This is an optimization exercise on Yosys and OpenROAD, whose aim is small area and a short achievable clock period, not a production implementation. Where RTL was checked, it was by simulation tests only, not by an equivalence proof against the original. Not every run is shown, and edits may drop behaviour that the tests do not exercise. Only the layout flow was run in runs 10 to 17; the RTL was not checked for function there.

==> flow/design.v, too long to show whole: its modules and the start of the top module <==
// module fir: 2042 lines
// module fir_fa: 6 lines
// module fir_sreg: 5 lines
// module fir_ha: 6 lines
// module fir_bandstop: 21 lines
module fir_bandstop ( clk, in, out );
  // ...
==> flow/flow/run.sh <==
#!/bin/bash
# The standard layout (standard.sh: ORFS synthesis to final layout), with one change:
# the buffers that ORFS puts on every input and output port are sky130_fd_sc_hd__buf_2
# instead of the delay cell that buffer_ports picks by default.
set -euo pipefail
export BUFFER_PORTS_ARGS="-buffer_cell sky130_fd_sc_hd__buf_2"
bash standard.sh > standard.log 2>&1
==> flow/standard.sh <==
#!/bin/bash
# synth_recipe.tcl (not shown) runs the flow's synth.tcl, then flattens the netlist and writes it again
# the make line also repeats each setting of config.mk as NAME=value (left out here)
make -C /OpenROAD-flow-scripts/flow DESIGN_CONFIG=/design/flow/config.mk WORK_HOME=/design/flow/orfs CLKGATE_MAP_FILE= SYNTH_SCRIPT=/design/flow/synth_recipe.tcl "${@:-finish}"
==> flow/config.mk <==
export PLATFORM = sky130hd
export DESIGN_NAME = fir_bandstop
export DESIGN_NICKNAME = fir_bandstop
export VERILOG_FILES = /design/flow/design.v
export SDC_FILE = /design/flow/constraint.sdc
export NUM_CORES = 4
export LEC_CHECK = 0
export CAP_MARGIN = 20
export CORE_MARGIN = 2
export CORE_UTILIZATION = 50
export CTS_CLUSTER_DIAMETER = 60
export CTS_CLUSTER_SIZE = 30
export SLEW_MARGIN = 20
export SYNTH_HIERARCHICAL = 1
export SYNTH_MINIMUM_KEEP_SIZE = 0
==> flow/constraint.sdc <==
create_clock -name core_clock -period 12.0 [get_ports {clk}]
set_input_delay 2.4000 -clock core_clock [delete_from_list [all_inputs] [get_ports {clk}]]
set_output_delay 2.4000 -clock core_clock [all_outputs]
set_load 0.01 [all_outputs]
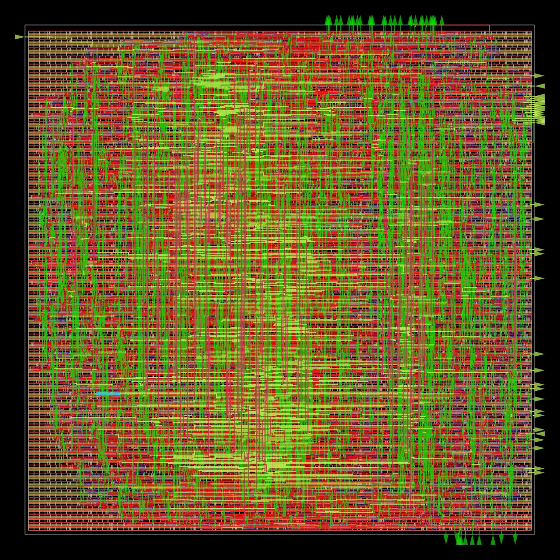
*The routed nets, run 1*
routed wl met2: 79260 um
Top Metal Used: met5
via count: 30.18k
M1 wire length: 72790 um
gr usage total: 0.3295

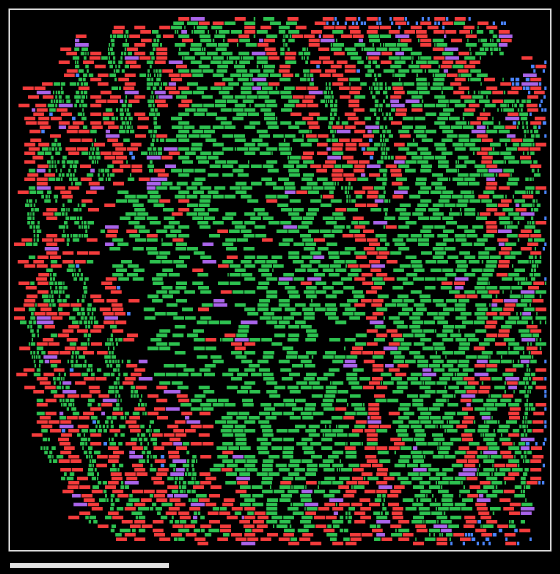
*Cells colored by class, run 1*
Scale bar: 100 um.
| class | color | cells |
|---|---|---|
| flops | red | 930 |
| clock drivers and dummy loads | purple | 164 |
| other buffers and delay cells | blue | 109 |
| combinational and other logic | green | 2746 |

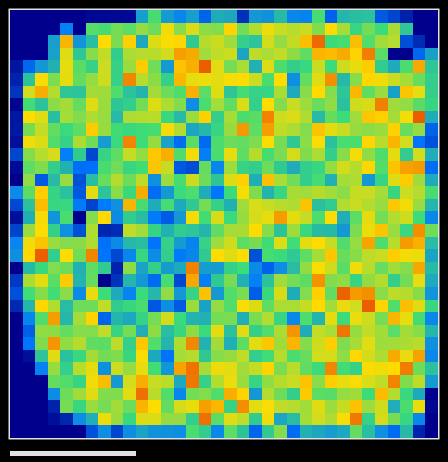
*Local utilization, run 1*
Scale bar: 100 um. The die is cut into 34 by 34 equal tiles; dark blue is low, red is high, 0 to 100% covered.
tiles over 75% full: 11%
mean over tiles: 52%
fullest tile: 89%
nearly empty tiles: 5.3%
Core Util, Final: 0.5577
Initial Util: 0.5049
Core ar.: 111000 um^2

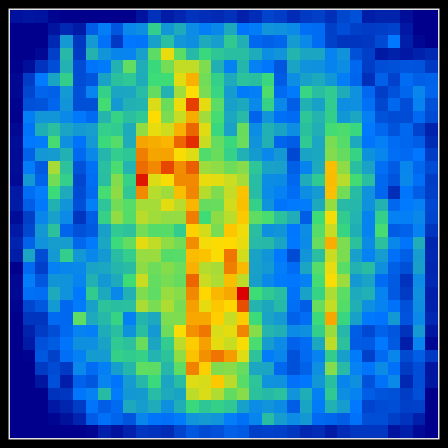
*Routed metal per tile, run 1*
The die is cut into 34 by 34 equal tiles; dark blue is low, red is high, scaled to the fullest tile. Values are wire area over tile area, all layers added.
tiles over half the peak: 23%
densest ninth of the die: center
nearly empty tiles: 5.4%
fullest tile: 0.78
mean over tiles: 0.27
final wirelength: 182200 um
DR WL/cell: 33.48 um

==> flow_metrics.tcl, run 1 <==
set metrics [dict create \
    cp_max_fo 7 \
    yosys.area_share.simple 0.02382 \
    grt_pass1_wl_um 257800 \
    first_global_vias 34310 \
    clkLatencyLatePin_ns 0.71 \
    place_congestion 1.072 \
    first_pass_iters 5 \
    criticalPathCategory "flop to flop" \
    cp_cell_sequence "fa_1, fa_1, fa_1, fa_1, fa_1, fa_1" \
    path_depth 6 \
    io_pins 75 \
    ys_seq_elements 930 \
    synthArstFlopShare 0 \
    clockBufferDepth 3 \
    fin_crit_sh 0.3251 \
    cts_resized 0 \
    synth_top_family_by_area "adder cells" \
    hpwl_um 152100 \
    ys_seq_area_frac 0.3323 \
    slew_violations 0 \
    post_dp_cell_area_um2 58560 \
    viasPerCell 5.547 \
    cts_tree "built" \
    endpoint_kind "flop" \
    seq_area_um2 18620 \
    status "timing/DRC/antenna clean" \
    antenna_found_initial 6 \
    layout.nets 5506 \
    rsz0062_at_grt "no" \
    avgSynthCellArea_um2 15.27 \
    tightest_slew_ns 1.195 \
    synth_compound_area_frac 0.04580 \
    cp_data_required_time_ns 12.56 \
    cts.reportedPaths.clkPinSlew_ns 0.09 \
    portBuffers 74 \
    numClockSinks 930 \
    finalInstanceArea_um2 61890 \
    wl_met3_um 19570 \
    synth-xor-area-share 0.02345 \
    hold_path_class "flop to flop" \
    max_slew_margin 0.1948 \
    syn-instance-count 3670 \
    critical-path-max-stage-delay_ns 0.91 \
    netlist-cell-type-count 67 \
    grt_remaining_overflow 0 \
    root_buffer "clkbuf_16" \
    rows 122 \
    instances_no_fill 5441 \
    multi_input_area_um2 36340 \
    reg2reg_slack_ns 8.10 \
    cp_slowest_cell "dfxtp_1" \
    ys_warn_count 8 \
    hold_slack_ns 0.3166 \
    pre_cts_slack_ns 7.916 \
]
==> run 1: layer usage <==
metal  vias to the layer above  track usage
met1                     16080       0.4288
met5                         -            0
met3                       480       0.1178
met4                         2       0.1599
met2                      1503       0.4931
li1                      12110            -
==> run 1: cell type report <==
class                   instances  share of cell area
multi-input cells            2448              0.5872
flip-flops and latches        930              0.3009
clock buffers                  93             0.03587
well taps                    1488             0.03008
inverters                     298             0.01807
clock inverters                71             0.01755
repair buffers                109             0.01023
diodes                          4           0.0001617
==> run 1: placed cells by master (no fill, tap or decap), types with 35 or more instances in the layout <==
cell       instances
buf_4             35
xnor2_1          108
a21oi_1          124
o21ai_0           44
dfxtp_1          929
nor2_1            78
nand2_1           46
a21o_1            63
inv_1            298
ha_1             178
buf_2             74
nand3_1           39
fa_1            1437
xor2_1            42
clkbuf_16         87
==> run 1: cell usage after synthesis, drive strengths merged (14+ instances only) <==
cell,instances,share of area
nand3,39,0.0035
o21bai,34,0.0046
and3,15,0.0017
a21oi,126,0.012
nor2,78,0.0052
o21ai,51,0.0046
xor2,42,0.0066
a21o,63,0.0084
nor3,27,0.0024
nor2b,17,0.0019
nand2,46,0.0031
dfxtp,930,0.33
inv,298,0.020
xnor2,108,0.017
o21a,14,0.0019
a31oi,20,0.0022
fa,1437,0.51
ha,178,0.040
==> run 1: cell families after synthesis <==
| group | Yosys count |
|---|---|
| mux | 4 |
| buf+inv | 309 |
| xor+xnor | 150 |
| simple gates | 272 |
| flops | 930 |
| other cells | 2 |
| fa+ha+maj | 1615 |
| compound gates | 388 |
### Layout detail, run 1

Scale bar: 10 um. Window x 154 to 184, y 222 to 252 um. Cells in gray, sequential cells in the stronger gray; small squares are vias.
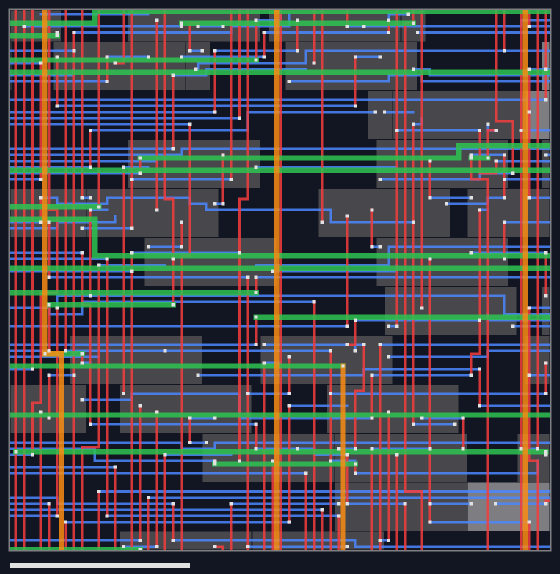

--- run 2 (diff from run 1) ---
--- a/flow/flow/run.sh
+++ b/flow/flow/run.sh
@@ -6,2 +6,3 @@
 export BUFFER_PORTS_ARGS="-buffer_cell sky130_fd_sc_hd__buf_2"
+export SETUP_SLACK_MARGIN=8.3
 bash standard.sh > standard.log 2>&1
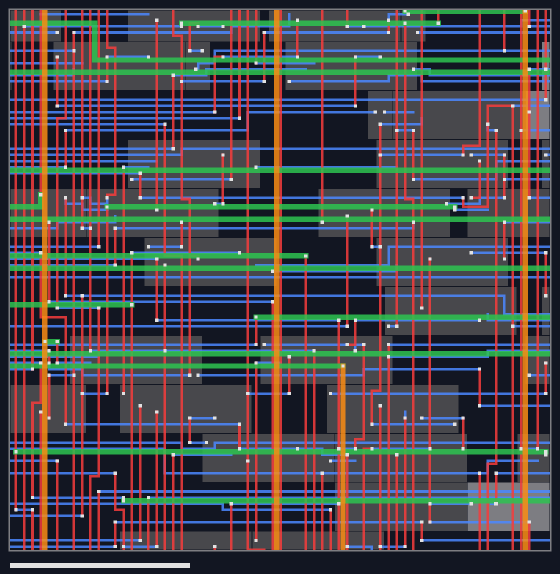
*Layout detail, run 2*
Scale bar: 10 um. Window x 154 to 184, y 222 to 252 um. Cells in gray, sequential cells in the stronger gray; small squares are vias.
| layer | color |
|---|---|
| metal 4 | orange |
| metal 3 | green |
| metal 2 | red |
| metal 1 | blue |
sequential cells in the window: 1
most frequent: fa_1 (21), inv_1 (3)
cells with their middle in the window: 26

==> flow_metrics.tcl, run 2 <==
set metrics [dict create \
    reg2reg_slack_ns 8.30 \
    cts.reportedPaths.clkPinSlew_ns 0.09 \
    ys_seq_area_frac 0.3323 \
    first_pass_iters 5 \
    rows 122 \
    synthArstFlopShare 0 \
    num_vias 30220 \
    track_usage 0.3303 \
    most-common-layout-cells "fa_1 (1437), dfxtp_1 (859), inv_1 (298)" \
    syn-instance-count 3670 \
    finalInstanceArea_um2 62030 \
    postRouteAntennaNets 0 \
    multi_input_area_um2 36370 \
    root_buffer "clkbuf_16" \
    yosys.area.top_type "fa_1" \
    ys_seq_elements 930 \
    cp_data_required_time_ns 12.58 \
    wirelength_um 182600 \
    numClockSinks 930 \
    largest_register_ffs 34 \
    rsz0062_at_grt "no" \
    synth_top_area_frac 0.5134 \
    layout.nets 5508 \
    start_util 0.5049 \
    synth_top_cells_by_area "fa_1 (51%), dfxtp_1 (33%), ha_1 (4.0%), inv_1 (2.0%), xnor2_1 (1.7%)" \
    antenna_found_initial 6 \
    setup_viol 0 \
    post_dp_cell_area_um2 58560 \
    fin_crit_sh 0.3084 \
    slew_violations 0 \
    cts_tree "built" \
    synth.most_common_cell "fa_1" \
    cp_max_fo 6 \
    first_global_vias 34330 \
    clkLatencyLatePin_ns 0.71 \
    clockBufferDepth 3 \
    avgSynthCellArea_um2 15.27 \
    criticalPathCategory "flop to flop" \
    synth_commonest_cells "fa_1 (1437), dfxtp_1 (930), inv_1 (298)" \
    core_um2 111000 \
    layout_commonest_cell "fa_1" \
    netlist-cell-type-count 67 \
    status "timing/DRC/antenna clean" \
    wl_per_cell_um 33.53 \
    pre_cts_slack_ns 7.916 \
    seq_area_um2 18710 \
    tightest_slew_ns 1.161 \
    hold_path_class "flop to flop" \
    max_slew_margin 0.2179 \
    hpwl_um 152100 \
    io_pins 75 \
    worst-r2r-cell-count 5 \
]
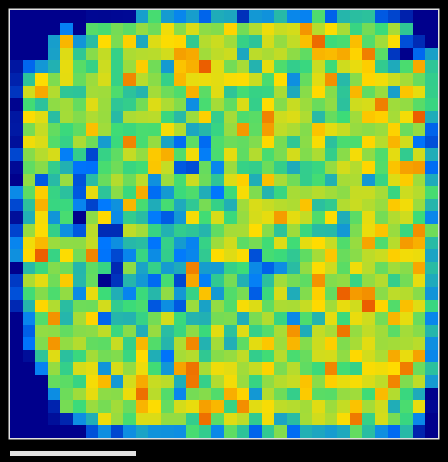
*Local utilization, run 2*
Scale bar: 100 um. The die is cut into 34 by 34 equal tiles; dark blue is low, red is high, 0 to 100% covered.
fullest tile: 89%
nearly empty tiles: 5.2%
tiles over 75% full: 11%
mean over tiles: 52%
Core Util, Final: 0.5590

## run 2: cell counts after synthesis
No cell type changed its count.
## run 2: metal layers
layer  share of wire  wire length (um)  up-vias  global-route usage
met3            0.11             19840      476              0.1178
met5        0.000071                13        -                   0
met1            0.40             72860    16140              0.4310
li1                -                 -    12120                   -
met4           0.058             10510        2              0.1599
met2            0.43             79330     1482              0.4935
## run 2: timing repair
action                                  CTS  global route
endpoints found under the setup margin   49            38
pin swaps                                 1             1
hold buffers                              0             0
setup buffers                             0             1
resized for setup                        48            27
gates cloned                              1             0
## run 2: area by class of cell
type / count / share of cell area
Clock inverter: 71 / 0.01751
Clock buffer: 93 / 0.03578
Antenna cell: 5 / 0.0002017
Multi-Input combinational cell: 2449 / 0.5863
Inverter: 298 / 0.01803
Tap cell: 1488 / 0.03001
Sequential cell: 930 / 0.3016
Timing Repair Buffer: 110 / 0.01053
## run 2: cells by family (layout without fill, tap and decap cells)
family / Yosys count / after routing / synth area share
AND/OR/NAND/NOR: 272 / 272 / 0.02382
adder cells (fa/ha/maj): 1615 / 1615 / 0.5531
XOR/XNOR: 150 / 150 / 0.02345
buffers and inverters: 309 / 572 / 0.02070
AO/OA/AOI/OAI: 388 / 389 / 0.04580
multiplexers: 4 / 4 / 0.0007146
flip-flops: 930 / 930 / 0.3323
other: 2 / 24 / 0.0001340
## run 2: critical path, stage by stage (launching register included)
cell and delay [ns]:
dfxtp_1 0.93, fa_1 0.59, fa_1 0.59, fa_1 0.47
fa_1 0.58, fa_1 0.42
## run 2: metrics by stage
step                hold slack [ns]  cells
floorplan                    0.3096   3687
global placement             0.3095   5273
detailed placement           0.3121   5273
CTS                          0.3159   5438
global route                 0.3267   5439
finish                       0.3192   5444
### Cells colored by class, run 2

Scale bar: 100 um.
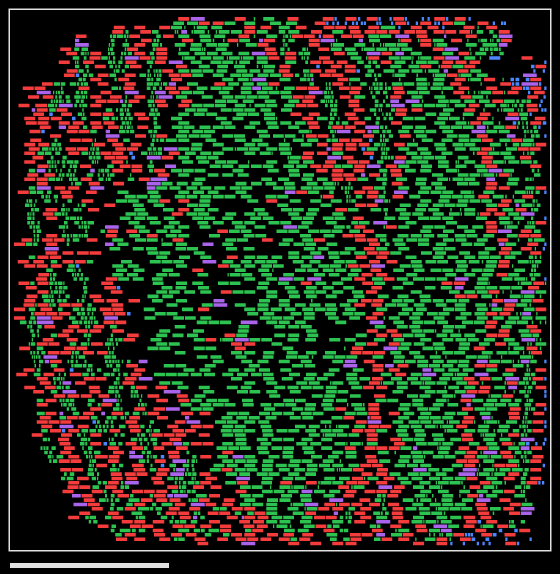

--- run 3 (diff from run 2) ---
==> flow/flow/run.sh (replaced) <==
#!/bin/bash
set -euo pipefail
export BUFFER_PORTS_ARGS="-buffer_cell sky130_fd_sc_hd__buf_2"
export SETUP_SLACK_MARGIN=8.45
bash standard.sh > standard.log 2>&1
--- a/flow/config.mk
+++ b/flow/config.mk
@@ -10,4 +10,4 @@
 export CORE_UTILIZATION = 50
-export CTS_CLUSTER_DIAMETER = 60
-export CTS_CLUSTER_SIZE = 30
+export CTS_CLUSTER_DIAMETER = 45
+export CTS_CLUSTER_SIZE = 40
 export SLEW_MARGIN = 20
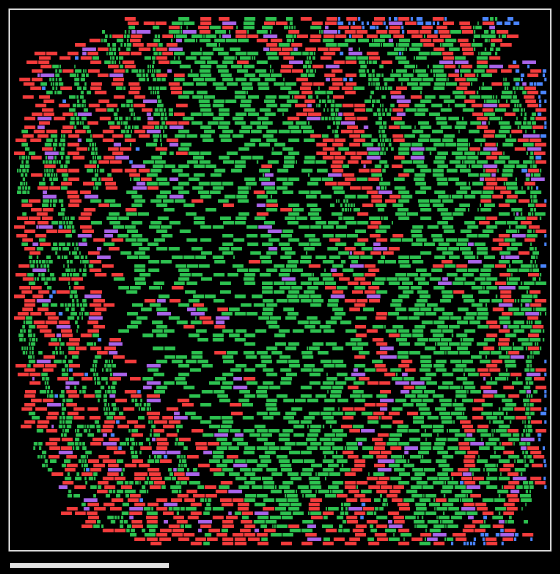
*Cells colored by class, run 3*
Scale bar: 100 um.
| class | color | cells |
|---|---|---|
| flops | red | 930 |
| other buffers and delay cells | blue | 117 |
| combinational and other logic | green | 2746 |
| clock drivers and dummy loads | purple | 212 |

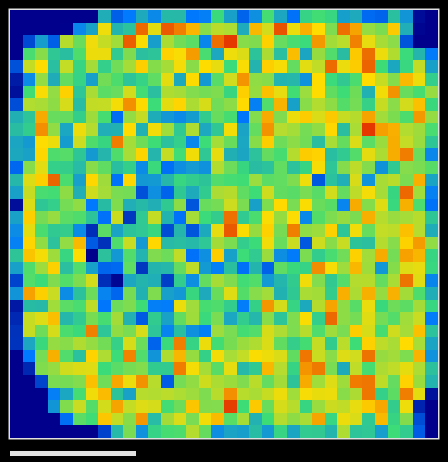
*Local utilization, run 3*
Scale bar: 100 um. The die is cut into 34 by 34 equal tiles; dark blue is low, red is high, 0 to 100% covered.
fullest tile: 94%
tiles over 75% full: 12%
nearly empty tiles: 3.9%
mean over tiles: 53%
Core Util, Final: 0.5683

==> flow_metrics.tcl, run 3 <==
set metrics [dict create \
    clkLatencyLatePin_ns 0.72 \
    status "timing/DRC/antenna clean" \
    start_util 0.5049 \
    synth_commonest_cells "fa_1 (1437), dfxtp_1 (930), inv_1 (298)" \
    cp_top_family "flip-flops" \
    hpwl_um 154800 \
    largest_register_ffs 34 \
    yosys.area.top_type "fa_1" \
    track_usage 0.3354 \
    rsz0062_at_grt "yes" \
    cp_slowest_cell "dfxtp_1" \
    syn-instance-count 3670 \
    antenna_found_initial 11 \
    wirelength_um 185700 \
    fin_crit_sh 0.2968 \
    synth_top_area_frac 0.5134 \
    criticalPathCategory "flop to output pin" \
    cp_max_fo 1 \
    hold_path_class "flop to flop" \
    avgSynthCellArea_um2 15.27 \
    ys_seq_elements 930 \
    setup_viol 0 \
    first_global_vias 34400 \
    cts_tree "built" \
    postRouteAntennaNets 0 \
]
[run 3: cell counts after synthesis]
Identical to the previous run, type by type.
[run 3: cell type report]
class	count	share of cell area
multi-input combinational	2448	0.5767
sequential	930	0.2994
clock buffer	120	0.04623
tap	1488	0.02952
inverter	298	0.01774
clock inverter	92	0.01754
timing repair buffer	117	0.01264
antenna	7	0.0002778
[run 3: kinds of logic after synthesis]
logic type | Yosys count | share of synthesized area
flip-flops | 930 | 0.3323
AND/OR/NAND/NOR | 272 | 0.02382
other | 2 | 0.0001340
multiplexers | 4 | 0.0007146
XOR/XNOR | 150 | 0.02345
buffers and inverters | 309 | 0.02070
AO/OA/AOI/OAI | 388 | 0.04580
adder cells (fa/ha/maj) | 1615 | 0.5531
[run 3: repair_timing]
item | CTS | global route
buffers inserted | 0 | 1
pin swaps | 0 | 1
endpoints found under the setup margin | 160 | 98
gates resized for setup | 158 | 70
[run 3: metal layers]
metal / routed length, um / GRT usage / vias up
met4: 9741 / 0.1544 / 2
met2: 82360 / 0.5096 / 1485
li1: - / - / 12220
met1: 73700 / 0.4381 / 16260
met3: 19900 / 0.1131 / 439
met5: 7 / 0 / -
[run 3: per-stage QoR]
| step | hold slack (ns) | util | instances | setup WS (ns) |
|---|---|---|---|---|
| 6_report | 0.3130 | 0.5683 | 5500 | 8.439 |
| 5_1_grt | 0.3207 | 0.5681 | 5493 | 8.370 |
| 4_1_cts | 0.3208 | 0.5668 | 5492 | 8.363 |
| 3_5_place_dp | 0.3121 | 0.5282 | 5280 | 8.145 |
| 3_3_place_gp | 0.3099 | 0.5281 | 5279 | 8.017 |
| 2_1_floorplan | 0.3096 | - | 3687 | 8.593 |
### Layout detail, run 3

Scale bar: 10 um. Window x 154 to 184, y 222 to 252 um. Cells in gray, sequential cells in the stronger gray; small squares are vias.
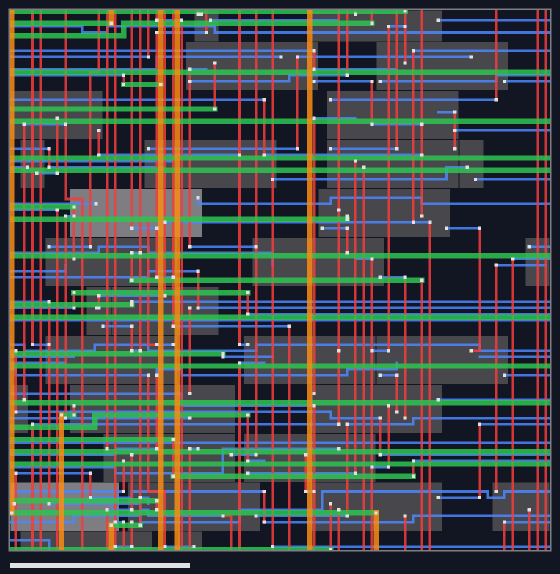

--- run 4 (diff from run 3) ---
--- a/flow/flow/run.sh
+++ b/flow/flow/run.sh
@@ -4,2 +4,3 @@
 export SETUP_SLACK_MARGIN=8.45
+export CTS_ARGS="-sink_clustering_enable -repair_clock_nets -sink_clustering_size 30 -sink_clustering_max_diameter 60 -dont_use_dummy_load"
 bash standard.sh > standard.log 2>&1
--- a/flow/config.mk
+++ b/flow/config.mk
@@ -10,4 +10,4 @@
 export CORE_UTILIZATION = 50
-export CTS_CLUSTER_DIAMETER = 45
-export CTS_CLUSTER_SIZE = 40
+export CTS_CLUSTER_DIAMETER = 60
+export CTS_CLUSTER_SIZE = 30
 export SLEW_MARGIN = 20
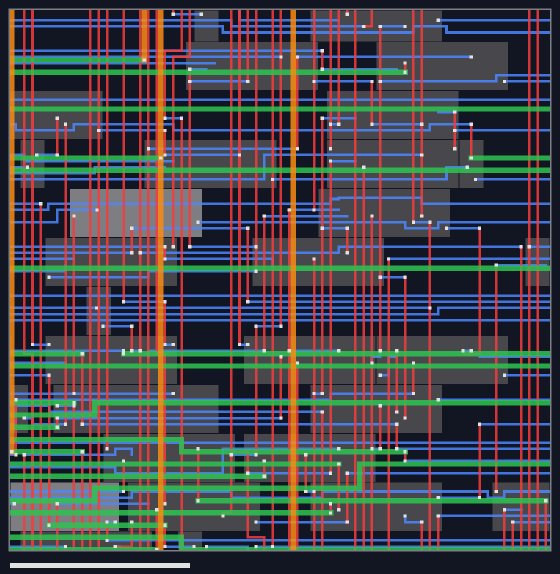
*Layout detail, run 4*
Scale bar: 10 um. Window x 154 to 184, y 222 to 252 um. Cells in gray, sequential cells in the stronger gray; small squares are vias.
| layer | color |
|---|---|
| metal 4 | orange |
| metal 3 | green |
| metal 1 | blue |
| metal 2 | red |
cells with their middle in the window: 25
sequential cells in the window: 2
most frequent: fa_1 (18), inv_1 (4), dfxtp_1 (2)

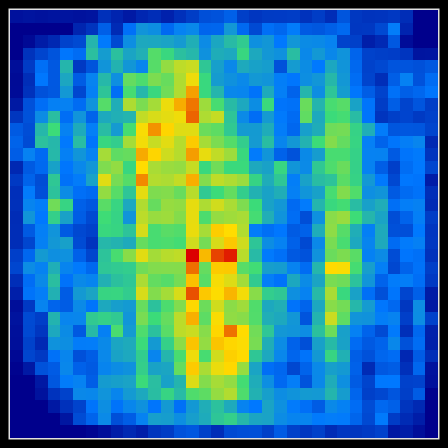
*Routed metal per tile, run 4*
The die is cut into 34 by 34 equal tiles; dark blue is low, red is high, scaled to the fullest tile. Values are wire area over tile area, all layers added.
densest ninth of the die: center
tiles over half the peak: 23%
fullest tile: 0.81
nearly empty tiles: 3.3%
mean over tiles: 0.27
via count: 29.98k
DR WL/cell: 34.38 um
final wirelength: 184700 um
gr usage total: 0.3337

==> flow_metrics.tcl, run 4 <==
set metrics [dict create \
    setup_tns_ns 0 \
    status "timing/DRC/antenna clean" \
    synth_ff_type "dfxtp_1" \
    clkLatencyLatePin_ns 0.70 \
    cts_tree "built" \
    ys_seq_elements 930 \
    rsz0062_at_grt "yes" \
    criticalPathCategory "flop to flop" \
    synth_top_area_frac 0.5134 \
    yosys.area.top_type "fa_1" \
    first_global_vias 33810 \
    hold_path_class "flop to flop" \
    postRouteAntennaNets 0 \
    cp_max_fo 6 \
    rows 122 \
    hpwl_um 154800 \
    largest_register_ffs 34 \
    hold_slack_ns 0.3043 \
    avgSynthCellArea_um2 15.27 \
    synth_commonest_cells "fa_1 (1437), dfxtp_1 (930), inv_1 (298)" \
    antenna_found_initial 11 \
    setup_viol 0 \
    start_util 0.5049 \
    fin_crit_sh 0.2955 \
    final_hold_viol_count 0 \
]
-- run 4: what timing repair did --
item | 4_1_cts | 5_1_grt
pin swaps | 0 | 1
setup endpoints to repair | 133 | 69
hold endpoints to repair | 0 | 0
hold buffers | 0 | 0
resized for setup | 153 | 68
buffers inserted | 0 | 1
gates cloned | 0 | 0
-- run 4: area by class of cell --
type                       instances  area [um^2]  area share
sequential                       930        18880      0.3087
antenna                            7        17.52   0.0002865
tap                             1488         1862     0.03045
multi-input combinational       2448        36390      0.5951
timing repair buffer             117        759.5     0.01242
clock buffer                      85         2127     0.03478
inverter                         298         1119     0.01829
-- run 4: cell families (layout without fill, tap and decap cells) --
kind of cell / after synthesis / in the layout / share of synthesized area
xor+xnor: 150 / 150 / 0.02345
other cells: 2 / 26 / 0.0001340
mux: 4 / 4 / 0.0007146
compound gates: 388 / 388 / 0.04580
simple gates: 272 / 272 / 0.02382
flops: 930 / 930 / 0.3323
fa+ha+maj: 1615 / 1615 / 0.5531
buf+inv: 309 / 500 / 0.02070
-- run 4: stage by stage --
stage | setup slack, ns | instances | util
after floorplan | 8.593 | 3687 | -
after global placement | 8.017 | 5279 | 0.5281
after detailed placement | 8.145 | 5280 | 0.5282
after CTS | 8.364 | 5365 | 0.5495
after global routing | 8.384 | 5366 | 0.5509
final | 8.454 | 5373 | 0.5510
-- run 4: critical path: stages (launching register included) --
cell and delay [ns]:
dfxtp_2 0.67, fa_1 0.55, fa_1 0.41, fa_1 0.43
fa_1 0.43, fa_1 0.44, fa_1 0.48
-- run 4: routing by layer --
layer / vias up / routed length, um / track usage
li1: 12040 / - / -
met1: 16000 / 73390 / 0.4361
met2: 1497 / 81570 / 0.5071
met3: 441 / 19950 / 0.1139
met4: 2 / 9805 / 0.1502
met5: - / 13 / 0
### Cells colored by class, run 4

Scale bar: 100 um.
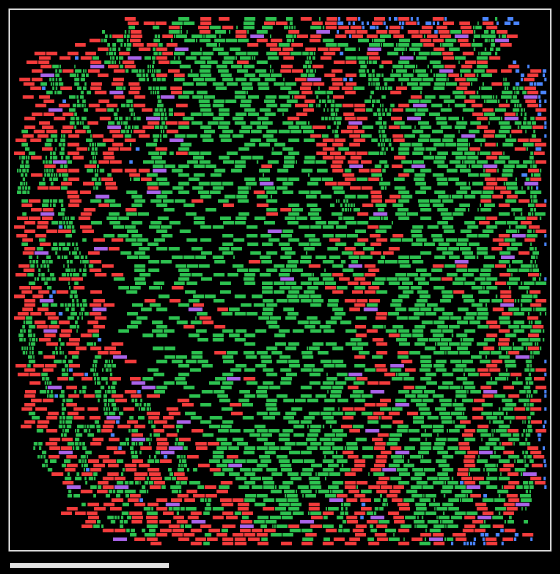

--- run 5 (diff from run 4) ---
==> flow/flow/run.sh (replaced) <==
#!/bin/bash
set -euo pipefail
export BUFFER_PORTS_ARGS="-buffer_cell sky130_fd_sc_hd__buf_2"
export SETUP_SLACK_MARGIN=8.45
export CTS_ARGS="-sink_clustering_enable -repair_clock_nets -sink_clustering_size 12 -sink_clustering_max_diameter 40 -root_buf sky130_fd_sc_hd__clkbuf_16 -sink_clustering_buffer sky130_fd_sc_hd__clkbuf_4 -dont_use_dummy_load"
bash standard.sh > standard.log 2>&1
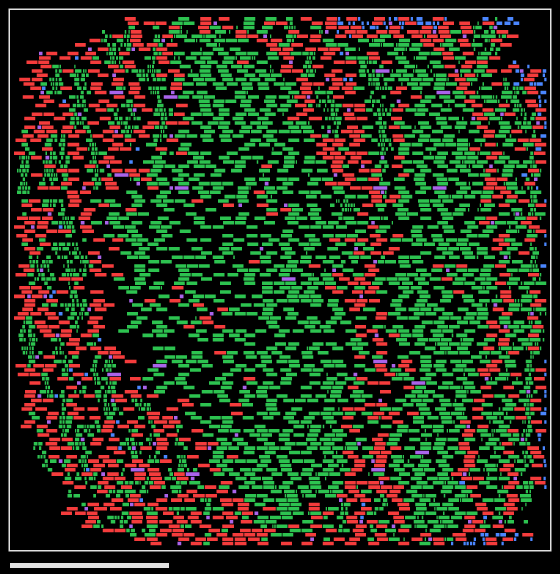
*Cells colored by class, run 5*
Scale bar: 100 um.
| class | color | cells |
|---|---|---|
| flops | red | 930 |
| clock drivers | purple | 134 |
| combinational and other logic | green | 2746 |
| other buffers and delay cells | blue | 117 |
FP Rows: 122
Seq area share: 0.3129
post-route cell area: 60370 um^2

==> flow_metrics.tcl, run 5 <==
set metrics [dict create \
    antenna_found_initial 8 \
    path_depth 1 \
    yosys.area.top_type "fa_1" \
    start_util 0.5049 \
    max_slew_margin 0.2826 \
    hold_slack_ns 0.2918 \
    maxCapViolCount 0 \
    largest_register_ffs 34 \
    avgSynthCellArea_um2 15.27 \
    ys_seq_elements 930 \
    synth_fa_ha_area_frac 0.5531 \
    critical-path-max-stage-delay_ns 0.33 \
    synth_top_family_by_area "adder cells" \
    pre_cts_slack_ns 8.145 \
    cp_top_family "flip-flops" \
    cp_cell_sequence "buf_2" \
    place_inst 5280 \
    instances_no_fill 5419 \
    track_usage 0.3348 \
    setup_viol 0 \
    final_hold_viol_count 0 \
    synth-xor-area-share 0.02345 \
    cp_max_fo 1 \
    synth_commonest_cells "fa_1 (1437), dfxtp_1 (930), inv_1 (298)" \
    ys_seq_area_frac 0.3323 \
    clkLatencyLatePin_ns 0.74 \
    fin_ws_ns 8.415 \
    criticalPathCategory "flop to output pin" \
    cp_slowest_cell "dfxtp_1" \
    hold_path_class "flop to flop" \
    wl_per_cell_um 34.12 \
    wirelength_um 184900 \
    status "timing/DRC/antenna clean" \
    final_util 0.5440 \
    setup_tns_ns 0 \
    rsz0062_at_grt "yes" \
    crit_buf_inv 1 \
]
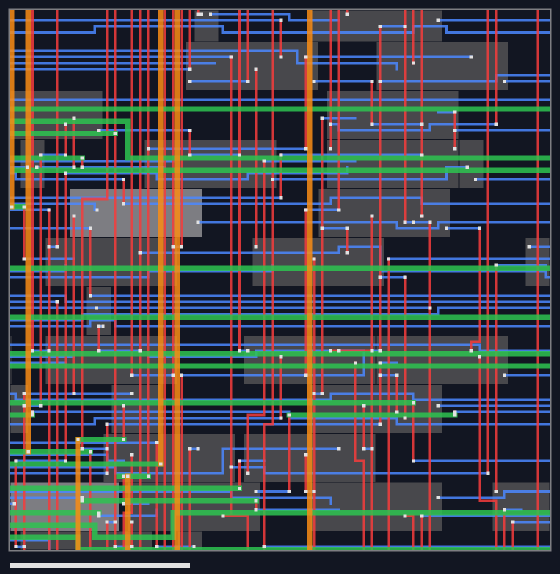
*Layout detail, run 5*
Scale bar: 10 um. Window x 154 to 184, y 222 to 252 um. Cells in gray, sequential cells in the stronger gray; small squares are vias.
| layer | color |
|---|---|
| metal 1 | blue |
| metal 4 | orange |
| metal 2 | red |
| metal 3 | green |
sequential cells in the window: 2
most frequent: fa_1 (18), inv_1 (4), dfxtp_1 (2)
cells with their middle in the window: 25

[run 5: changes by cell type in the layout (fill, tap and decap cells not counted), sizes merged]
cell and change:
clkbuf +49, diode -3
[run 5: worst reg2reg max path: cells and delay by family (launching register included)]
kind / cells / cell delay (ns)
adder cells (fa/ha/maj): 6 / 2.84
flip-flops: 1 / 0.56
[run 5: cells by family (layout without fill, tap and decap cells)]
| family | Yosys count | after routing |
|---|---|---|
| and+or+nand+nor | 272 | 272 |
| AOI/OAI and AO/OA | 388 | 388 |
| buffers and inverters | 309 | 549 |
| DFF | 930 | 930 |
| muxes | 4 | 4 |
| adders and majority gates | 1615 | 1615 |
| xor gates and xnor gates | 150 | 150 |
| other | 2 | 23 |
[run 5: timing repair]
action / 4_1_cts / 5_1_grt
endpoints found under the setup margin: 175 / 105
resized for setup: 153 / 84
endpoints found under the hold margin: 0 / 0
pin swaps: 0 / 1
hold buffers: 0 / 0
setup buffers: 0 / 1
[run 5: layer usage]
| metal | up-vias | track usage | part of all wire |
|---|---|---|---|
| met2 | 1470 | 0.5054 | 0.44 |
| met5 | - | 0 | 0.00011 |
| li1 | 12180 | - | - |
| met1 | 16140 | 0.4315 | 0.39 |
| met3 | 457 | 0.1247 | 0.11 |
| met4 | 4 | 0.1550 | 0.053 |
[run 5: area by class of cell]
type | count | area (um^2) | area share
diodes | 4 | 10.01 | 0.0001658
flip-flops and latches | 930 | 18890 | 0.3129
well taps | 1488 | 1862 | 0.03084
multi-input cells | 2448 | 36380 | 0.6026
repair buffers | 117 | 808.3 | 0.01339
clock buffers | 134 | 1304 | 0.02159
inverters | 298 | 1119 | 0.01853
### The routed nets, run 5

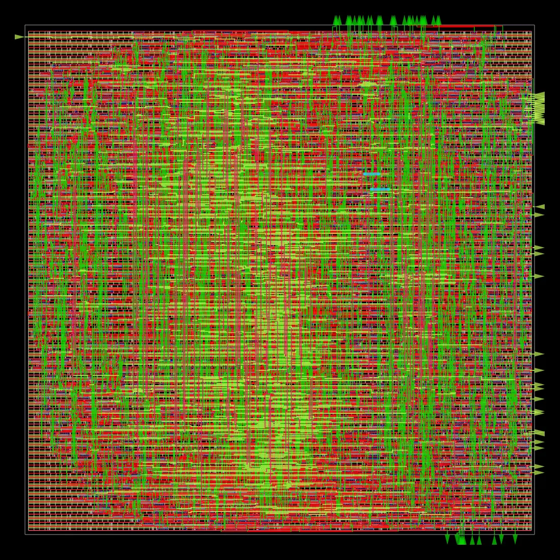

--- run 6 (diff from run 5) ---
==> flow/flow/run.sh (replaced) <==
#!/bin/bash
set -euo pipefail
export BUFFER_PORTS_ARGS="-buffer_cell sky130_fd_sc_hd__buf_2"
export SETUP_SLACK_MARGIN=8.45
export CTS_ARGS="-sink_clustering_enable -repair_clock_nets -sink_clustering_size 20 -sink_clustering_max_diameter 50 -root_buf sky130_fd_sc_hd__clkbuf_16 -sink_clustering_buffer sky130_fd_sc_hd__clkbuf_8 -dont_use_dummy_load"
bash standard.sh > standard.log 2>&1
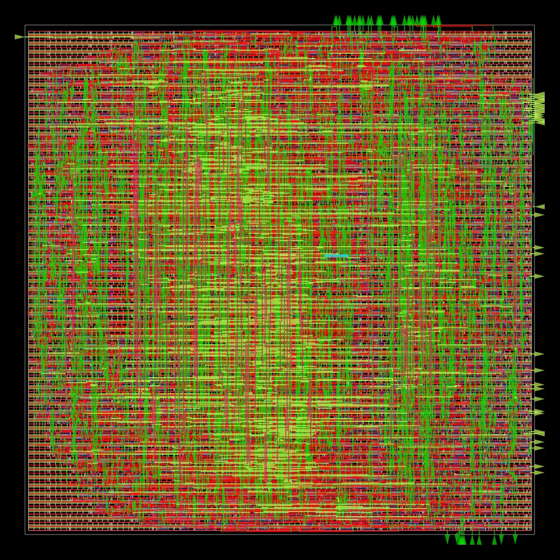
*The routed nets, run 6*
M1 wire length: 73140 um
gr usage total: 0.3336
met3 WL: 20410 um
final wirelength: 184600 um

==> flow_metrics.tcl, run 6 <==
set metrics [dict create \
    finalInstanceArea_um2 60530 \
    status "timing/DRC/antenna clean" \
    path_depth 6 \
    synth_ff_type "dfxtp_1" \
    slew_violations 0 \
    cp_top_family "adder cells" \
    rsz0062_at_grt "yes" \
    tightest_slew_ns 1.199 \
    multi_input_area_um2 36390 \
    cp_cell_sequence "fa_1, fa_1, fa_1, fa_1, fa_1, fa_1" \
    rows 122 \
    largest_register_ffs 34 \
    critPathLaunchType "flop" \
    ys_seq_elements 930 \
    antenna_found_initial 11 \
    ys_seq_area_frac 0.3323 \
    num_vias 29970 \
    hold_path_class "flop to flop" \
    setup_tns_ns 0 \
    yosys.area.top_type "fa_1" \
    synth_commonest_cells "fa_1 (1437), dfxtp_1 (930), inv_1 (298)" \
    start_util 0.5049 \
    maxCapViolCount 0 \
    cp_max_fo 4 \
    max_slew_margin 0.1924 \
    setup_viol 0 \
    synth_enable_flop_cells 0 \
    crit_buf_inv 0 \
    critical-path-max-stage-delay_ns 0.54 \
    synthArstFlopShare 0 \
    cp_slowest_cell "fa_1" \
    criticalPathCategory "flop to flop" \
    final_hold_viol_count 0 \
    seq_area_um2 18920 \
    io_pins 75 \
    clkLatencyLatePin_ns 0.68 \
    wl_per_cell_um 34.26 \
    synth_top_cells_by_area "fa_1 (51%), dfxtp_1 (33%), ha_1 (4.0%), inv_1 (2.0%), xnor2_1 (1.7%)" \
    avgSynthCellArea_um2 15.27 \
]
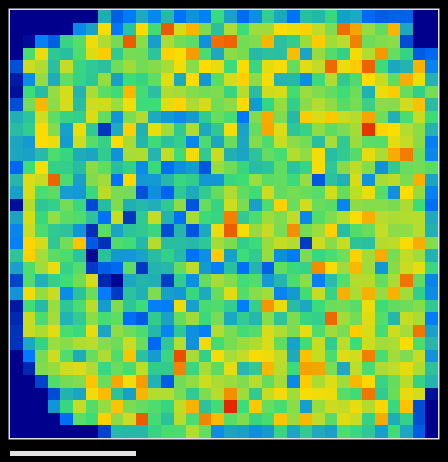
*Local utilization, run 6*
Scale bar: 100 um. The die is cut into 34 by 34 equal tiles; dark blue is low, red is high, 0 to 100% covered.
tiles over 75% full: 8.7%
mean over tiles: 51%
fullest tile: 95%
nearly empty tiles: 4.0%

## run 6: final cells by class
| class | count | share of cell area |
|---|---|---|
| sequential | 930 | 0.3126 |
| timing repair buffer | 117 | 0.01220 |
| multi-input combinational | 2448 | 0.6012 |
| inverter | 298 | 0.01848 |
| tap | 1488 | 0.03076 |
| antenna | 9 | 0.0003721 |
| clock buffer | 100 | 0.02441 |
## run 6: logic make-up (layout without fill, tap and decap cells)
family	count (synthesis)	count (layout)	synth area share
AND/OR/NAND/NOR	272	272	0.02382
flip-flops	930	930	0.3323
adder cells (fa/ha/maj)	1615	1615	0.5531
AO/OA/AOI/OAI	388	388	0.04580
XOR/XNOR	150	150	0.02345
other	2	28	0.0001340
multiplexers	4	4	0.0007146
buffers and inverters	309	515	0.02070
## run 6: timing repair
item / 4_1_cts / 5_1_grt
pin swaps: 0 / 1
endpoints found under the setup margin: 129 / 66
hold endpoints to repair: 0 / 0
buffers inserted: 0 / 1
resized for setup: 146 / 91
## run 6: metal layers
metal / global-route usage / share of wire / vias to the layer above
met5: 0 / 0.000070 / -
met4: 0.1480 / 0.050 / 2
met3: 0.1224 / 0.11 / 422
met2: 0.5058 / 0.44 / 1481
met1: 0.4321 / 0.40 / 16000
li1: - / - / 12060
## run 6: per-stage QoR
stage | hold slack, ns | std cells | worst slack (ns) | util
floorplan | 0.3096 | 3687 | 8.593 | -
finish | 0.2571 | 5390 | 8.471 | 0.5454
CTS | 0.2633 | 5380 | 8.381 | 0.5434
global placement | 0.3099 | 5279 | 8.017 | 0.5281
detailed placement | 0.3121 | 5280 | 8.145 | 0.5282
global route | 0.2702 | 5381 | 8.427 | 0.5452
--- run 7 (diff from run 6) ---
--- a/flow/flow/run.sh
+++ b/flow/flow/run.sh
@@ -5,2 +5,2 @@
 export CTS_ARGS="-sink_clustering_enable -repair_clock_nets -sink_clustering_size 20 -sink_clustering_max_diameter 50 -root_buf sky130_fd_sc_hd__clkbuf_16 -sink_clustering_buffer sky130_fd_sc_hd__clkbuf_8 -dont_use_dummy_load"
-bash standard.sh > standard.log 2>&1
+bash standard.sh > standard.log 2>&1   # ORFS's own logs stay under orfs/logs/
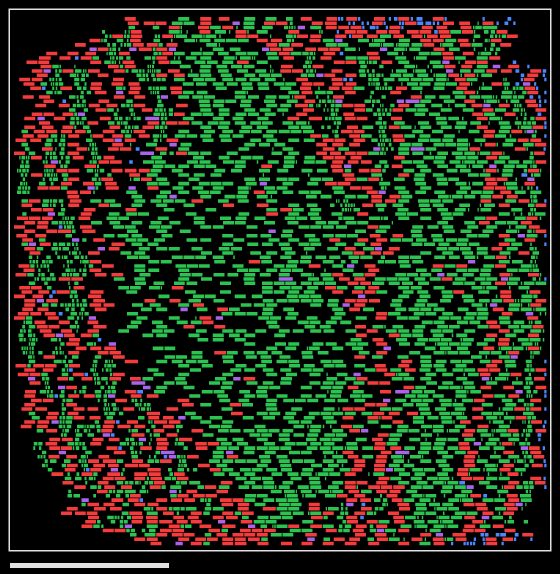
*Cells colored by class, run 7*
Scale bar: 100 um.
| class | color | cells |
|---|---|---|
| other buffers and delay cells | blue | 117 |
| clock drivers | purple | 100 |
| flops | red | 930 |
| combinational and other logic | green | 2746 |

==> flow_metrics.tcl, run 7 <==
set metrics [dict create \
    status "timing/DRC/antenna clean" \
    busiest_layer "met2" \
    wl_per_cell_um 34.26 \
    yosys.area_share.simple 0.02382 \
    instances_no_fill 5390 \
    maxCapViolCount 0 \
    cp_max_fo 4 \
    clkLatencyLatePin_ns 0.68 \
    antenna_found_initial 11 \
    max_slew_margin 0.1924 \
    yosys.area.top_type "fa_1" \
    wirelength_um 184600 \
    synth_commonest_cells "fa_1 (1437), dfxtp_1 (930), inv_1 (298)" \
    hold_slack_ns 0.2571 \
    synth_ff_type "dfxtp_1" \
    grtUsageMet3 0.1224 \
    synthArstFlopShare 0 \
    slew_violations 0 \
    start_util 0.5049 \
    synth_top_family_by_area "adder cells" \
    rsz0062_at_grt "yes" \
    rows 122 \
    final_hold_viol_count 0 \
    use_met1 0.4321 \
    synth_mux_area_frac 0.0007145 \
    track_usage 0.3336 \
    ys_seq_elements 930 \
    setup_tns_ns 0 \
    pre_cts_slack_ns 8.145 \
    avgSynthCellArea_um2 15.27 \
]
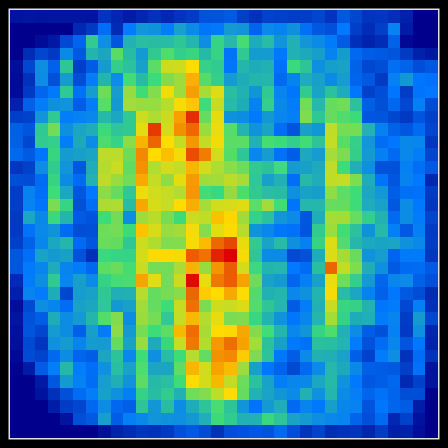
*Routed metal per tile, run 7*
The die is cut into 34 by 34 equal tiles; dark blue is low, red is high, scaled to the fullest tile. Values are wire area over tile area, all layers added.
densest ninth of the die: center
nearly empty tiles: 3.4%
tiles over half the peak: 26%

[run 7: metal layers]
layer | up-vias | share of wire
met5 | - | 0.000070
met4 | 2 | 0.050
met3 | 422 | 0.11
met2 | 1481 | 0.44
met1 | 16000 | 0.40
li1 | 12060 | -
[run 7: logic make-up after synthesis]
group           after synthesis
mux                           4
flops                       930
compound gates              388
xor+xnor                    150
other cells                   2
fa+ha+maj                  1615
simple gates                272
buf+inv                     309
[run 7: timing repair]
item / in CTS / in global routing
pin swaps: 0 / 1
resized for setup: 146 / 91
setup endpoints to repair: 129 / 66
buffers inserted: 0 / 1
[run 7: final cells by class]
cell class                      count  area (um^2)  share of cell area
Multi-Input combinational cell   2448        36390              0.6012
Sequential cell                   930        18920              0.3126
Tap cell                         1488         1862             0.03076
Clock buffer                      100         1478             0.02441
Inverter                          298         1119             0.01848
Timing Repair Buffer              117        738.2             0.01220
Antenna cell                        9        22.52           0.0003721
[run 7: through the flow]
step                      area (um^2)    util
after floorplan                 56110       -
after global placement          58600  0.5281
after detailed placement        58610  0.5282
after CTS                       60300  0.5434
after global routing            60500  0.5452
final                           60530  0.5454
[run 7: critical path, cell delays in order (launching register included)]
cell and delay (ns):
dfxtp_2 0.52, fa_1 0.53, fa_1 0.54, fa_1 0.41, fa_1 0.51, fa_1 0.43
fa_1 0.43
### Layout detail, run 7

Scale bar: 10 um. Window x 154 to 184, y 222 to 252 um. Cells in gray, sequential cells in the stronger gray; small squares are vias.
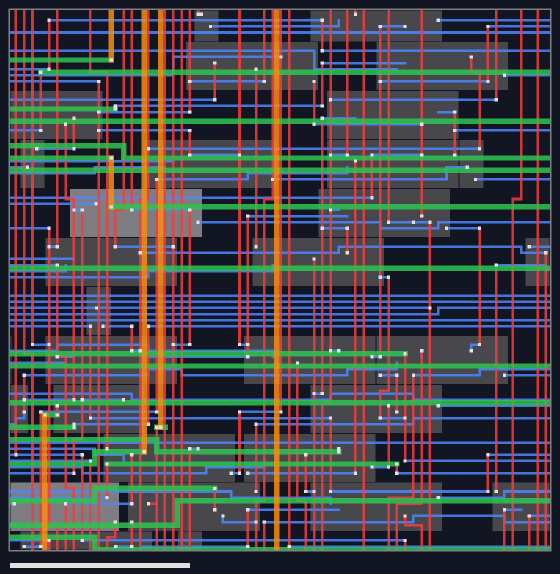

--- run 8 (diff from run 7) ---
--- a/flow/flow/run.sh
+++ b/flow/flow/run.sh
@@ -3,3 +3,3 @@
 export BUFFER_PORTS_ARGS="-buffer_cell sky130_fd_sc_hd__buf_2"
-export SETUP_SLACK_MARGIN=8.45
+export SETUP_SLACK_MARGIN=8.6
 export CTS_ARGS="-sink_clustering_enable -repair_clock_nets -sink_clustering_size 20 -sink_clustering_max_diameter 50 -root_buf sky130_fd_sc_hd__clkbuf_16 -sink_clustering_buffer sky130_fd_sc_hd__clkbuf_8 -dont_use_dummy_load"
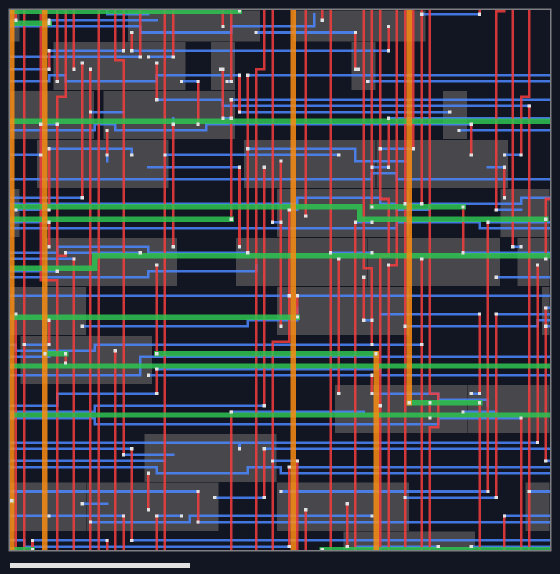
*Layout detail, run 8*
Scale bar: 10 um. Window x 154 to 184, y 222 to 252 um. Cells in gray, sequential cells in the stronger gray; small squares are vias.
| layer | color |
|---|---|
| metal 3 | green |
| metal 2 | red |
| metal 4 | orange |
| metal 1 | blue |
sequential cells in the window: 0
most frequent: fa_1 (21), inv_1 (3)
cells with their middle in the window: 24

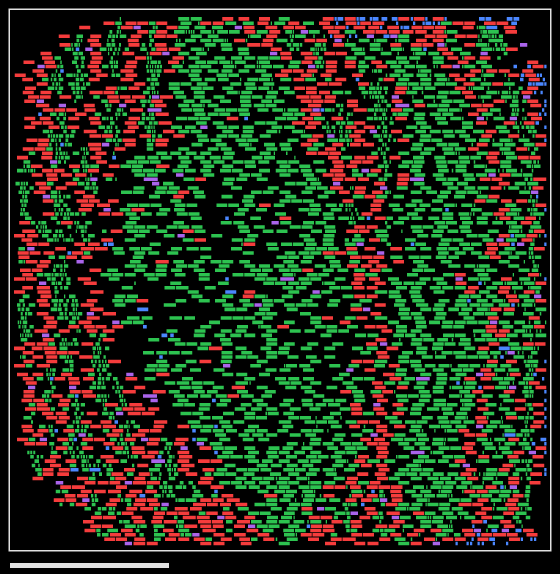
*Cells colored by class, run 8*
Scale bar: 100 um.
| class | color | cells |
|---|---|---|
| other buffers and delay cells | blue | 144 |
| flops | red | 930 |
| combinational and other logic | green | 2746 |
| clock drivers | purple | 103 |

==> flow_metrics.tcl, run 8 <==
set metrics [dict create \
    clkLatencyLatePin_ns 0.68 \
    slew_violations 0 \
    grtUsageMet3 0.1088 \
    status "timing/DRC/antenna clean" \
    path_depth 1 \
    max_slew_margin 0.2924 \
    setup_tns_ns 0 \
    cp_max_fo 1 \
    cp_slowest_cell "dfxtp_1" \
    cp_cell_sequence "buf_2" \
    wl_per_cell_um 34.66 \
    hold_slack_ns 0.2914 \
    avgSynthCellArea_um2 15.27 \
    busiest_layer "met2" \
    synthArstFlopShare 0 \
    final_util 0.5522 \
    track_usage 0.3381 \
    synth_top_family_by_area "adder cells" \
    synth_mux_area_frac 0.0007145 \
    instances_no_fill 5415 \
    start_util 0.5049 \
    use_met1 0.4454 \
    rsz0062_at_grt "yes" \
    final_hold_viol_count 0 \
]
## run 8: area by class of cell
| class | count | area [um^2] | area share |
|---|---|---|---|
| Antenna cell | 4 | 10.01 | 0.0001633 |
| Clock buffer | 103 | 1519 | 0.02479 |
| Inverter | 298 | 1122 | 0.01831 |
| Multi-Input combinational cell | 2448 | 36520 | 0.5959 |
| Sequential cell | 930 | 19160 | 0.3127 |
| Tap cell | 1488 | 1862 | 0.03038 |
| Timing Repair Buffer | 144 | 1091 | 0.01780 |
## run 8: through the flow
step,instance area (um^2)
global route,61270
global placement,58580
finish,61280
floorplan,56110
detailed placement,58580
CTS,60680
## run 8: per-layer routing
layer	wire length, um	up-vias
met2	84110	1370
li1	-	12100
met1	75830	16350
met4	9089	0
met5	0	-
met3	18670	409
## run 8: logic make-up after synthesis
group | count (synthesis)
mux | 4
fa+ha+maj | 1615
flops | 930
xor+xnor | 150
compound gates | 388
buf+inv | 309
simple gates | 272
other cells | 2
## run 8: timing repair
item	4_1_cts	5_1_grt
pin swaps	5	19
gates cloned	0	1
setup buffers	4	27
endpoints found under the setup margin	267	118
resized for setup	309	115
### Routed metal per tile, run 8

The die is cut into 34 by 34 equal tiles; dark blue is low, red is high, scaled to the fullest tile. Values are wire area over tile area, all layers added.
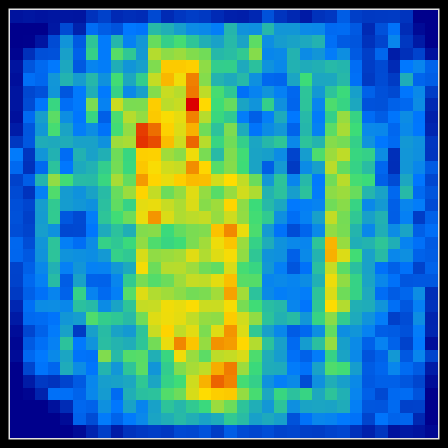

--- run 9 (diff from run 8) ---
--- a/flow/config.mk
+++ b/flow/config.mk
@@ -9,3 +9,3 @@
 export CORE_MARGIN = 2
-export CORE_UTILIZATION = 50
+export CORE_UTILIZATION = 62
 export CTS_CLUSTER_DIAMETER = 60
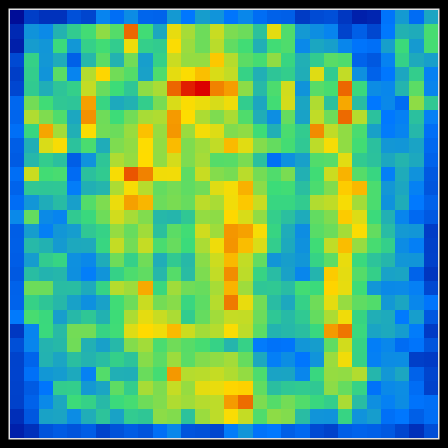
*Routed metal per tile, run 9*
The die is cut into 30 by 30 equal tiles; dark blue is low, red is high, scaled to the fullest tile. Values are wire area over tile area, all layers added.
fullest tile: 0.80
mean over tiles: 0.37
tiles over half the peak: 44%

==> flow_metrics.tcl, run 9 <==
set metrics [dict create \
    start_util 0.6244 \
    netlist-cell-type-count 67 \
    synth_ff_type "dfxtp_1" \
    fin_skew_ns 0.08843 \
    clkLatencyLatePin_ns 0.68 \
    cp_top_family "flip-flops" \
    antenna_cells 0 \
    postRouteAntennaNets 0 \
    cts.reportedPaths.clkPinSlew_ns 0.11 \
    most-common-layout-cells "fa_1 (1396), dfxtp_1 (659), inv_1 (297)" \
    status "timing/DRC/antenna clean" \
    instances_no_fill 5100 \
    num_vias 32230 \
    critical-path-max-stage-delay_ns 0.34 \
    setup_tns_ns 0 \
    synth_top_family_by_area "adder cells" \
    final_hold_viol_count 0 \
    cp_cell_sequence "buf_2" \
    yosys.area_share.simple 0.02382 \
    synthArstFlopShare 0 \
    slew_violations 0 \
    multi_input_area_um2 36560 \
    synth_mux_area_frac 0.0007145 \
    cp_max_fo 1 \
    wl_per_cell_um 38.24 \
    max_slew_margin 0.2500 \
    track_usage 0.4331 \
]
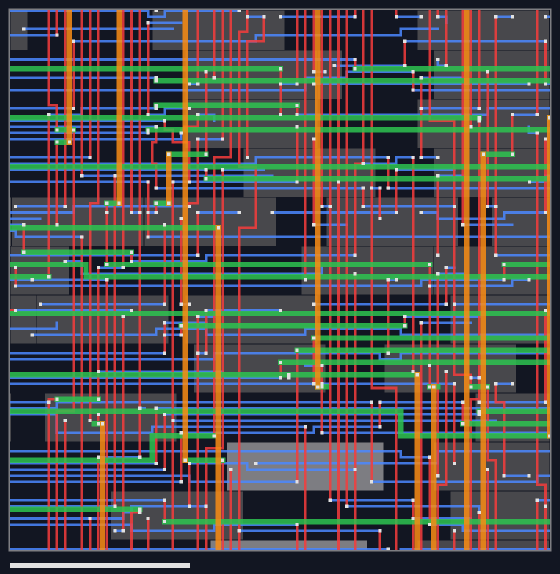
*Layout detail, run 9*
Scale bar: 10 um. Window x 137 to 167, y 198 to 228 um. Cells in gray, sequential cells in the stronger gray; small squares are vias.
| layer | color |
|---|---|
| metal 1 | blue |
| metal 3 | green |
| metal 2 | red |
| metal 4 | orange |
sequential cells in the window: 1
cells with their middle in the window: 25
most frequent: fa_1 (23), inv_1 (1), dfxtp_4 (1)

-- run 9: area by class of cell --
cell class              instances  area share
flip-flops and latches        930      0.3151
multi-input cells            2450      0.5984
clock buffers                  89     0.02171
repair buffers                157     0.02231
well taps                    1176     0.02409
inverters                     298     0.01831
-- run 9: repair_timing --
| action | CTS | global route |
|---|---|---|
| resized for setup | 340 | 152 |
| buffers inserted | 11 | 47 |
| endpoints found under the setup margin | 263 | 125 |
| pin swaps | 1 | 11 |
| gates cloned | 1 | 1 |
-- run 9: worst reg2reg max path: stages, from the launching register on --
cell and delay, ns:
dfxtp_2 0.73, fa_1 0.58, fa_1 0.52, fa_1 0.46, fa_1 0.58, fa_1 0.42
-- run 9: layer usage --
metal / vias to the layer above / track usage / share of wire
met5: - / 0 / 0.00021
met4: 6 / 0.2517 / 0.073
met3: 685 / 0.1590 / 0.13
met2: 2236 / 0.6557 / 0.45
met1: 17190 / 0.5411 / 0.35
li1: 12110 / - / -
-- run 9: cell families after synthesis --
group,Yosys count
adders and majority gates,1615
xor gates and xnor gates,150
and+or+nand+nor,272
muxes,4
other,2
AOI/OAI and AO/OA,388
buffers and inverters,309
DFF,930
-- run 9: stage by stage --
| stage | setup slack (ns) | hold slack [ns] | area (um^2) | util |
|---|---|---|---|---|
| 2_1_floorplan | 8.600 | 0.3096 | 56110 | - |
| 3_3_place_gp | 8.128 | 0.3099 | 58100 | 0.6474 |
| 3_5_place_dp | 7.944 | 0.3121 | 58100 | 0.6474 |
| 4_1_cts | 8.442 | 0.3129 | 60200 | 0.6708 |
| 5_1_grt | 8.398 | 0.3030 | 61080 | 0.6807 |
| 6_report | 8.436 | 0.3055 | 61080 | 0.6807 |
### The routed nets, run 9

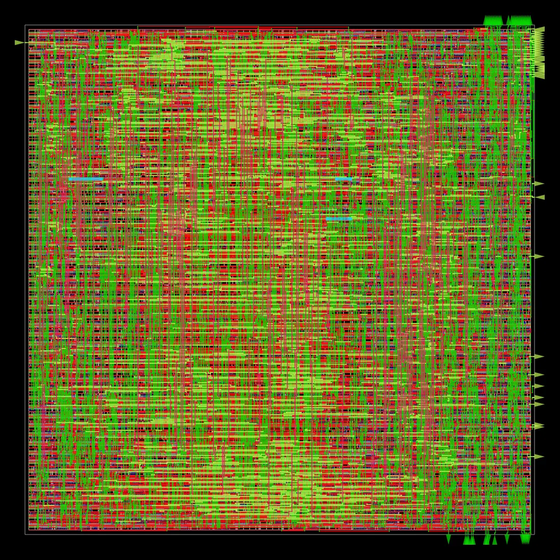

## Run 10: large edit since run 9, in outline
flow/design.v: 2080 -> 2316 lines; modules unchanged: 2
  fir: edited, 2042 -> 2292 lines
  fir_bandstop: edited, 21 -> 12 lines
  removed: fir_sreg
==> module fir_bandstop as of run 10 <==
module fir_bandstop ( clk, in, out );
input  wire clk;
input  wire [15:0]in;
output wire [57:0]out;
wire [33:0] y;
fir fir_bs_inst(
	.clk(clk),
	.in(in),
	.y(y)
	);
assign out = {{24{y[33]}}, y};
endmodule
==> flow/run.sh (new file) <==
#!/bin/bash
# synth_recipe.tcl (not shown) runs the flow's synth.tcl, then flattens the netlist and writes it again
# the make line also repeats each setting of config.mk as NAME=value (left out here)
make -C /OpenROAD-flow-scripts/flow DESIGN_CONFIG=/design/flow/config.mk WORK_HOME=/design/flow/orfs CLKGATE_MAP_FILE= SYNTH_SCRIPT=/design/flow/synth_recipe.tcl finish
--- a/flow/config.mk
+++ b/flow/config.mk
@@ -8,7 +8,5 @@
 export CAP_MARGIN = 20
 export CORE_MARGIN = 2
-export CORE_UTILIZATION = 62
-export CTS_CLUSTER_DIAMETER = 60
-export CTS_CLUSTER_SIZE = 30
+export CORE_UTILIZATION = 50
 export SLEW_MARGIN = 20
 export SYNTH_HIERARCHICAL = 1
removed: flow/flow/run.sh
removed: flow/standard.sh
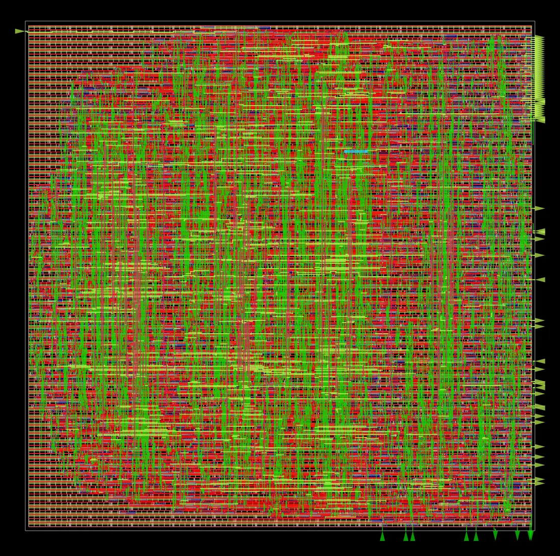
*The routed nets, run 10*
DR WL/cell: 29.14 um
final wirelength: 166400 um
routed wl met2: 77670 um
M1 wire length: 70660 um
met3 WL: 11200 um

==> flow_metrics.tcl, run 10 <==
set metrics [dict create \
    cts_setup_buffers 0 \
    instances_no_fill 5711 \
    h-tree-depth 3 \
    drc 0 \
    cts_resized 0 \
    clkLatencyLatePin_ns 0.71 \
    post_dp_cell_area_um2 60120 \
    rsz0062_at_grt "no" \
    largest_register_ffs 34 \
    multi_input_area_um2 35440 \
    avgSynthCellArea_um2 14.78 \
    grt_pass1_wl_um 240900 \
    viasPerCell 5.372 \
    tightest_slew_ns 1.204 \
    drive_gt1_frac 0.08698 \
    slew_violations 0 \
    status "timing/DRC/antenna clean" \
    setup_tns_ns 0 \
    max_slew_margin 0.1934 \
    pre_cts_slack_ns 6.796 \
    cts.reportedPaths.clkPinSlew_ns 0.06 \
    fin_skew_ns 0.02218 \
    synth_ff_type "dfxtp_1" \
    cp_max_fo 8 \
    drtIter0Drc 2435 \
    postRouteAntennaNets 0 \
    final_hold_viol_count 0 \
    root_buffer "clkbuf_16" \
    syn-instance-count 3826 \
    critPathLaunchType "flop" \
    arrival_ns 5.79 \
    numClockSinks 995 \
    synth_commonest_cells "fa_1 (1332), dfxtp_1 (995), inv_1 (336)" \
    layout_commonest_cell "fa_1" \
    synthArstFlopShare 0 \
    dieHeight_um 340.3 \
    most-common-layout-cells "fa_1 (1332), dfxtp_1 (995), inv_1 (336)" \
    start_util 0.5035 \
    fin_ws_ns 6.794 \
    ys_warn_count 7 \
    seq_area_um2 19920 \
    netlist-cell-type-count 79 \
    clockBufferDepth 3 \
    finalInstanceArea_um2 64010 \
    antenna_found_initial 5 \
    die_width_um 340.3 \
    first_global_vias 34470 \
]
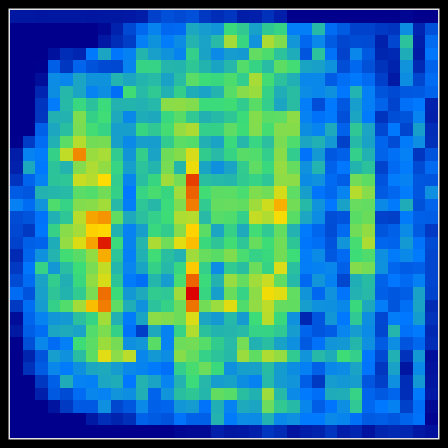
*Routed metal per tile, run 10*
The die is cut into 34 by 34 equal tiles; dark blue is low, red is high, scaled to the fullest tile. Values are wire area over tile area, all layers added.
tiles over half the peak: 20%
mean over tiles: 0.23
nearly empty tiles: 6.5%
gr usage total: 0.2979
via count: 30.68k

run 10: cell types whose count changed in the layout (fill, tap and decap cells not counted), sizes merged, moves of 18 or more:
cell           previous run  this run
inv                     298       343
buf                     157       120
dfxtp                   930       995
nand2                    46        64
clkbuf                   89       142
clkdlybuf4s50             0        74
fa                     1437      1332
clkinv                    0        32
run 10: layer usage:
metal / global-route usage / routed length [um] / vias up
met2: 0.4811 / 77670 / 1153
met4: 0.1124 / 6879 / 2
met1: 0.4066 / 70660 / 16370
li1: - / - / 12810
met3: 0.05200 / 11200 / 349
met5: 0 / 13 / -
run 10: logic make-up after synthesis:
family,Yosys count,share of synthesized area
and+or+nand+nor,334,0.02942
adders and majority gates,1525,0.5141
muxes,3,0.0005309
buffers and inverters,366,0.02615
DFF,995,0.3522
xor gates and xnor gates,168,0.02601
AOI/OAI and AO/OA,433,0.05145
other,2,0.0001328
run 10: cell type report:
class,instances,share of cell area
inverters,336,0.01970
well taps,1500,0.02932
diodes,3,0.0001173
clock buffers,142,0.04672
multi-input cells,2480,0.5537
clock inverters,61,0.01362
repair buffers,194,0.02565
flip-flops and latches,995,0.3112
run 10: worst max-delay path, cell delays in order, from the launching register on:
cell	delay [ns]
dfxtp_1	0.79
inv_1	0.47
fa_1	0.60
inv_1	0.08
a21o_1	0.13
a211oi_1	0.14
o2bb2ai_1	0.23
o21ai_1	0.40
xor2_1	0.81
fa_1	0.57
fa_1	0.40
fa_1	0.46
run 10: stage by stage:
| step | hold slack [ns] | util |
|---|---|---|
| after detailed placement | 0.3121 | 0.5351 |
| after floorplan | 0.3096 | - |
| final | 0.3215 | 0.5698 |
| after global routing | 0.3262 | 0.5697 |
| after CTS | 0.3210 | 0.5695 |
| after global placement | 0.3098 | 0.5347 |
### Layout detail, run 10

Scale bar: 10 um. Window x 155 to 185, y 223 to 253 um. Cells in gray, sequential cells in the stronger gray; small squares are vias.
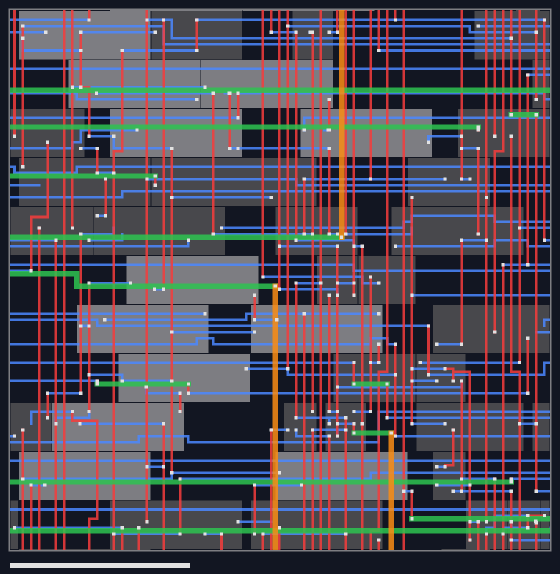

--- run 11 (diff from run 10) ---
--- a/flow/config.mk
+++ b/flow/config.mk
@@ -7,6 +7,6 @@
 export LEC_CHECK = 0
-export CAP_MARGIN = 20
+export CAP_MARGIN = 50
 export CORE_MARGIN = 2
 export CORE_UTILIZATION = 50
-export SLEW_MARGIN = 20
+export SLEW_MARGIN = 75
 export SYNTH_HIERARCHICAL = 1
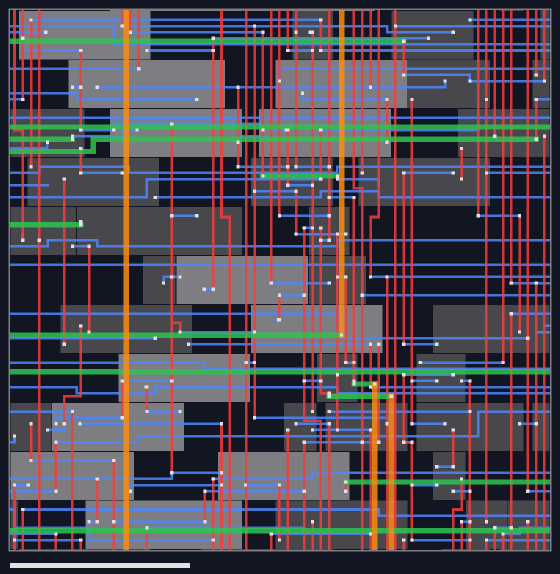
*Layout detail, run 11*
Scale bar: 10 um. Window x 155 to 185, y 223 to 253 um. Cells in gray, sequential cells in the stronger gray; small squares are vias.
| layer | color |
|---|---|
| metal 3 | green |
| metal 1 | blue |
| metal 4 | orange |
| metal 2 | red |
cells with their middle in the window: 36
sequential cells in the window: 12
most frequent: dfxtp_1 (10), fa_1 (8), ha_1 (4)

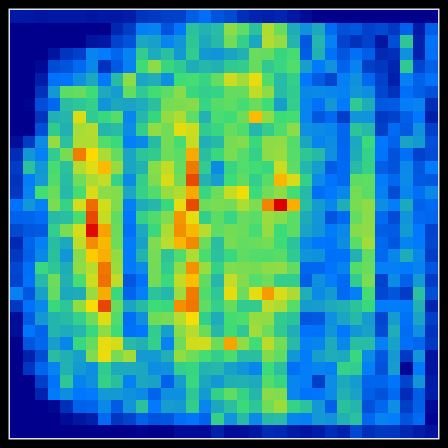
*Routed metal per tile, run 11*
The die is cut into 34 by 34 equal tiles; dark blue is low, red is high, scaled to the fullest tile. Values are wire area over tile area, all layers added.
fullest tile: 0.65
mean over tiles: 0.24
nearly empty tiles: 6.1%
densest ninth of the die: center
tiles over half the peak: 27%
gr usage total: 0.2993
DR WL/cell: 28.89 um
final wirelength: 167600 um

==> flow_metrics.tcl, run 11 <==
set metrics [dict create \
    synth_mux_area_frac 0.0005309 \
    die_width_um 340.3 \
    start_util 0.5035 \
    synth_top_family_by_area "adder cells" \
    crit_path_frequent_cell "fa_1" \
    synth_fa_ha_area_frac 0.5141 \
    drc 0 \
    clkLatencyLatePin_ns 0.70 \
    status "timing/DRC/antenna clean" \
    synth-xor-area-share 0.02601 \
    h-tree-depth 3 \
    cp_slowest_cell "clkdlybuf4s50_1" \
    synth_ff_type "dfxtp_1" \
    viasPerCell 5.358 \
    final_hold_viol_count 0 \
    final_util 0.5886 \
    post_dp_cell_area_um2 62000 \
    num_vias 31080 \
    ys_warn_count 7 \
    cp_cell_sequence "buf_4, ha_2, fa_2, a21oi_1, o21ai_1, o41ai_2, buf_1, clkdlybuf4s50_1, clkdlybuf4s25_1, o21ai_2, a31oi_1, nor2_1, o22ai_1, buf_4, fa_1, fa_1, fa_1" \
    drtIter0Drc 2454 \
    yosys.area_share.simple 0.02942 \
    synth_commonest_cells "fa_1 (1332), dfxtp_1 (995), inv_1 (336)" \
    syn-instance-count 3826 \
    netlist-cell-type-count 79 \
    dieHeight_um 340.3 \
    drive_gt1_frac 0.1564 \
    finalInstanceArea_um2 66120 \
    most-common-layout-cells "fa_1 (1325), dfxtp_1 (916), inv_1 (330)" \
    cts.reportedPaths.clkPinSlew_ns 0.06 \
    root_buffer "clkbuf_16" \
    clockBufferDepth 3 \
    cts_setup_buffers 0 \
    synth_compound_area_frac 0.05145 \
    cts_resized 0 \
]
==> run 11: cell counts after synthesis <==
No cell type changed its count.
==> run 11: layout make-up <==
| type | count | area (um^2) | area share |
|---|---|---|---|
| well taps | 1500 | 1877 | 0.02838 |
| repair buffers | 281 | 2188 | 0.03310 |
| clock inverters | 55 | 674.4 | 0.01020 |
| clock buffers | 151 | 3274 | 0.04952 |
| inverters | 336 | 1261 | 0.01907 |
| flip-flops and latches | 995 | 20120 | 0.3043 |
| multi-input cells | 2480 | 36720 | 0.5554 |
| diodes | 3 | 7.507 | 0.0001135 |
==> run 11: stage by stage <==
step / setup WS (ns) / std cells / hold slack (ns)
floorplan: 7.611 / 3841 / 0.3096
global placement: 6.662 / 5504 / 0.3098
detailed placement: 6.960 / 5588 / 0.3118
CTS: 6.939 / 5794 / 0.3226
global route: 6.729 / 5798 / 0.3255
finish: 6.937 / 5801 / 0.3203
==> run 11: layer usage <==
metal  global-route usage  wire length [um]  vias to the layer above  share of wire
met1               0.4099             71000                    16560           0.42
met5                    0                 0                        -              0
met2               0.4797             77670                     1180           0.46
met4               0.1177              7467                        0          0.045
met3              0.05217             11460                      361          0.068
li1                     -                 -                    12990              -
==> run 11: cells by family after synthesis <==
kind of cell,Yosys count
buffers and inverters,366
DFF,995
xor gates and xnor gates,168
adders and majority gates,1525
and+or+nand+nor,334
AOI/OAI and AO/OA,433
muxes,3
other,2
==> run 11: worst max-delay path, delay by kind of cell (launching register included) <==
kind                       cells  cell delay, ns
AOI/OAI and AO/OA              6            1.08
adders and majority gates      5            1.99
DFF                            1            0.29
and+or+nand+nor                1            0.06
buffers and inverters          5            1.48
### Cells colored by class, run 11

Scale bar: 100 um.
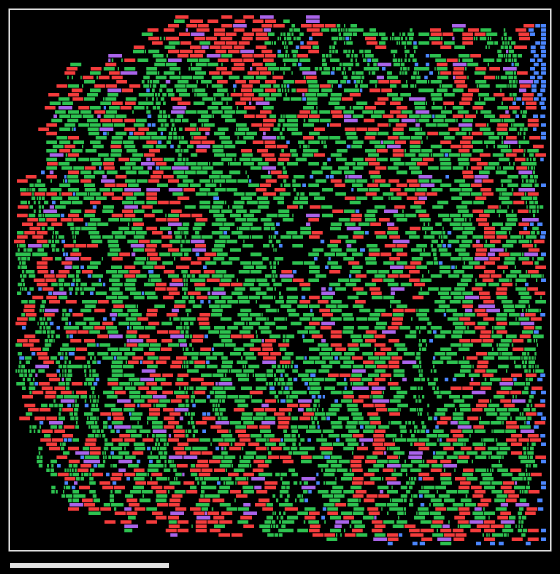

--- run 12: outline of the changes from run 11 ---
flow/design.v: 2316 -> 2152 lines; modules unchanged: 3
  fir: edited, 2292 -> 2128 lines
--- a/flow/config.mk
+++ b/flow/config.mk
@@ -6,8 +6,8 @@
 export NUM_CORES = 4
 export LEC_CHECK = 0
-export CAP_MARGIN = 50
+export CAP_MARGIN = 20
 export CORE_MARGIN = 2
 export CORE_UTILIZATION = 50
-export SLEW_MARGIN = 75
+export SLEW_MARGIN = 20
 export SYNTH_HIERARCHICAL = 1
 export SYNTH_MINIMUM_KEEP_SIZE = 0
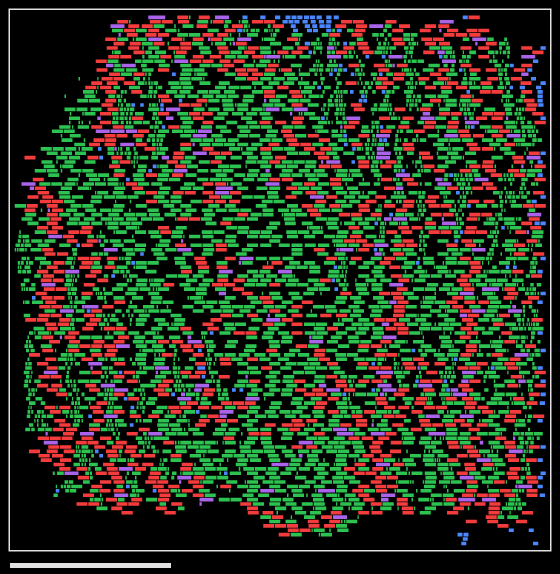
*Cells colored by class, run 12*
Scale bar: 100 um.
| class | color | cells |
|---|---|---|
| flops | red | 923 |
| clock drivers and dummy loads | purple | 184 |
| combinational and other logic | green | 2899 |
| other buffers and delay cells | blue | 166 |
post-route cell area: 61950 um^2
Core ar.: 108700 um^2
FP Rows: 121
Core Util, Final: 0.5699
Seq area share: 0.2983

==> flow_metrics.tcl, run 12 <==
set metrics [dict create \
    drtIter0Drc 2961 \
    synth_top_cells_by_area "fa_1 (46%), dfxtp_1 (34%), ha_1 (4.9%), inv_1 (2.7%), xnor2_1 (1.9%)" \
    tightest_slew_ns 1.201 \
    cp_top_family "adder cells" \
    cts_setup_buffers 0 \
    drc 0 \
    synth_ff_type "dfxtp_1" \
    path_depth 12 \
    fin_crit_sh 0.4310 \
    synth_commonest_cells "fa_1 (1269), dfxtp_1 (923), inv_1 (387)" \
    clkLatencyLatePin_ns 0.71 \
    cp_cell_sequence "ha_1, fa_1, a21o_1, a21oi_1, o21ai_0, nand3_1, a31oi_1, o2bb2ai_2, fa_1, fa_1, fa_1, fa_1" \
    die_width_um 335.0 \
    netlist-cell-type-count 84 \
    root_buffer "clkbuf_16" \
    dieHeight_um 335.0 \
    ys_seq_elements 923 \
    seq_area_um2 18480 \
    num_vias 31100 \
    wl_per_cell_um 30.35 \
    crit_path_frequent_cell "fa_1" \
    crit_buf_inv 0 \
    grt_remaining_overflow 0 \
    clockBufferDepth 3 \
    reg2reg_slack_ns 6.83 \
    criticalPathCategory "flop to flop" \
    wirelength_um 169600 \
    portBuffers 74 \
    cp_data_required_time_ns 12.57 \
    post_dp_cell_area_um2 58440 \
    cts.reportedPaths.clkPinSlew_ns 0.06 \
    hold_depth 0 \
    synth_enable_flop_cells 0 \
    track_usage 0.3141 \
    syn-instance-count 3841 \
    area_delta_synth_final_pct 13.06 \
    cts_resized 0 \
    multi_input_area_um2 35330 \
    yosys.area.top_type "fa_1" \
    h-tree-depth 3 \
    drive_gt1_frac 0.08845 \
    ys_warn_count 7 \
    viasPerCell 5.566 \
    cp_slowest_cell "o2bb2ai_2" \
    status "timing/DRC/antenna clean" \
    most-common-layout-cells "fa_1 (1269), dfxtp_1 (923), inv_1 (387)" \
    final_hold_viol_count 0 \
]
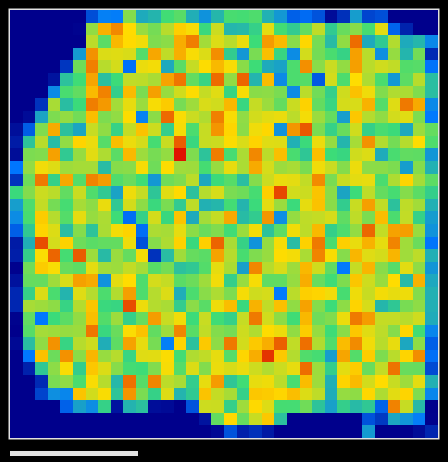
*Local utilization, run 12*
Scale bar: 100 um. The die is cut into 34 by 34 equal tiles; dark blue is low, red is high, 0 to 100% covered.
nearly empty tiles: 9.3%
tiles over 75% full: 16%
fullest tile: 98%
mean over tiles: 54%
Initial Util: 0.5040

==> run 12: cell types whose count changed after synthesis, moves of 9 or more <==
cell / delta
nand2b_1: -12
nor2b_1: +9
nor2_1: +25
ha_1: +20
fa_1: -63
o21ai_1: +15
inv_1: +51
dfxtp_1: -72
o21bai_1: +21
a21o_1: -15
==> run 12: cell type report <==
| class | count | share of cell area |
|---|---|---|
| sequential | 923 | 0.2983 |
| timing repair buffer | 166 | 0.02323 |
| clock inverter | 42 | 0.007716 |
| multi-input combinational | 2512 | 0.5703 |
| tap | 1414 | 0.02856 |
| antenna | 2 | 0.00008079 |
| inverter | 387 | 0.02345 |
| clock buffer | 142 | 0.04837 |
==> run 12: metrics by stage <==
step	setup WS, ns	instances	hold WS (ns)	utilization
3_5_place_dp	6.805	5402	0.3121	0.5377
5_1_grt	6.513	5586	0.3231	0.5698
6_report	6.828	5588	0.3214	0.5699
2_1_floorplan	7.428	3856	0.3096	-
4_1_cts	6.798	5586	0.3228	0.5696
3_3_place_gp	6.837	5401	0.3098	0.5373
==> run 12: layer usage <==
| metal | track usage | vias to the layer above | wire (um) |
|---|---|---|---|
| met5 | 0 | - | 0 |
| met4 | 0.1309 | 0 | 8336 |
| met3 | 0.08177 | 379 | 16270 |
| met2 | 0.4866 | 1503 | 76540 |
| met1 | 0.4230 | 16420 | 68460 |
| li1 | - | 12800 | - |
==> run 12: kinds of logic after synthesis <==
family,after synthesis,share of synthesized area
buffers and inverters,421,0.03065
AO/OA/AOI/OAI,464,0.05737
AND/OR/NAND/NOR,372,0.03380
other,2,0.0001371
multiplexers,7,0.001325
XOR/XNOR,170,0.02718
adder cells (fa/ha/maj),1482,0.5123
flip-flops,923,0.3372
### Layout detail, run 12

Scale bar: 10 um. Window x 153 to 183, y 220 to 250 um. Cells in gray, sequential cells in the stronger gray; small squares are vias.
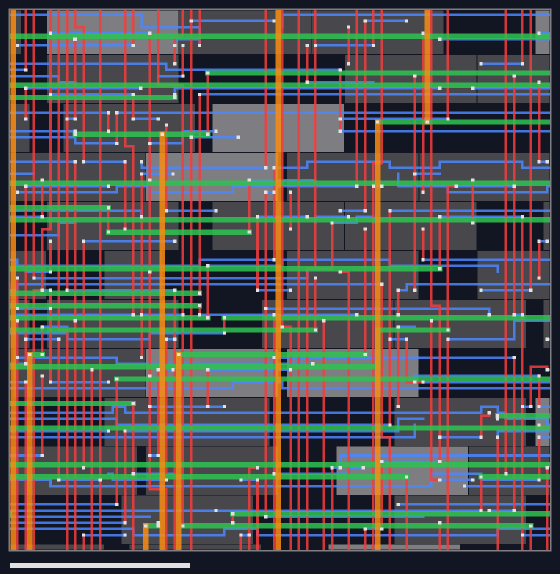

--- run 13 (diff from run 12) ---
--- a/flow/config.mk
+++ b/flow/config.mk
@@ -7,6 +7,6 @@
 export LEC_CHECK = 0
-export CAP_MARGIN = 20
+export CAP_MARGIN = 50
 export CORE_MARGIN = 2
 export CORE_UTILIZATION = 50
-export SLEW_MARGIN = 20
+export SLEW_MARGIN = 75
 export SYNTH_HIERARCHICAL = 1
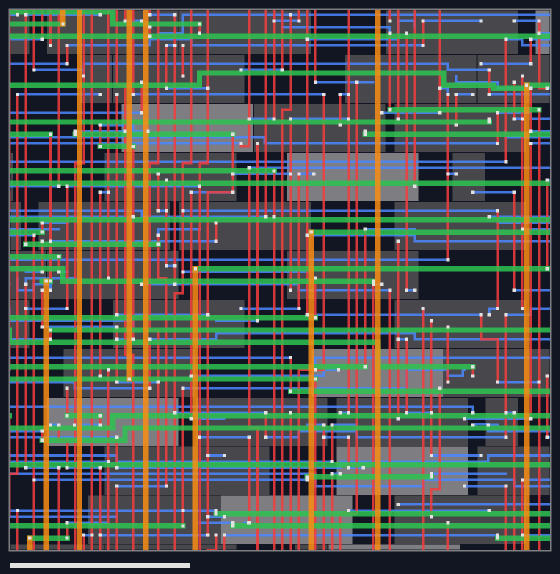
*Layout detail, run 13*
Scale bar: 10 um. Window x 153 to 183, y 220 to 250 um. Cells in gray, sequential cells in the stronger gray; small squares are vias.
| layer | color |
|---|---|
| metal 3 | green |
| metal 4 | orange |
| metal 1 | blue |
| metal 2 | red |
most frequent: fa_1 (23), dfxtp_1 (6), buf_2 (3)
cells with their middle in the window: 33
sequential cells in the window: 6

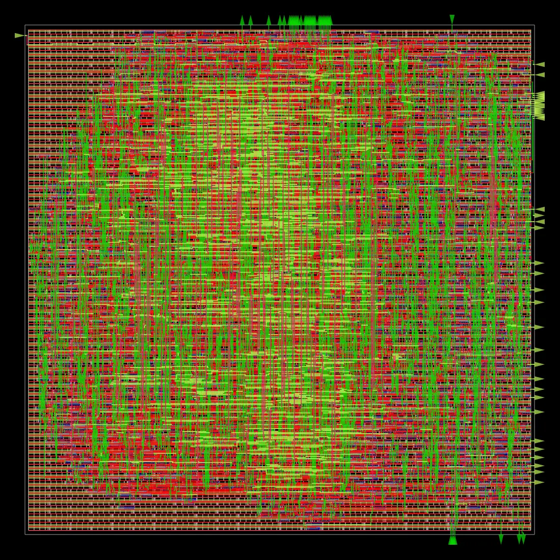
*The routed nets, run 13*
via count: 31.88k
final wirelength: 171300 um
M1 wire length: 68390 um

==> flow_metrics.tcl, run 13 <==
set metrics [dict create \
    synth_top_cells_by_area "fa_1 (46%), dfxtp_1 (34%), ha_1 (4.9%), inv_1 (2.7%), xnor2_1 (1.9%)" \
    syn-instance-count 3841 \
    track_usage 0.3184 \
    synth_enable_flop_cells 0 \
    ys_warn_count 7 \
    drtIter0Drc 2823 \
    cts_setup_buffers 0 \
    root_buffer "clkbuf_16" \
    h-tree-depth 3 \
    grt_use_met2 0.4957 \
    fin_crit_sh 0.4176 \
    hold_depth 0 \
    area_delta_synth_final_pct 18.89 \
    use_met1 0.4291 \
    netlist-cell-type-count 84 \
    clkLatencyLatePin_ns 0.72 \
    dieHeight_um 335.0 \
    synth_ff_type "dfxtp_1" \
    drc 0 \
    most-common-layout-cells "fa_1 (1260), dfxtp_1 (880), inv_1 (384)" \
    viasPerCell 5.548 \
    core_um2 108700 \
    cp_cell_sequence "ha_4, fa_4, a211oi_1, nor2_1, o31a_2, o21a_1, a21oi_1, nor2b_1, o31a_2, buf_4, fa_1, fa_1, fa_1, fa_1" \
    reg2reg_slack_ns 6.99 \
    criticalPathCategory "flop to flop" \
    cp_data_required_time_ns 12.59 \
    final_util 0.5993 \
    status "timing/DRC/antenna clean" \
    rows 121 \
    busiest_layer "met2" \
    wl_per_cell_um 29.81 \
    synth_commonest_cells "fa_1 (1269), dfxtp_1 (923), inv_1 (387)" \
    final_hold_viol_count 0 \
    grt_remaining_overflow 0 \
]
[run 13: cell counts after synthesis]
Identical to the previous run, type by type.
[run 13: layout make-up]
type,count,area (um^2)
inverters,387,1453
clock buffers,133,2899
multi-input cells,2512,37150
fillers,8448,43560
repair buffers,318,2434
well taps,1414,1769
clock inverters,58,840.8
flip-flops and latches,923,18590
diodes,2,5.005
[run 13: cells by family (layout without fill, tap and decap cells)]
logic type                 after synthesis  count (layout)  synth area share
buffers and inverters                  421             896           0.03065
and+or+nand+nor                        372             372           0.03380
DFF                                    923             923            0.3372
other                                    2              19         0.0001371
adders and majority gates             1482            1482            0.5123
AOI/OAI and AO/OA                      464             464           0.05737
muxes                                    7               7          0.001325
xor gates and xnor gates               170             170           0.02718
[run 13: per-stage QoR]
stage	cell area, um^2	instances	setup slack (ns)
floorplan	54850	3856	7.428
global placement	58410	5401	6.837
detailed placement	61160	5550	7.076
CTS	64900	5741	7.016
global route	65140	5745	6.868
finish	65140	5747	6.989
[run 13: critical path: cells and delay by family, from the launching register on]
kind | cells | cell delay [ns]
AO/OA/AOI/OAI | 5 | 1.61
adder cells (fa/ha/maj) | 6 | 2.48
buffers and inverters | 1 | 0.23
AND/OR/NAND/NOR | 2 | 0.21
flip-flops | 1 | 0.35
[run 13: routing by layer]
layer	wire length, um	vias to the layer above
li1	-	13130
met1	68390	16770
met2	77450	1566
met3	16660	413
met4	8812	0
met5	0	-
### Routed metal per tile, run 13

The die is cut into 34 by 34 equal tiles; dark blue is low, red is high, scaled to the fullest tile. Values are wire area over tile area, all layers added.
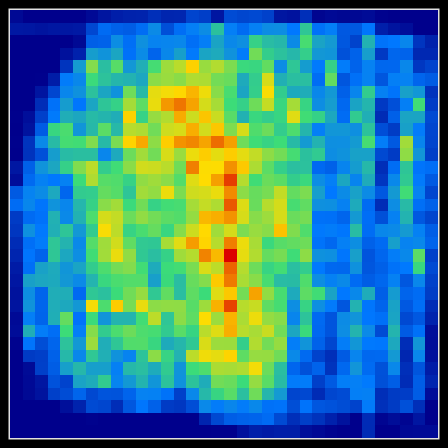

--- run 14 (diff from run 13) ---
--- a/flow/config.mk
+++ b/flow/config.mk
@@ -7,6 +7,8 @@
 export LEC_CHECK = 0
-export CAP_MARGIN = 50
+export CAP_MARGIN = 20
 export CORE_MARGIN = 2
-export CORE_UTILIZATION = 50
-export SLEW_MARGIN = 75
+export CORE_UTILIZATION = 55
+export CTS_BUF_LIST = sky130_fd_sc_hd__clkbuf_4 sky130_fd_sc_hd__clkbuf_8
+export CTS_CLUSTER_SIZE = 25
+export SLEW_MARGIN = 20
 export SYNTH_HIERARCHICAL = 1
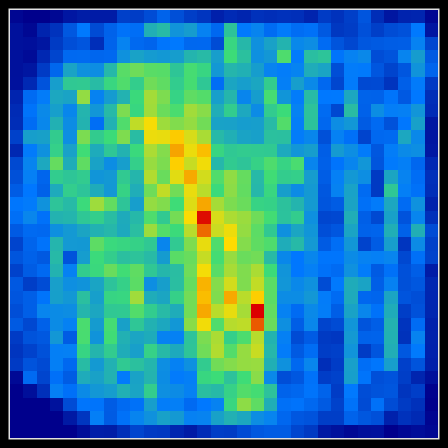
*Routed metal per tile, run 14*
The die is cut into 32 by 32 equal tiles; dark blue is low, red is high, scaled to the fullest tile. Values are wire area over tile area, all layers added.
tiles over half the peak: 17%
mean over tiles: 0.28
nearly empty tiles: 2.6%
fullest tile: 0.87

==> flow_metrics.tcl, run 14 <==
set metrics [dict create \
    die_width_um 319.6 \
    post_dp_cell_area_um2 58320 \
    final_hold_viol_count 0 \
    cts_tree "built" \
    grt_remaining_overflow 0 \
    synth_enable_flop_cells 0 \
    netlist-cell-type-count 84 \
    fin_crit_sh 0.4367 \
    synth_top_cells_by_area "fa_1 (46%), dfxtp_1 (34%), ha_1 (4.9%), inv_1 (2.7%), xnor2_1 (1.9%)" \
    most-common-layout-cells "fa_1 (1269), dfxtp_1 (923), inv_1 (387)" \
    dieHeight_um 319.6 \
    area_delta_synth_final_pct 12.87 \
    drc 0 \
    synth_fa_ha_area_frac 0.5123 \
    finalInstanceArea_um2 61840 \
    place_inst 5275 \
    reg2reg_slack_ns 6.76 \
    status "timing/DRC/antenna clean" \
    use_met1 0.4679 \
    h-tree-depth 4 \
    ys_warn_count 7 \
    cp_data_required_time_ns 12.72 \
    synth-xor-area-share 0.02718 \
    yosys.area_share.simple 0.03380 \
    wirelength_um 170300 \
    clkLatencyLatePin_ns 0.86 \
    instances_no_fill 5566 \
    synth_commonest_cells "fa_1 (1269), dfxtp_1 (923), inv_1 (387)" \
    synth_mux_area_frac 0.001325 \
    criticalPathCategory "flop to flop" \
    ys_seq_area_frac 0.3372 \
    num_vias 31480 \
    synth_ff_type "dfxtp_1" \
    hold_depth 0 \
    synth_compound_area_frac 0.05736 \
    cts_setup_buffers 0 \
    setup_tns_ns 0 \
    viasPerCell 5.656 \
    track_usage 0.3498 \
    rows 115 \
    wl_per_cell_um 30.60 \
    busiest_layer "met2" \
    drtIter0Drc 2744 \
    grt_use_met2 0.5394 \
    hold_path_class "flop to flop" \
    core_um2 98560 \
    synth_top_family_by_area "adder cells" \
    rsz0062_at_grt "no" \
    cts_resized 0 \
    root_buffer "clkbuf_8" \
    worst-r2r-cell-count 12 \
    syn-instance-count 3841 \
]
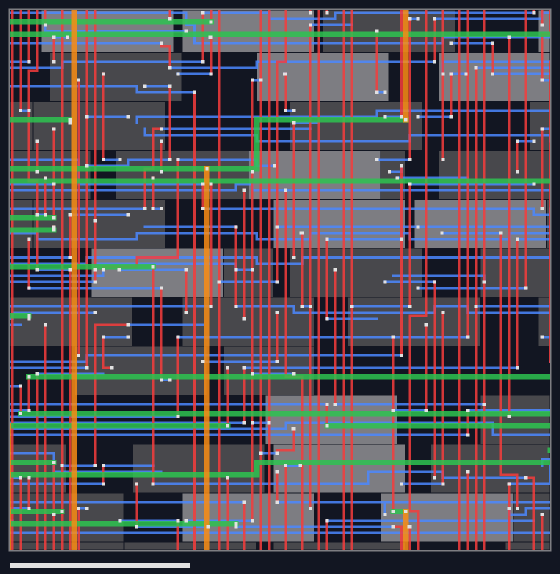
*Layout detail, run 14*
Scale bar: 10 um. Window x 145 to 175, y 209 to 239 um. Cells in gray, sequential cells in the stronger gray; small squares are vias.
| layer | color |
|---|---|
| metal 4 | orange |
| metal 2 | red |
| metal 3 | green |
| metal 1 | blue |
most frequent: fa_1 (18), dfxtp_1 (12)
sequential cells in the window: 12
cells with their middle in the window: 33

## run 14: cell counts after synthesis
Identical to the previous run, type by type.
## run 14: metrics by stage
stage,worst slack (ns),util
3_3_place_gp,6.846,0.5915
2_1_floorplan,7.428,-
3_5_place_dp,6.777,0.5917
5_1_grt,6.607,0.6274
6_report,6.760,0.6274
4_1_cts,6.763,0.6269
## run 14: layout make-up
class / count / area [um^2]
diodes: 2 / 5.005
clock buffers: 246 / 3110
clock inverters: 41 / 356.6
fillers: 7611 / 36720
inverters: 387 / 1453
multi-input cells: 2512 / 35370
flip-flops and latches: 923 / 18480
well taps: 1287 / 1610
repair buffers: 168 / 1454
## run 14: per-layer routing
layer,routed length [um],up-vias
li1,-,12940
met5,13,-
met4,10120,2
met2,76930,1583
met3,15500,470
met1,67760,16480
## run 14: logic make-up (layout without fill, tap and decap cells)
family	Yosys count	count (layout)
buffers and inverters	421	842
adders and majority gates	1482	1482
other	2	19
AOI/OAI and AO/OA	464	464
xor gates and xnor gates	170	170
and+or+nand+nor	372	372
muxes	7	7
DFF	923	923
## run 14: critical path, cell delays in order (launching register included)
cell	delay [ns]
dfxtp_1	0.36
ha_1	0.29
a21o_1	0.11
a21oi_1	0.13
o21ai_0	0.32
nand2_1	0.11
o21ai_0	0.82
a2111o_1	0.29
nand3_1	0.63
fa_1	0.71
fa_1	0.46
fa_1	0.44
fa_1	0.44
### The routed nets, run 14

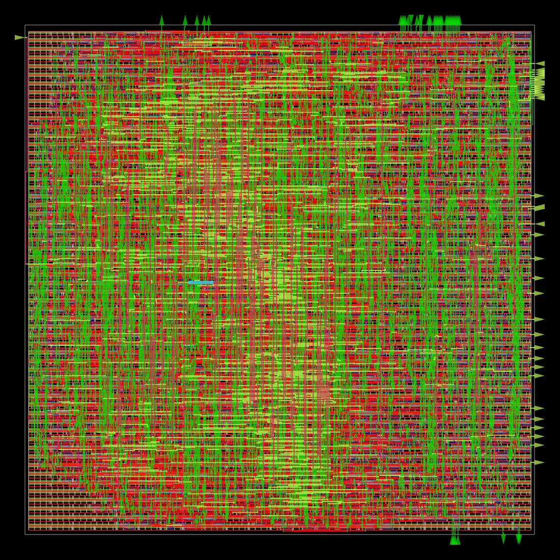

## Run 15: large edit since run 14, in outline
flow/design.v: 2152 -> 2134 lines; modules unchanged: 3
  fir: edited, 2128 -> 2110 lines
--- a/flow/config.mk
+++ b/flow/config.mk
@@ -8,7 +8,5 @@
 export CAP_MARGIN = 20
 export CORE_MARGIN = 2
-export CORE_UTILIZATION = 55
-export CTS_BUF_LIST = sky130_fd_sc_hd__clkbuf_4 sky130_fd_sc_hd__clkbuf_8
-export CTS_CLUSTER_SIZE = 25
+export CORE_UTILIZATION = 50
 export SLEW_MARGIN = 20
 export SYNTH_HIERARCHICAL = 1
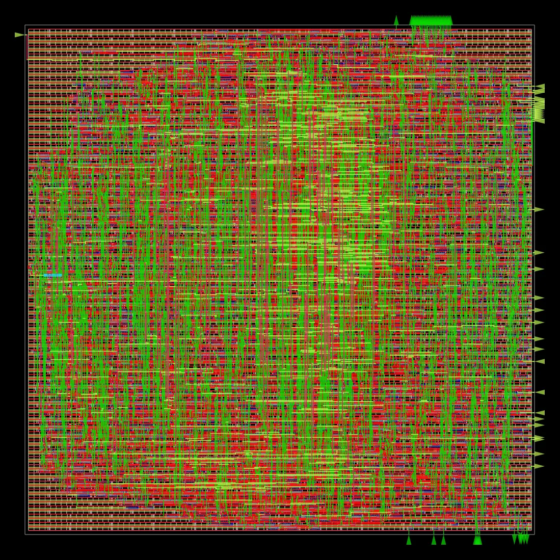
*The routed nets, run 15*
DR WL/cell: 29.95 um
via count: 29.52k
M1 wire length: 67960 um

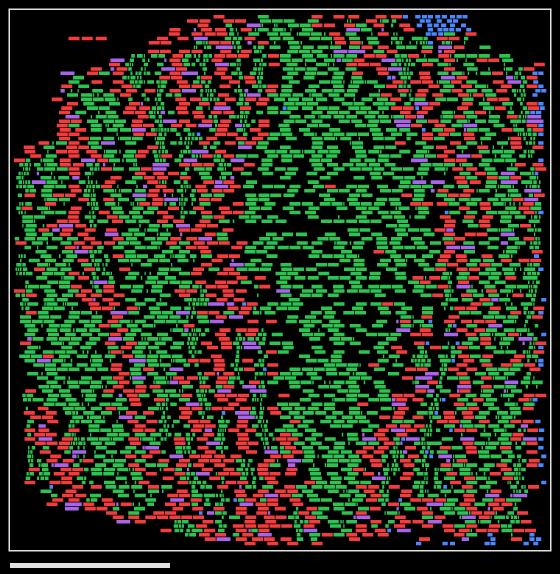
*Cells colored by class, run 15*
Scale bar: 100 um.
| class | color | cells |
|---|---|---|
| combinational and other logic | green | 2763 |
| clock drivers and dummy loads | purple | 191 |
| other buffers and delay cells | blue | 101 |
| flops | red | 958 |

==> flow_metrics.tcl, run 15 <==
set metrics [dict create \
    status "timing/DRC/antenna clean" \
    syn-instance-count 3738 \
    path_depth 1 \
    drtIter0Drc 2298 \
    cts_tree "built" \
    ys_warn_count 7 \
    synth_enable_flop_cells 0 \
    synth_commonest_cells "fa_1 (1347), dfxtp_1 (958), inv_1 (366)" \
    crit_buf_inv 1 \
    criticalPathCategory "flop to output pin" \
    cts_resized 0 \
    critical-path-max-stage-delay_ns 0.74 \
    nFillCells 9012 \
    area_delta_synth_final_pct 11.47 \
    fin_crit_sh 0.3760 \
    worst-r2r-cell-count 6 \
    instances_no_fill 5502 \
    core_um2 110500 \
    ys_seq_area_frac 0.3451 \
    hold_path_class "flop to flop" \
    drc 0 \
    cp_data_required_time_ns 9.60 \
    rows 122 \
    final_hold_viol_count 0 \
    rsz0062_at_grt "no" \
    cp_cell_sequence "clkdlybuf4s50_1" \
    cp_top_family "flip-flops" \
    h-tree-depth 3 \
]
-- run 15: cell count changes in the layout (fill, tap and decap cells not counted), moves of 44 or more --
| cell | previous run | this run |
|---|---|---|
| fa_1 | 1269 | 1347 |
| clkbuf_4 | 44 | 0 |
| buf_4 | 92 | 27 |
| xnor2_2 | 60 | 1 |
| clkbuf_16 | 0 | 102 |
| clkbuf_8 | 202 | 17 |
| xnor2_1 | 54 | 112 |
-- run 15: logic make-up (layout without fill, tap and decap cells) --
logic type | after synthesis | count (layout) | synth area share
adders and majority gates | 1525 | 1525 | 0.5253
DFF | 958 | 958 | 0.3451
AOI/OAI and AO/OA | 417 | 417 | 0.05122
buffers and inverters | 398 | 658 | 0.02851
and+or+nand+nor | 278 | 278 | 0.02436
xor gates and xnor gates | 157 | 157 | 0.02475
muxes | 3 | 3 | 0.0005629
other | 2 | 18 | 0.0001351
-- run 15: final cells by class --
| class | instances | area [um^2] | area share |
|---|---|---|---|
| multi-input combinational | 2397 | 34880 | 0.5632 |
| sequential | 958 | 19180 | 0.3096 |
| clock buffer | 133 | 2839 | 0.04583 |
| tap | 1488 | 1862 | 0.03006 |
| inverter | 366 | 1374 | 0.02218 |
| timing repair buffer | 101 | 943.4 | 0.01523 |
| clock inverter | 58 | 858.3 | 0.01386 |
| antenna | 1 | 2.502 | 0.00004040 |
-- run 15: routing by layer --
| layer | share of wire | track usage | vias to the layer above |
|---|---|---|---|
| met5 | 0.000061 | 0 | - |
| met4 | 0.045 | 0.1252 | 2 |
| met3 | 0.065 | 0.05604 | 319 |
| met2 | 0.48 | 0.5013 | 1050 |
| met1 | 0.41 | 0.4029 | 15910 |
| li1 | - | - | 12240 |
-- run 15: metrics by stage --
step / utilization / worst slack (ns) / instance area, um^2
floorplan: - / 8.374 / 55630
global placement: 0.5269 / 7.846 / 58230
detailed placement: 0.5270 / 7.954 / 58240
CTS: 0.5605 / 7.429 / 61940
global route: 0.5605 / 7.359 / 61940
finish: 0.5605 / 7.488 / 61940
### Layout detail, run 15

Scale bar: 10 um. Window x 154 to 184, y 221 to 251 um. Cells in gray, sequential cells in the stronger gray; small squares are vias.
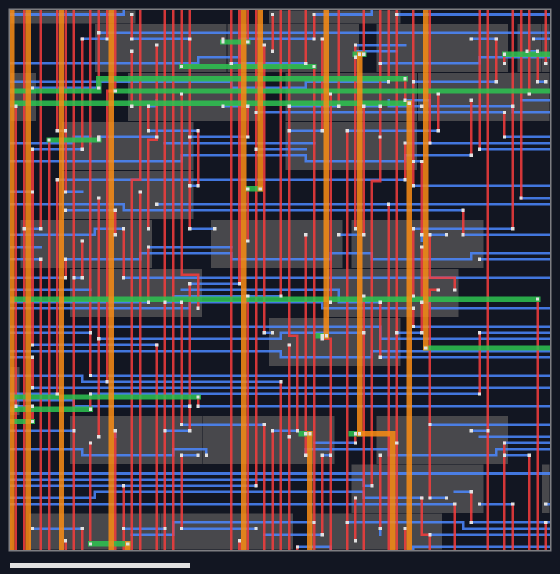

--- run 16: outline of the changes from run 15 ---
flow/design.v: 2134 -> 2080 lines; modules unchanged: 2
  fir: edited, 2110 -> 2041 lines
  fir_sreg: new, 5 lines
  fir_bandstop: edited, 12 -> 22 lines
==> module fir_bandstop as of run 16 <==
module fir_bandstop ( clk, in, out );
input  wire clk;
input  wire [15:0]in;
output wire [57:0]out;
wire [33:0] y;
wire ys;
wire [7:0] sg;
fir fir_bs_inst(
	.clk(clk),
	.in(in),
	.y(y),
	.ys(ys)
	);
genvar i;
generate
	for (i=0; i<8; i=i+1) begin: sign
		fir_sreg r ( .clk(clk), .d(ys), .q(sg[i]) );
	end
endgenerate
assign out = {sg[7],sg[7],sg[7],sg[6],sg[6],sg[6],sg[5],sg[5],sg[5],sg[4],sg[4],sg[4],
              sg[3],sg[3],sg[3],sg[2],sg[2],sg[2],sg[1],sg[1],sg[1],sg[0],sg[0],sg[0], y};
endmodule
==> module fir_sreg as of run 16 <==
module fir_sreg ( clk, d, q );
input wire clk, d;
output reg q;
always @(posedge clk) q <= d;
endmodule
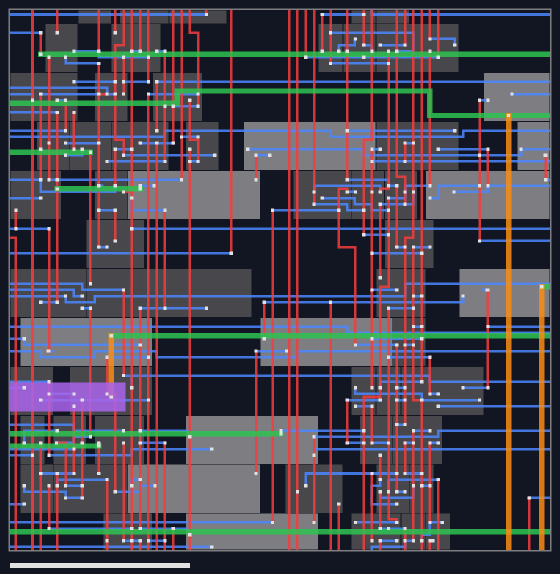
*Layout detail, run 16*
Scale bar: 10 um. Window x 154 to 184, y 221 to 251 um. Cells in gray, sequential cells in the stronger gray; small squares are vias.
| layer | color |
|---|---|
| metal 4 | orange |
| metal 1 | blue |
| metal 3 | green |
| metal 2 | red |
| metal 5 | purple |
cells with their middle in the window: 52
sequential cells in the window: 9
most frequent: dfxtp_1 (9), ha_1 (6), a21oi_1 (5)

==> flow_metrics.tcl, run 16 <==
set metrics [dict create \
    synth_commonest_cells "fa_1 (1332), dfxtp_1 (946), inv_1 (341)" \
    final_util 0.5591 \
    cp_top_family "buffers and inverters" \
    core_um2 110400 \
    area_delta_synth_final_pct 11.20 \
    status "timing/DRC/antenna clean" \
    final_hold_viol_count 0 \
    cp_data_required_time_ns 9.60 \
    hold_path_class "flop to flop" \
    instances_no_fill 5513 \
    ys_seq_area_frac 0.3413 \
    rsz0062_at_grt "no" \
    ys_warn_count 8 \
    nFillCells 8879 \
    criticalPathCategory "flop to output pin" \
    syn-instance-count 3750 \
    path_depth 1 \
    cp_cell_sequence "clkdlybuf4s50_1" \
    critical-path-max-stage-delay_ns 0.56 \
    crit_buf_inv 1 \
    cts_resized 0 \
    synth_enable_flop_cells 0 \
    synth_ff_type "dfxtp_1" \
    worst-r2r-cell-count 6 \
]
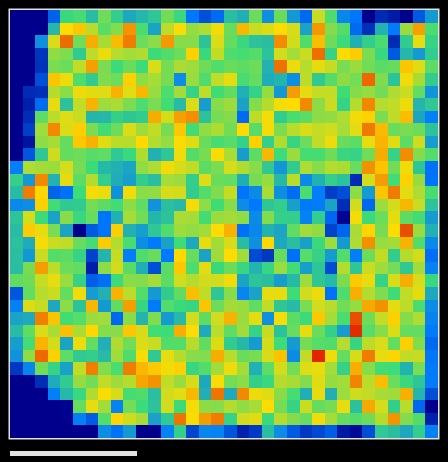
*Local utilization, run 16*
Scale bar: 100 um. The die is cut into 34 by 34 equal tiles; dark blue is low, red is high, 0 to 100% covered.
fullest tile: 96%
nearly empty tiles: 4.2%
mean over tiles: 53%
tiles over 75% full: 10%

## run 16: cell count changes after synthesis, moves of 8 or more
cell,change
fa_1,-15
ha_1,+16
xnor2_1,+12
nor2b_1,+10
dfxtp_1,-12
a21o_1,-12
nand2b_1,+9
buf_4,-8
a21oi_1,+19
o21bai_1,+9
and3_1,+8
inv_1,-25
## run 16: cell type report
| cell class | count | area, um^2 | share of cell area |
|---|---|---|---|
| well taps | 1488 | 1862 | 0.03017 |
| clock buffers | 134 | 2864 | 0.04642 |
| multi-input cells | 2458 | 35210 | 0.5706 |
| clock inverters | 53 | 673.1 | 0.01091 |
| flip-flops and latches | 946 | 18940 | 0.3069 |
| diodes | 1 | 2.502 | 0.00004056 |
| repair buffers | 92 | 875.8 | 0.01420 |
| inverters | 341 | 1280 | 0.02075 |
## run 16: per-stage QoR
step | cell area, um^2 | worst slack [ns] | hold WS, ns
finish | 61700 | 7.979 | 0.3023
global route | 61700 | 7.794 | 0.2973
CTS | 61700 | 7.913 | 0.2920
detailed placement | 58160 | 8.011 | 0.3121
global placement | 58140 | 7.885 | 0.3096
floorplan | 55540 | 8.630 | 0.3096
## run 16: cell families after synthesis
| logic type | Yosys count | synth area share |
|---|---|---|
| other | 2 | 0.0001354 |
| adders and majority gates | 1526 | 0.5243 |
| muxes | 3 | 0.0005638 |
| AOI/OAI and AO/OA | 437 | 0.05399 |
| buffers and inverters | 362 | 0.02557 |
| and+or+nand+nor | 304 | 0.02724 |
| DFF | 946 | 0.3413 |
| xor gates and xnor gates | 170 | 0.02684 |
## run 16: routing by layer
layer / vias to the layer above / wire length [um] / GRT usage
met5: - / 20 / 0
met4: 4 / 7841 / 0.1266
met3: 365 / 13080 / 0.06786
met2: 1230 / 80130 / 0.5054
met1: 16010 / 70180 / 0.4232
li1: 12350 / - / -
### The routed nets, run 16

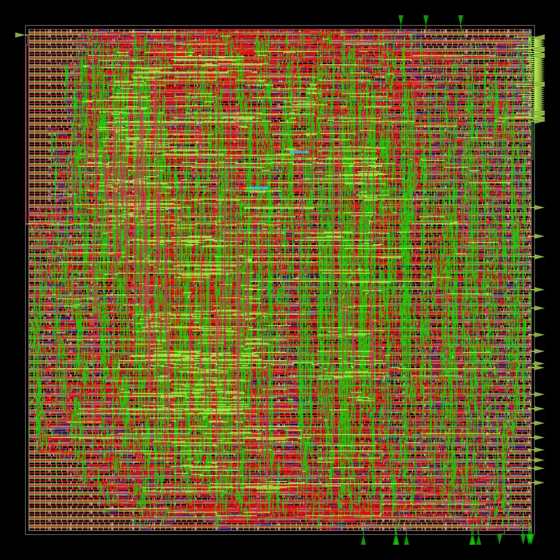

==> run 17: too many edits to list; what changed since run 16 <==
flow/design.v: 2080 -> 2286 lines; modules unchanged: 3
  fir: edited, 2041 -> 2248 lines
  fir_bandstop: edited, 22 -> 21 lines
==> module fir_bandstop as of run 17 <==
module fir_bandstop ( clk, in, out );
input  wire clk;
input  wire [15:0]in;
output wire [57:0]out;
wire [33:0] y;
wire ys;
wire [23:0] sg;
fir fir_bs_inst(
	.clk(clk),
	.in(in),
	.y(y),
	.ys(ys)
	);
genvar i;
generate
	for (i=0; i<24; i=i+1) begin: sign
		fir_sreg r ( .clk(clk), .d(ys), .q(sg[i]) );
	end
endgenerate
assign out = {sg, y};
endmodule
--- a/flow/config.mk
+++ b/flow/config.mk
@@ -9,4 +9,6 @@
 export CORE_MARGIN = 2
 export CORE_UTILIZATION = 50
+export CTS_CLUSTER_DIAMETER = 60
+export CTS_CLUSTER_SIZE = 30
 export SLEW_MARGIN = 20
 export SYNTH_HIERARCHICAL = 1
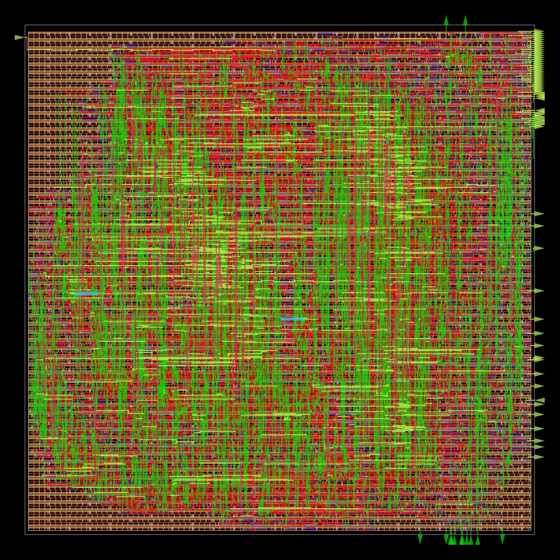
*The routed nets, run 17*
met3 WL: 11270 um
DR WL/cell: 28.82 um
gr usage total: 0.2891
M1 wire length: 65770 um
routed wl met2: 76480 um

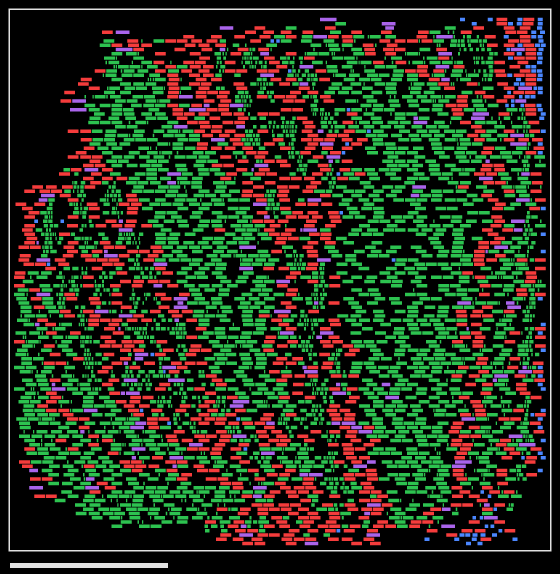
*Cells colored by class, run 17*
Scale bar: 100 um.
| class | color | cells |
|---|---|---|
| clock drivers and dummy loads | purple | 153 |
| combinational and other logic | green | 2834 |
| other buffers and delay cells | blue | 112 |
| flops | red | 967 |
Seq area share: 0.3064
Core Util, Final: 0.5601

==> flow_metrics.tcl, run 17 <==
set metrics [dict create \
    rsz0062_at_grt "no" \
    synth_fa_ha_area_frac 0.5429 \
    first_global_vias 34000 \
    reg2reg_slack_ns 7.71 \
    arrival_ns 4.94 \
    ys_seq_elements 967 \
    place_congestion 0.9817 \
    cts_tree "built" \
    grt_pass1_wl_um 234900 \
    netlist-cell-type-count 68 \
    root_buffer "clkbuf_16" \
    h-tree-depth 3 \
    critPathLaunchType "flop" \
    core_um2 112800 \
    instances_no_fill 5570 \
    cp_cell_sequence "inv_1, fa_1, fa_1, ha_1, a41o_1, a41oi_2, o41ai_1, or4_1, and2_1, o21a_1, a221oi_2, buf_4" \
    io_pins 75 \
    criticalPathCategory "flop to flop" \
    cp_top_family "compound AO/OA/AOI/OAI gates" \
    num_vias 29920 \
    area_delta_synth_final_pct 10.68 \
    numClockSinks 967 \
    critical-path-max-stage-delay_ns 0.66 \
    grt_remaining_overflow 0 \
    fin_skew_ns 0.05366 \
    start_util 0.5061 \
    synth-xor-area-share 0.02301 \
    synth_top_family_by_area "adder cells" \
    cp_data_required_time_ns 12.65 \
    synth_ff_type "dfxtp_1" \
    setup_tns_ns 0 \
    hold_path_class "flop to flop" \
    synth_commonest_cells "fa_1 (1437), dfxtp_1 (967), inv_1 (393)" \
    worst-r2r-cell-count 12 \
    antenna_found_initial 4 \
    netlist_area_um2 57090 \
    cp_max_fo 14 \
    setup_viol 0 \
    path_depth 12 \
    largest_register_ffs 34 \
    drive_gt1_frac 0.05091 \
    clockBufferDepth 3 \
    fmax_mhz 232.8 \
    status "timing/DRC/antenna clean" \
    synth_enable_flop_cells 0 \
    cts_made_buffers 82 \
    crit_buf_inv 2 \
    synth_mux_area_frac 0.0007232 \
    ys_warn_count 8 \
    grt_start_max_net_pins 31 \
    syn-instance-count 3788 \
    synth_compound_area_frac 0.04539 \
    wirelength_um 160500 \
    yosys.area_share.simple 0.02255 \
    ys_seq_area_frac 0.3391 \
    synth_top_area_frac 0.5039 \
    cts_resized 0 \
    final_hold_viol_count 0 \
]
run 17: cell count changes in the layout (fill, tap and decap cells not counted), sizes merged, moves of 10 or more:
cell    previous run  this run
o21a              24        14
nor2b             22         9
nor2              88        78
clkbuf           134        83
dfxtp            946       967
xnor2            125        99
inv              349       421
ha               194       178
fa              1332      1437
o21ai             75        60
buf               18        38
a21o              57        68
a21oi            141       103
run 17: metrics by stage:
| stage | instance area, um^2 | utilization | setup slack (ns) | hold WS, ns |
|---|---|---|---|---|
| floorplan | 57160 | - | 8.252 | 0.3096 |
| finish | 63190 | 0.5601 | 7.705 | 0.2943 |
| global placement | 60020 | 0.5321 | 7.521 | 0.3096 |
| global route | 63180 | 0.5601 | 7.445 | 0.3070 |
| CTS | 63170 | 0.5600 | 7.466 | 0.2910 |
| detailed placement | 60030 | 0.5321 | 7.497 | 0.3121 |
run 17: logic make-up after synthesis:
logic type,after synthesis
compound gates,384
xor+xnor,150
fa+ha+maj,1615
buf+inv,397
flops,967
mux,4
other cells,2
simple gates,269
run 17: cell type report:
cell class,instances,area [um^2]
diodes,4,10.01
clock buffers,83,2056
clock inverters,70,1090
fillers,9149,49620
inverters,393,1475
multi-input cells,2441,36300
flip-flops and latches,967,19360
well taps,1500,1877
repair buffers,112,1022
run 17: worst register-to-register path: stages (launching register included):
cell and delay, ns:
dfxtp_1 0.31, inv_1 0.05, fa_1 0.38, fa_1 0.38, ha_1 0.32, a41o_1 0.29, a41oi_2 0.34, o41ai_1 0.20
or4_1 0.49, and2_1 0.29, o21a_1 0.24, a221oi_2 0.66, buf_4 0.29
run 17: routing by layer:
metal | up-vias | GRT usage | share of wire
met2 | 1151 | 0.4754 | 0.48
met4 | 4 | 0.1118 | 0.043
li1 | 12370 | - | -
met3 | 360 | 0.05992 | 0.070
met5 | - | 0 | 0.00017
met1 | 16040 | 0.3795 | 0.41

==> notes/layouts.md <==
Pictures saved along the way, in no particular order.

Cells colored by class.
Scale bar: 100 um.
image #1
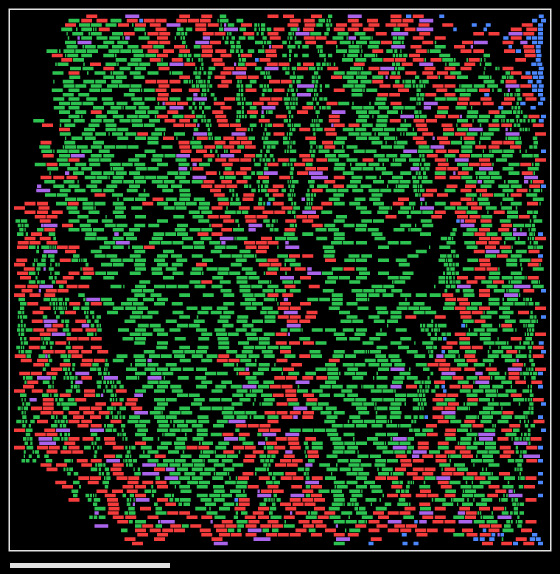
image #2
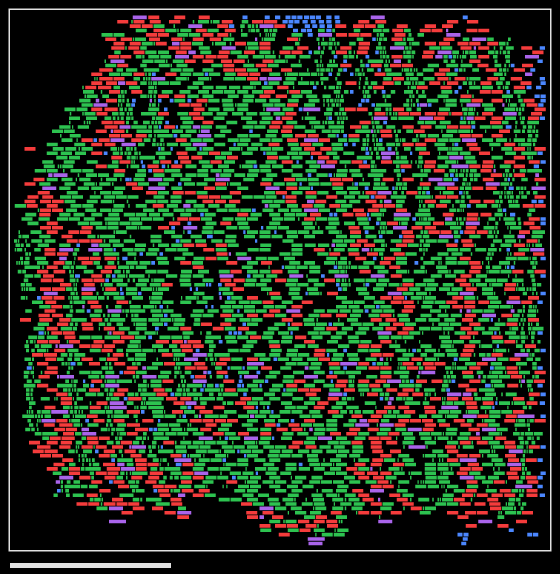
image #3
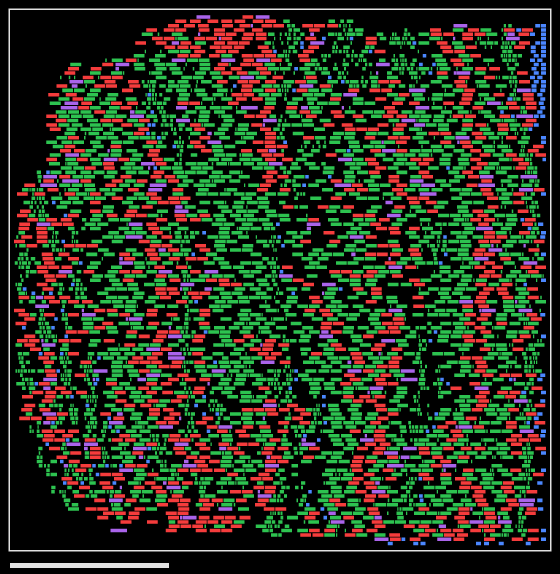
image #4
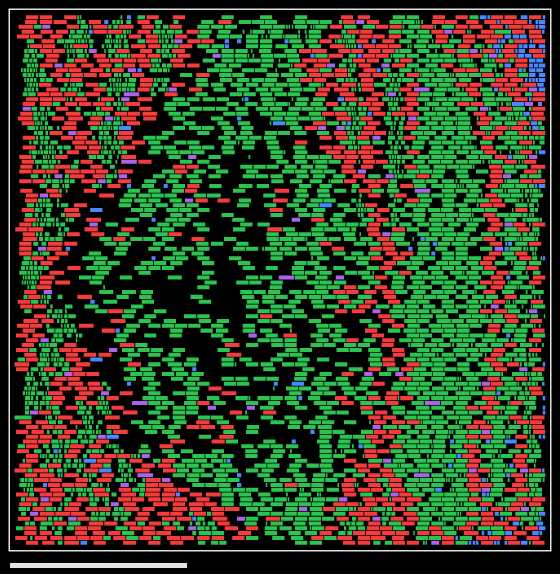
image #2: run 13
image #1: run 16
image #4: run 9
image #3: run 10


==> gallery <==
Routed metal per tile.
The die is cut into 34 by 34 equal tiles; dark blue is low, red is high, scaled to the fullest tile. Values are wire area over tile area, all layers added.
shot_01.png
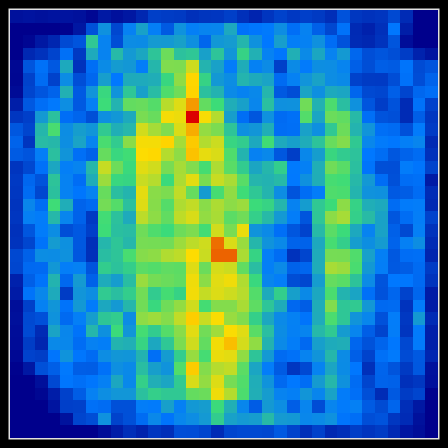
shot_02.png
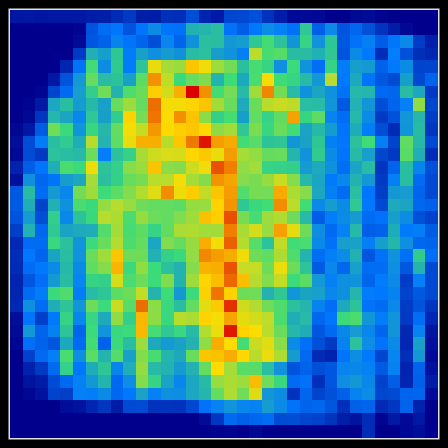
shot_03.png
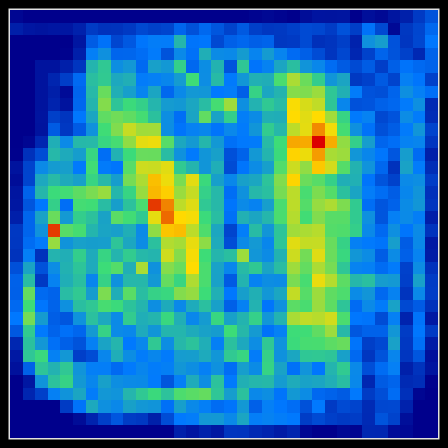
shot_04.png
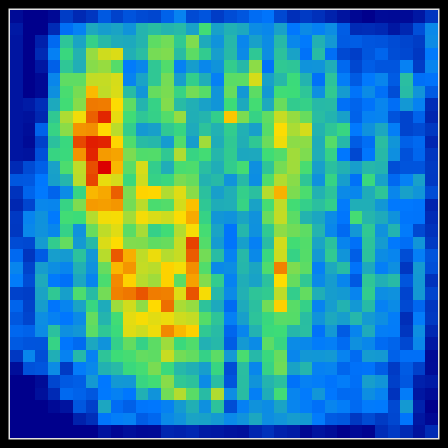
shot_05.png
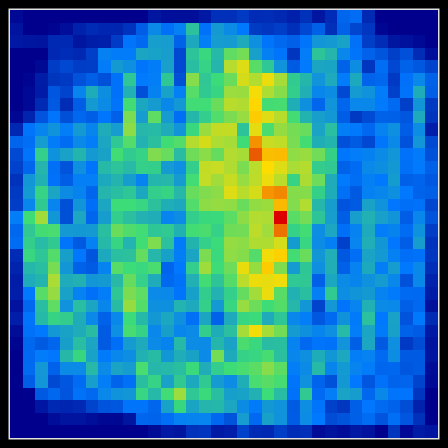
| from | picture |
|---|---|
| run 3 | shot_01.png |
| run 15 | shot_05.png |
| run 17 | shot_03.png |
| run 16 | shot_04.png |
| run 12 | shot_02.png |

Key to shot_05.png:
fullest tile: 0.74
mean over tiles: 0.24
densest ninth of the die: center

==> what the ideal ports hide <==
In the flow no input, the clock included, has a driving cell. The finished layouts below were timed again as built, in two steps. Step 1, drivers: a clkbuf_16 drives clk and a buf_2 each remaining input, both assumed. Step 2 times the ports against the registers' clock, not the clock port: input delays grow and output delays shrink by t, the midpoint of the rising clock arrivals with the driver on. Three values: ideal, step 1, step 2; two values: the first two.
run | t, ns | setup slack, ns | slew at the worst register clock pin (ns) | worst slew at a driven data input, ns | cell pins on the clock port's net
run 1 | 0.774 | 8.099 / 8.099 / 8.099 | 0.09 / 0.09 | 0.05 | 1
run 2 | 0.774 | 8.299 / 8.299 / 8.299 | 0.09 / 0.09 | 0.05 | 1
run 3 | 0.782 | 8.439 / 8.361 / 8.446 | 0.08 / 0.08 | 0.04 | 1
run 4 | 0.731 | 8.454 / 8.388 / 8.454 | 0.09 / 0.09 | 0.05 | 1
run 5 | 0.769 | 8.415 / 8.337 / 8.415 | 0.12 / 0.12 | 0.05 | 1
run 6 | 0.718 | 8.471 / 8.398 / 8.471 | 0.11 / 0.11 | 0.05 | 1
run 7 | 0.718 | 8.471 / 8.398 / 8.471 | 0.11 / 0.11 | 0.05 | 1
run 8 | 0.722 | 8.478 / 8.396 / 8.599 | 0.11 / 0.11 | 0.03 | 1
run 9 | 0.716 | 8.436 / 8.360 / 8.565 | 0.12 / 0.12 | 0.05 | 1
run 10 | 0.777 | 6.794 / 6.794 / 6.794 | 0.07 / 0.07 | 0.05 | 1
run 11 | 0.766 | 6.937 / 6.937 / 6.937 | 0.07 / 0.07 | 0.04 | 1
run 12 | 0.772 | 6.828 / 6.828 / 6.828 | 0.07 / 0.07 | 0.05 | 1
run 13 | 0.770 | 6.989 / 6.989 / 6.989 | 0.07 / 0.07 | 0.05 | 1
run 14 | 0.909 | 6.760 / 6.760 / 6.760 | 0.07 / 0.07 | 0.06 | 1
run 15 | 0.756 | 7.488 / 7.408 / 7.854 | 0.08 / 0.08 | 0.03 | 1
run 16 | 0.769 | 7.979 / 7.905 / 8.033 | 0.07 / 0.07 | 0.06 | 1
run 17 | 0.766 | 7.705 / 7.705 / 7.705 | 0.10 / 0.10 | 0.04 | 1
After both steps setup and hold are still met in every run listed.
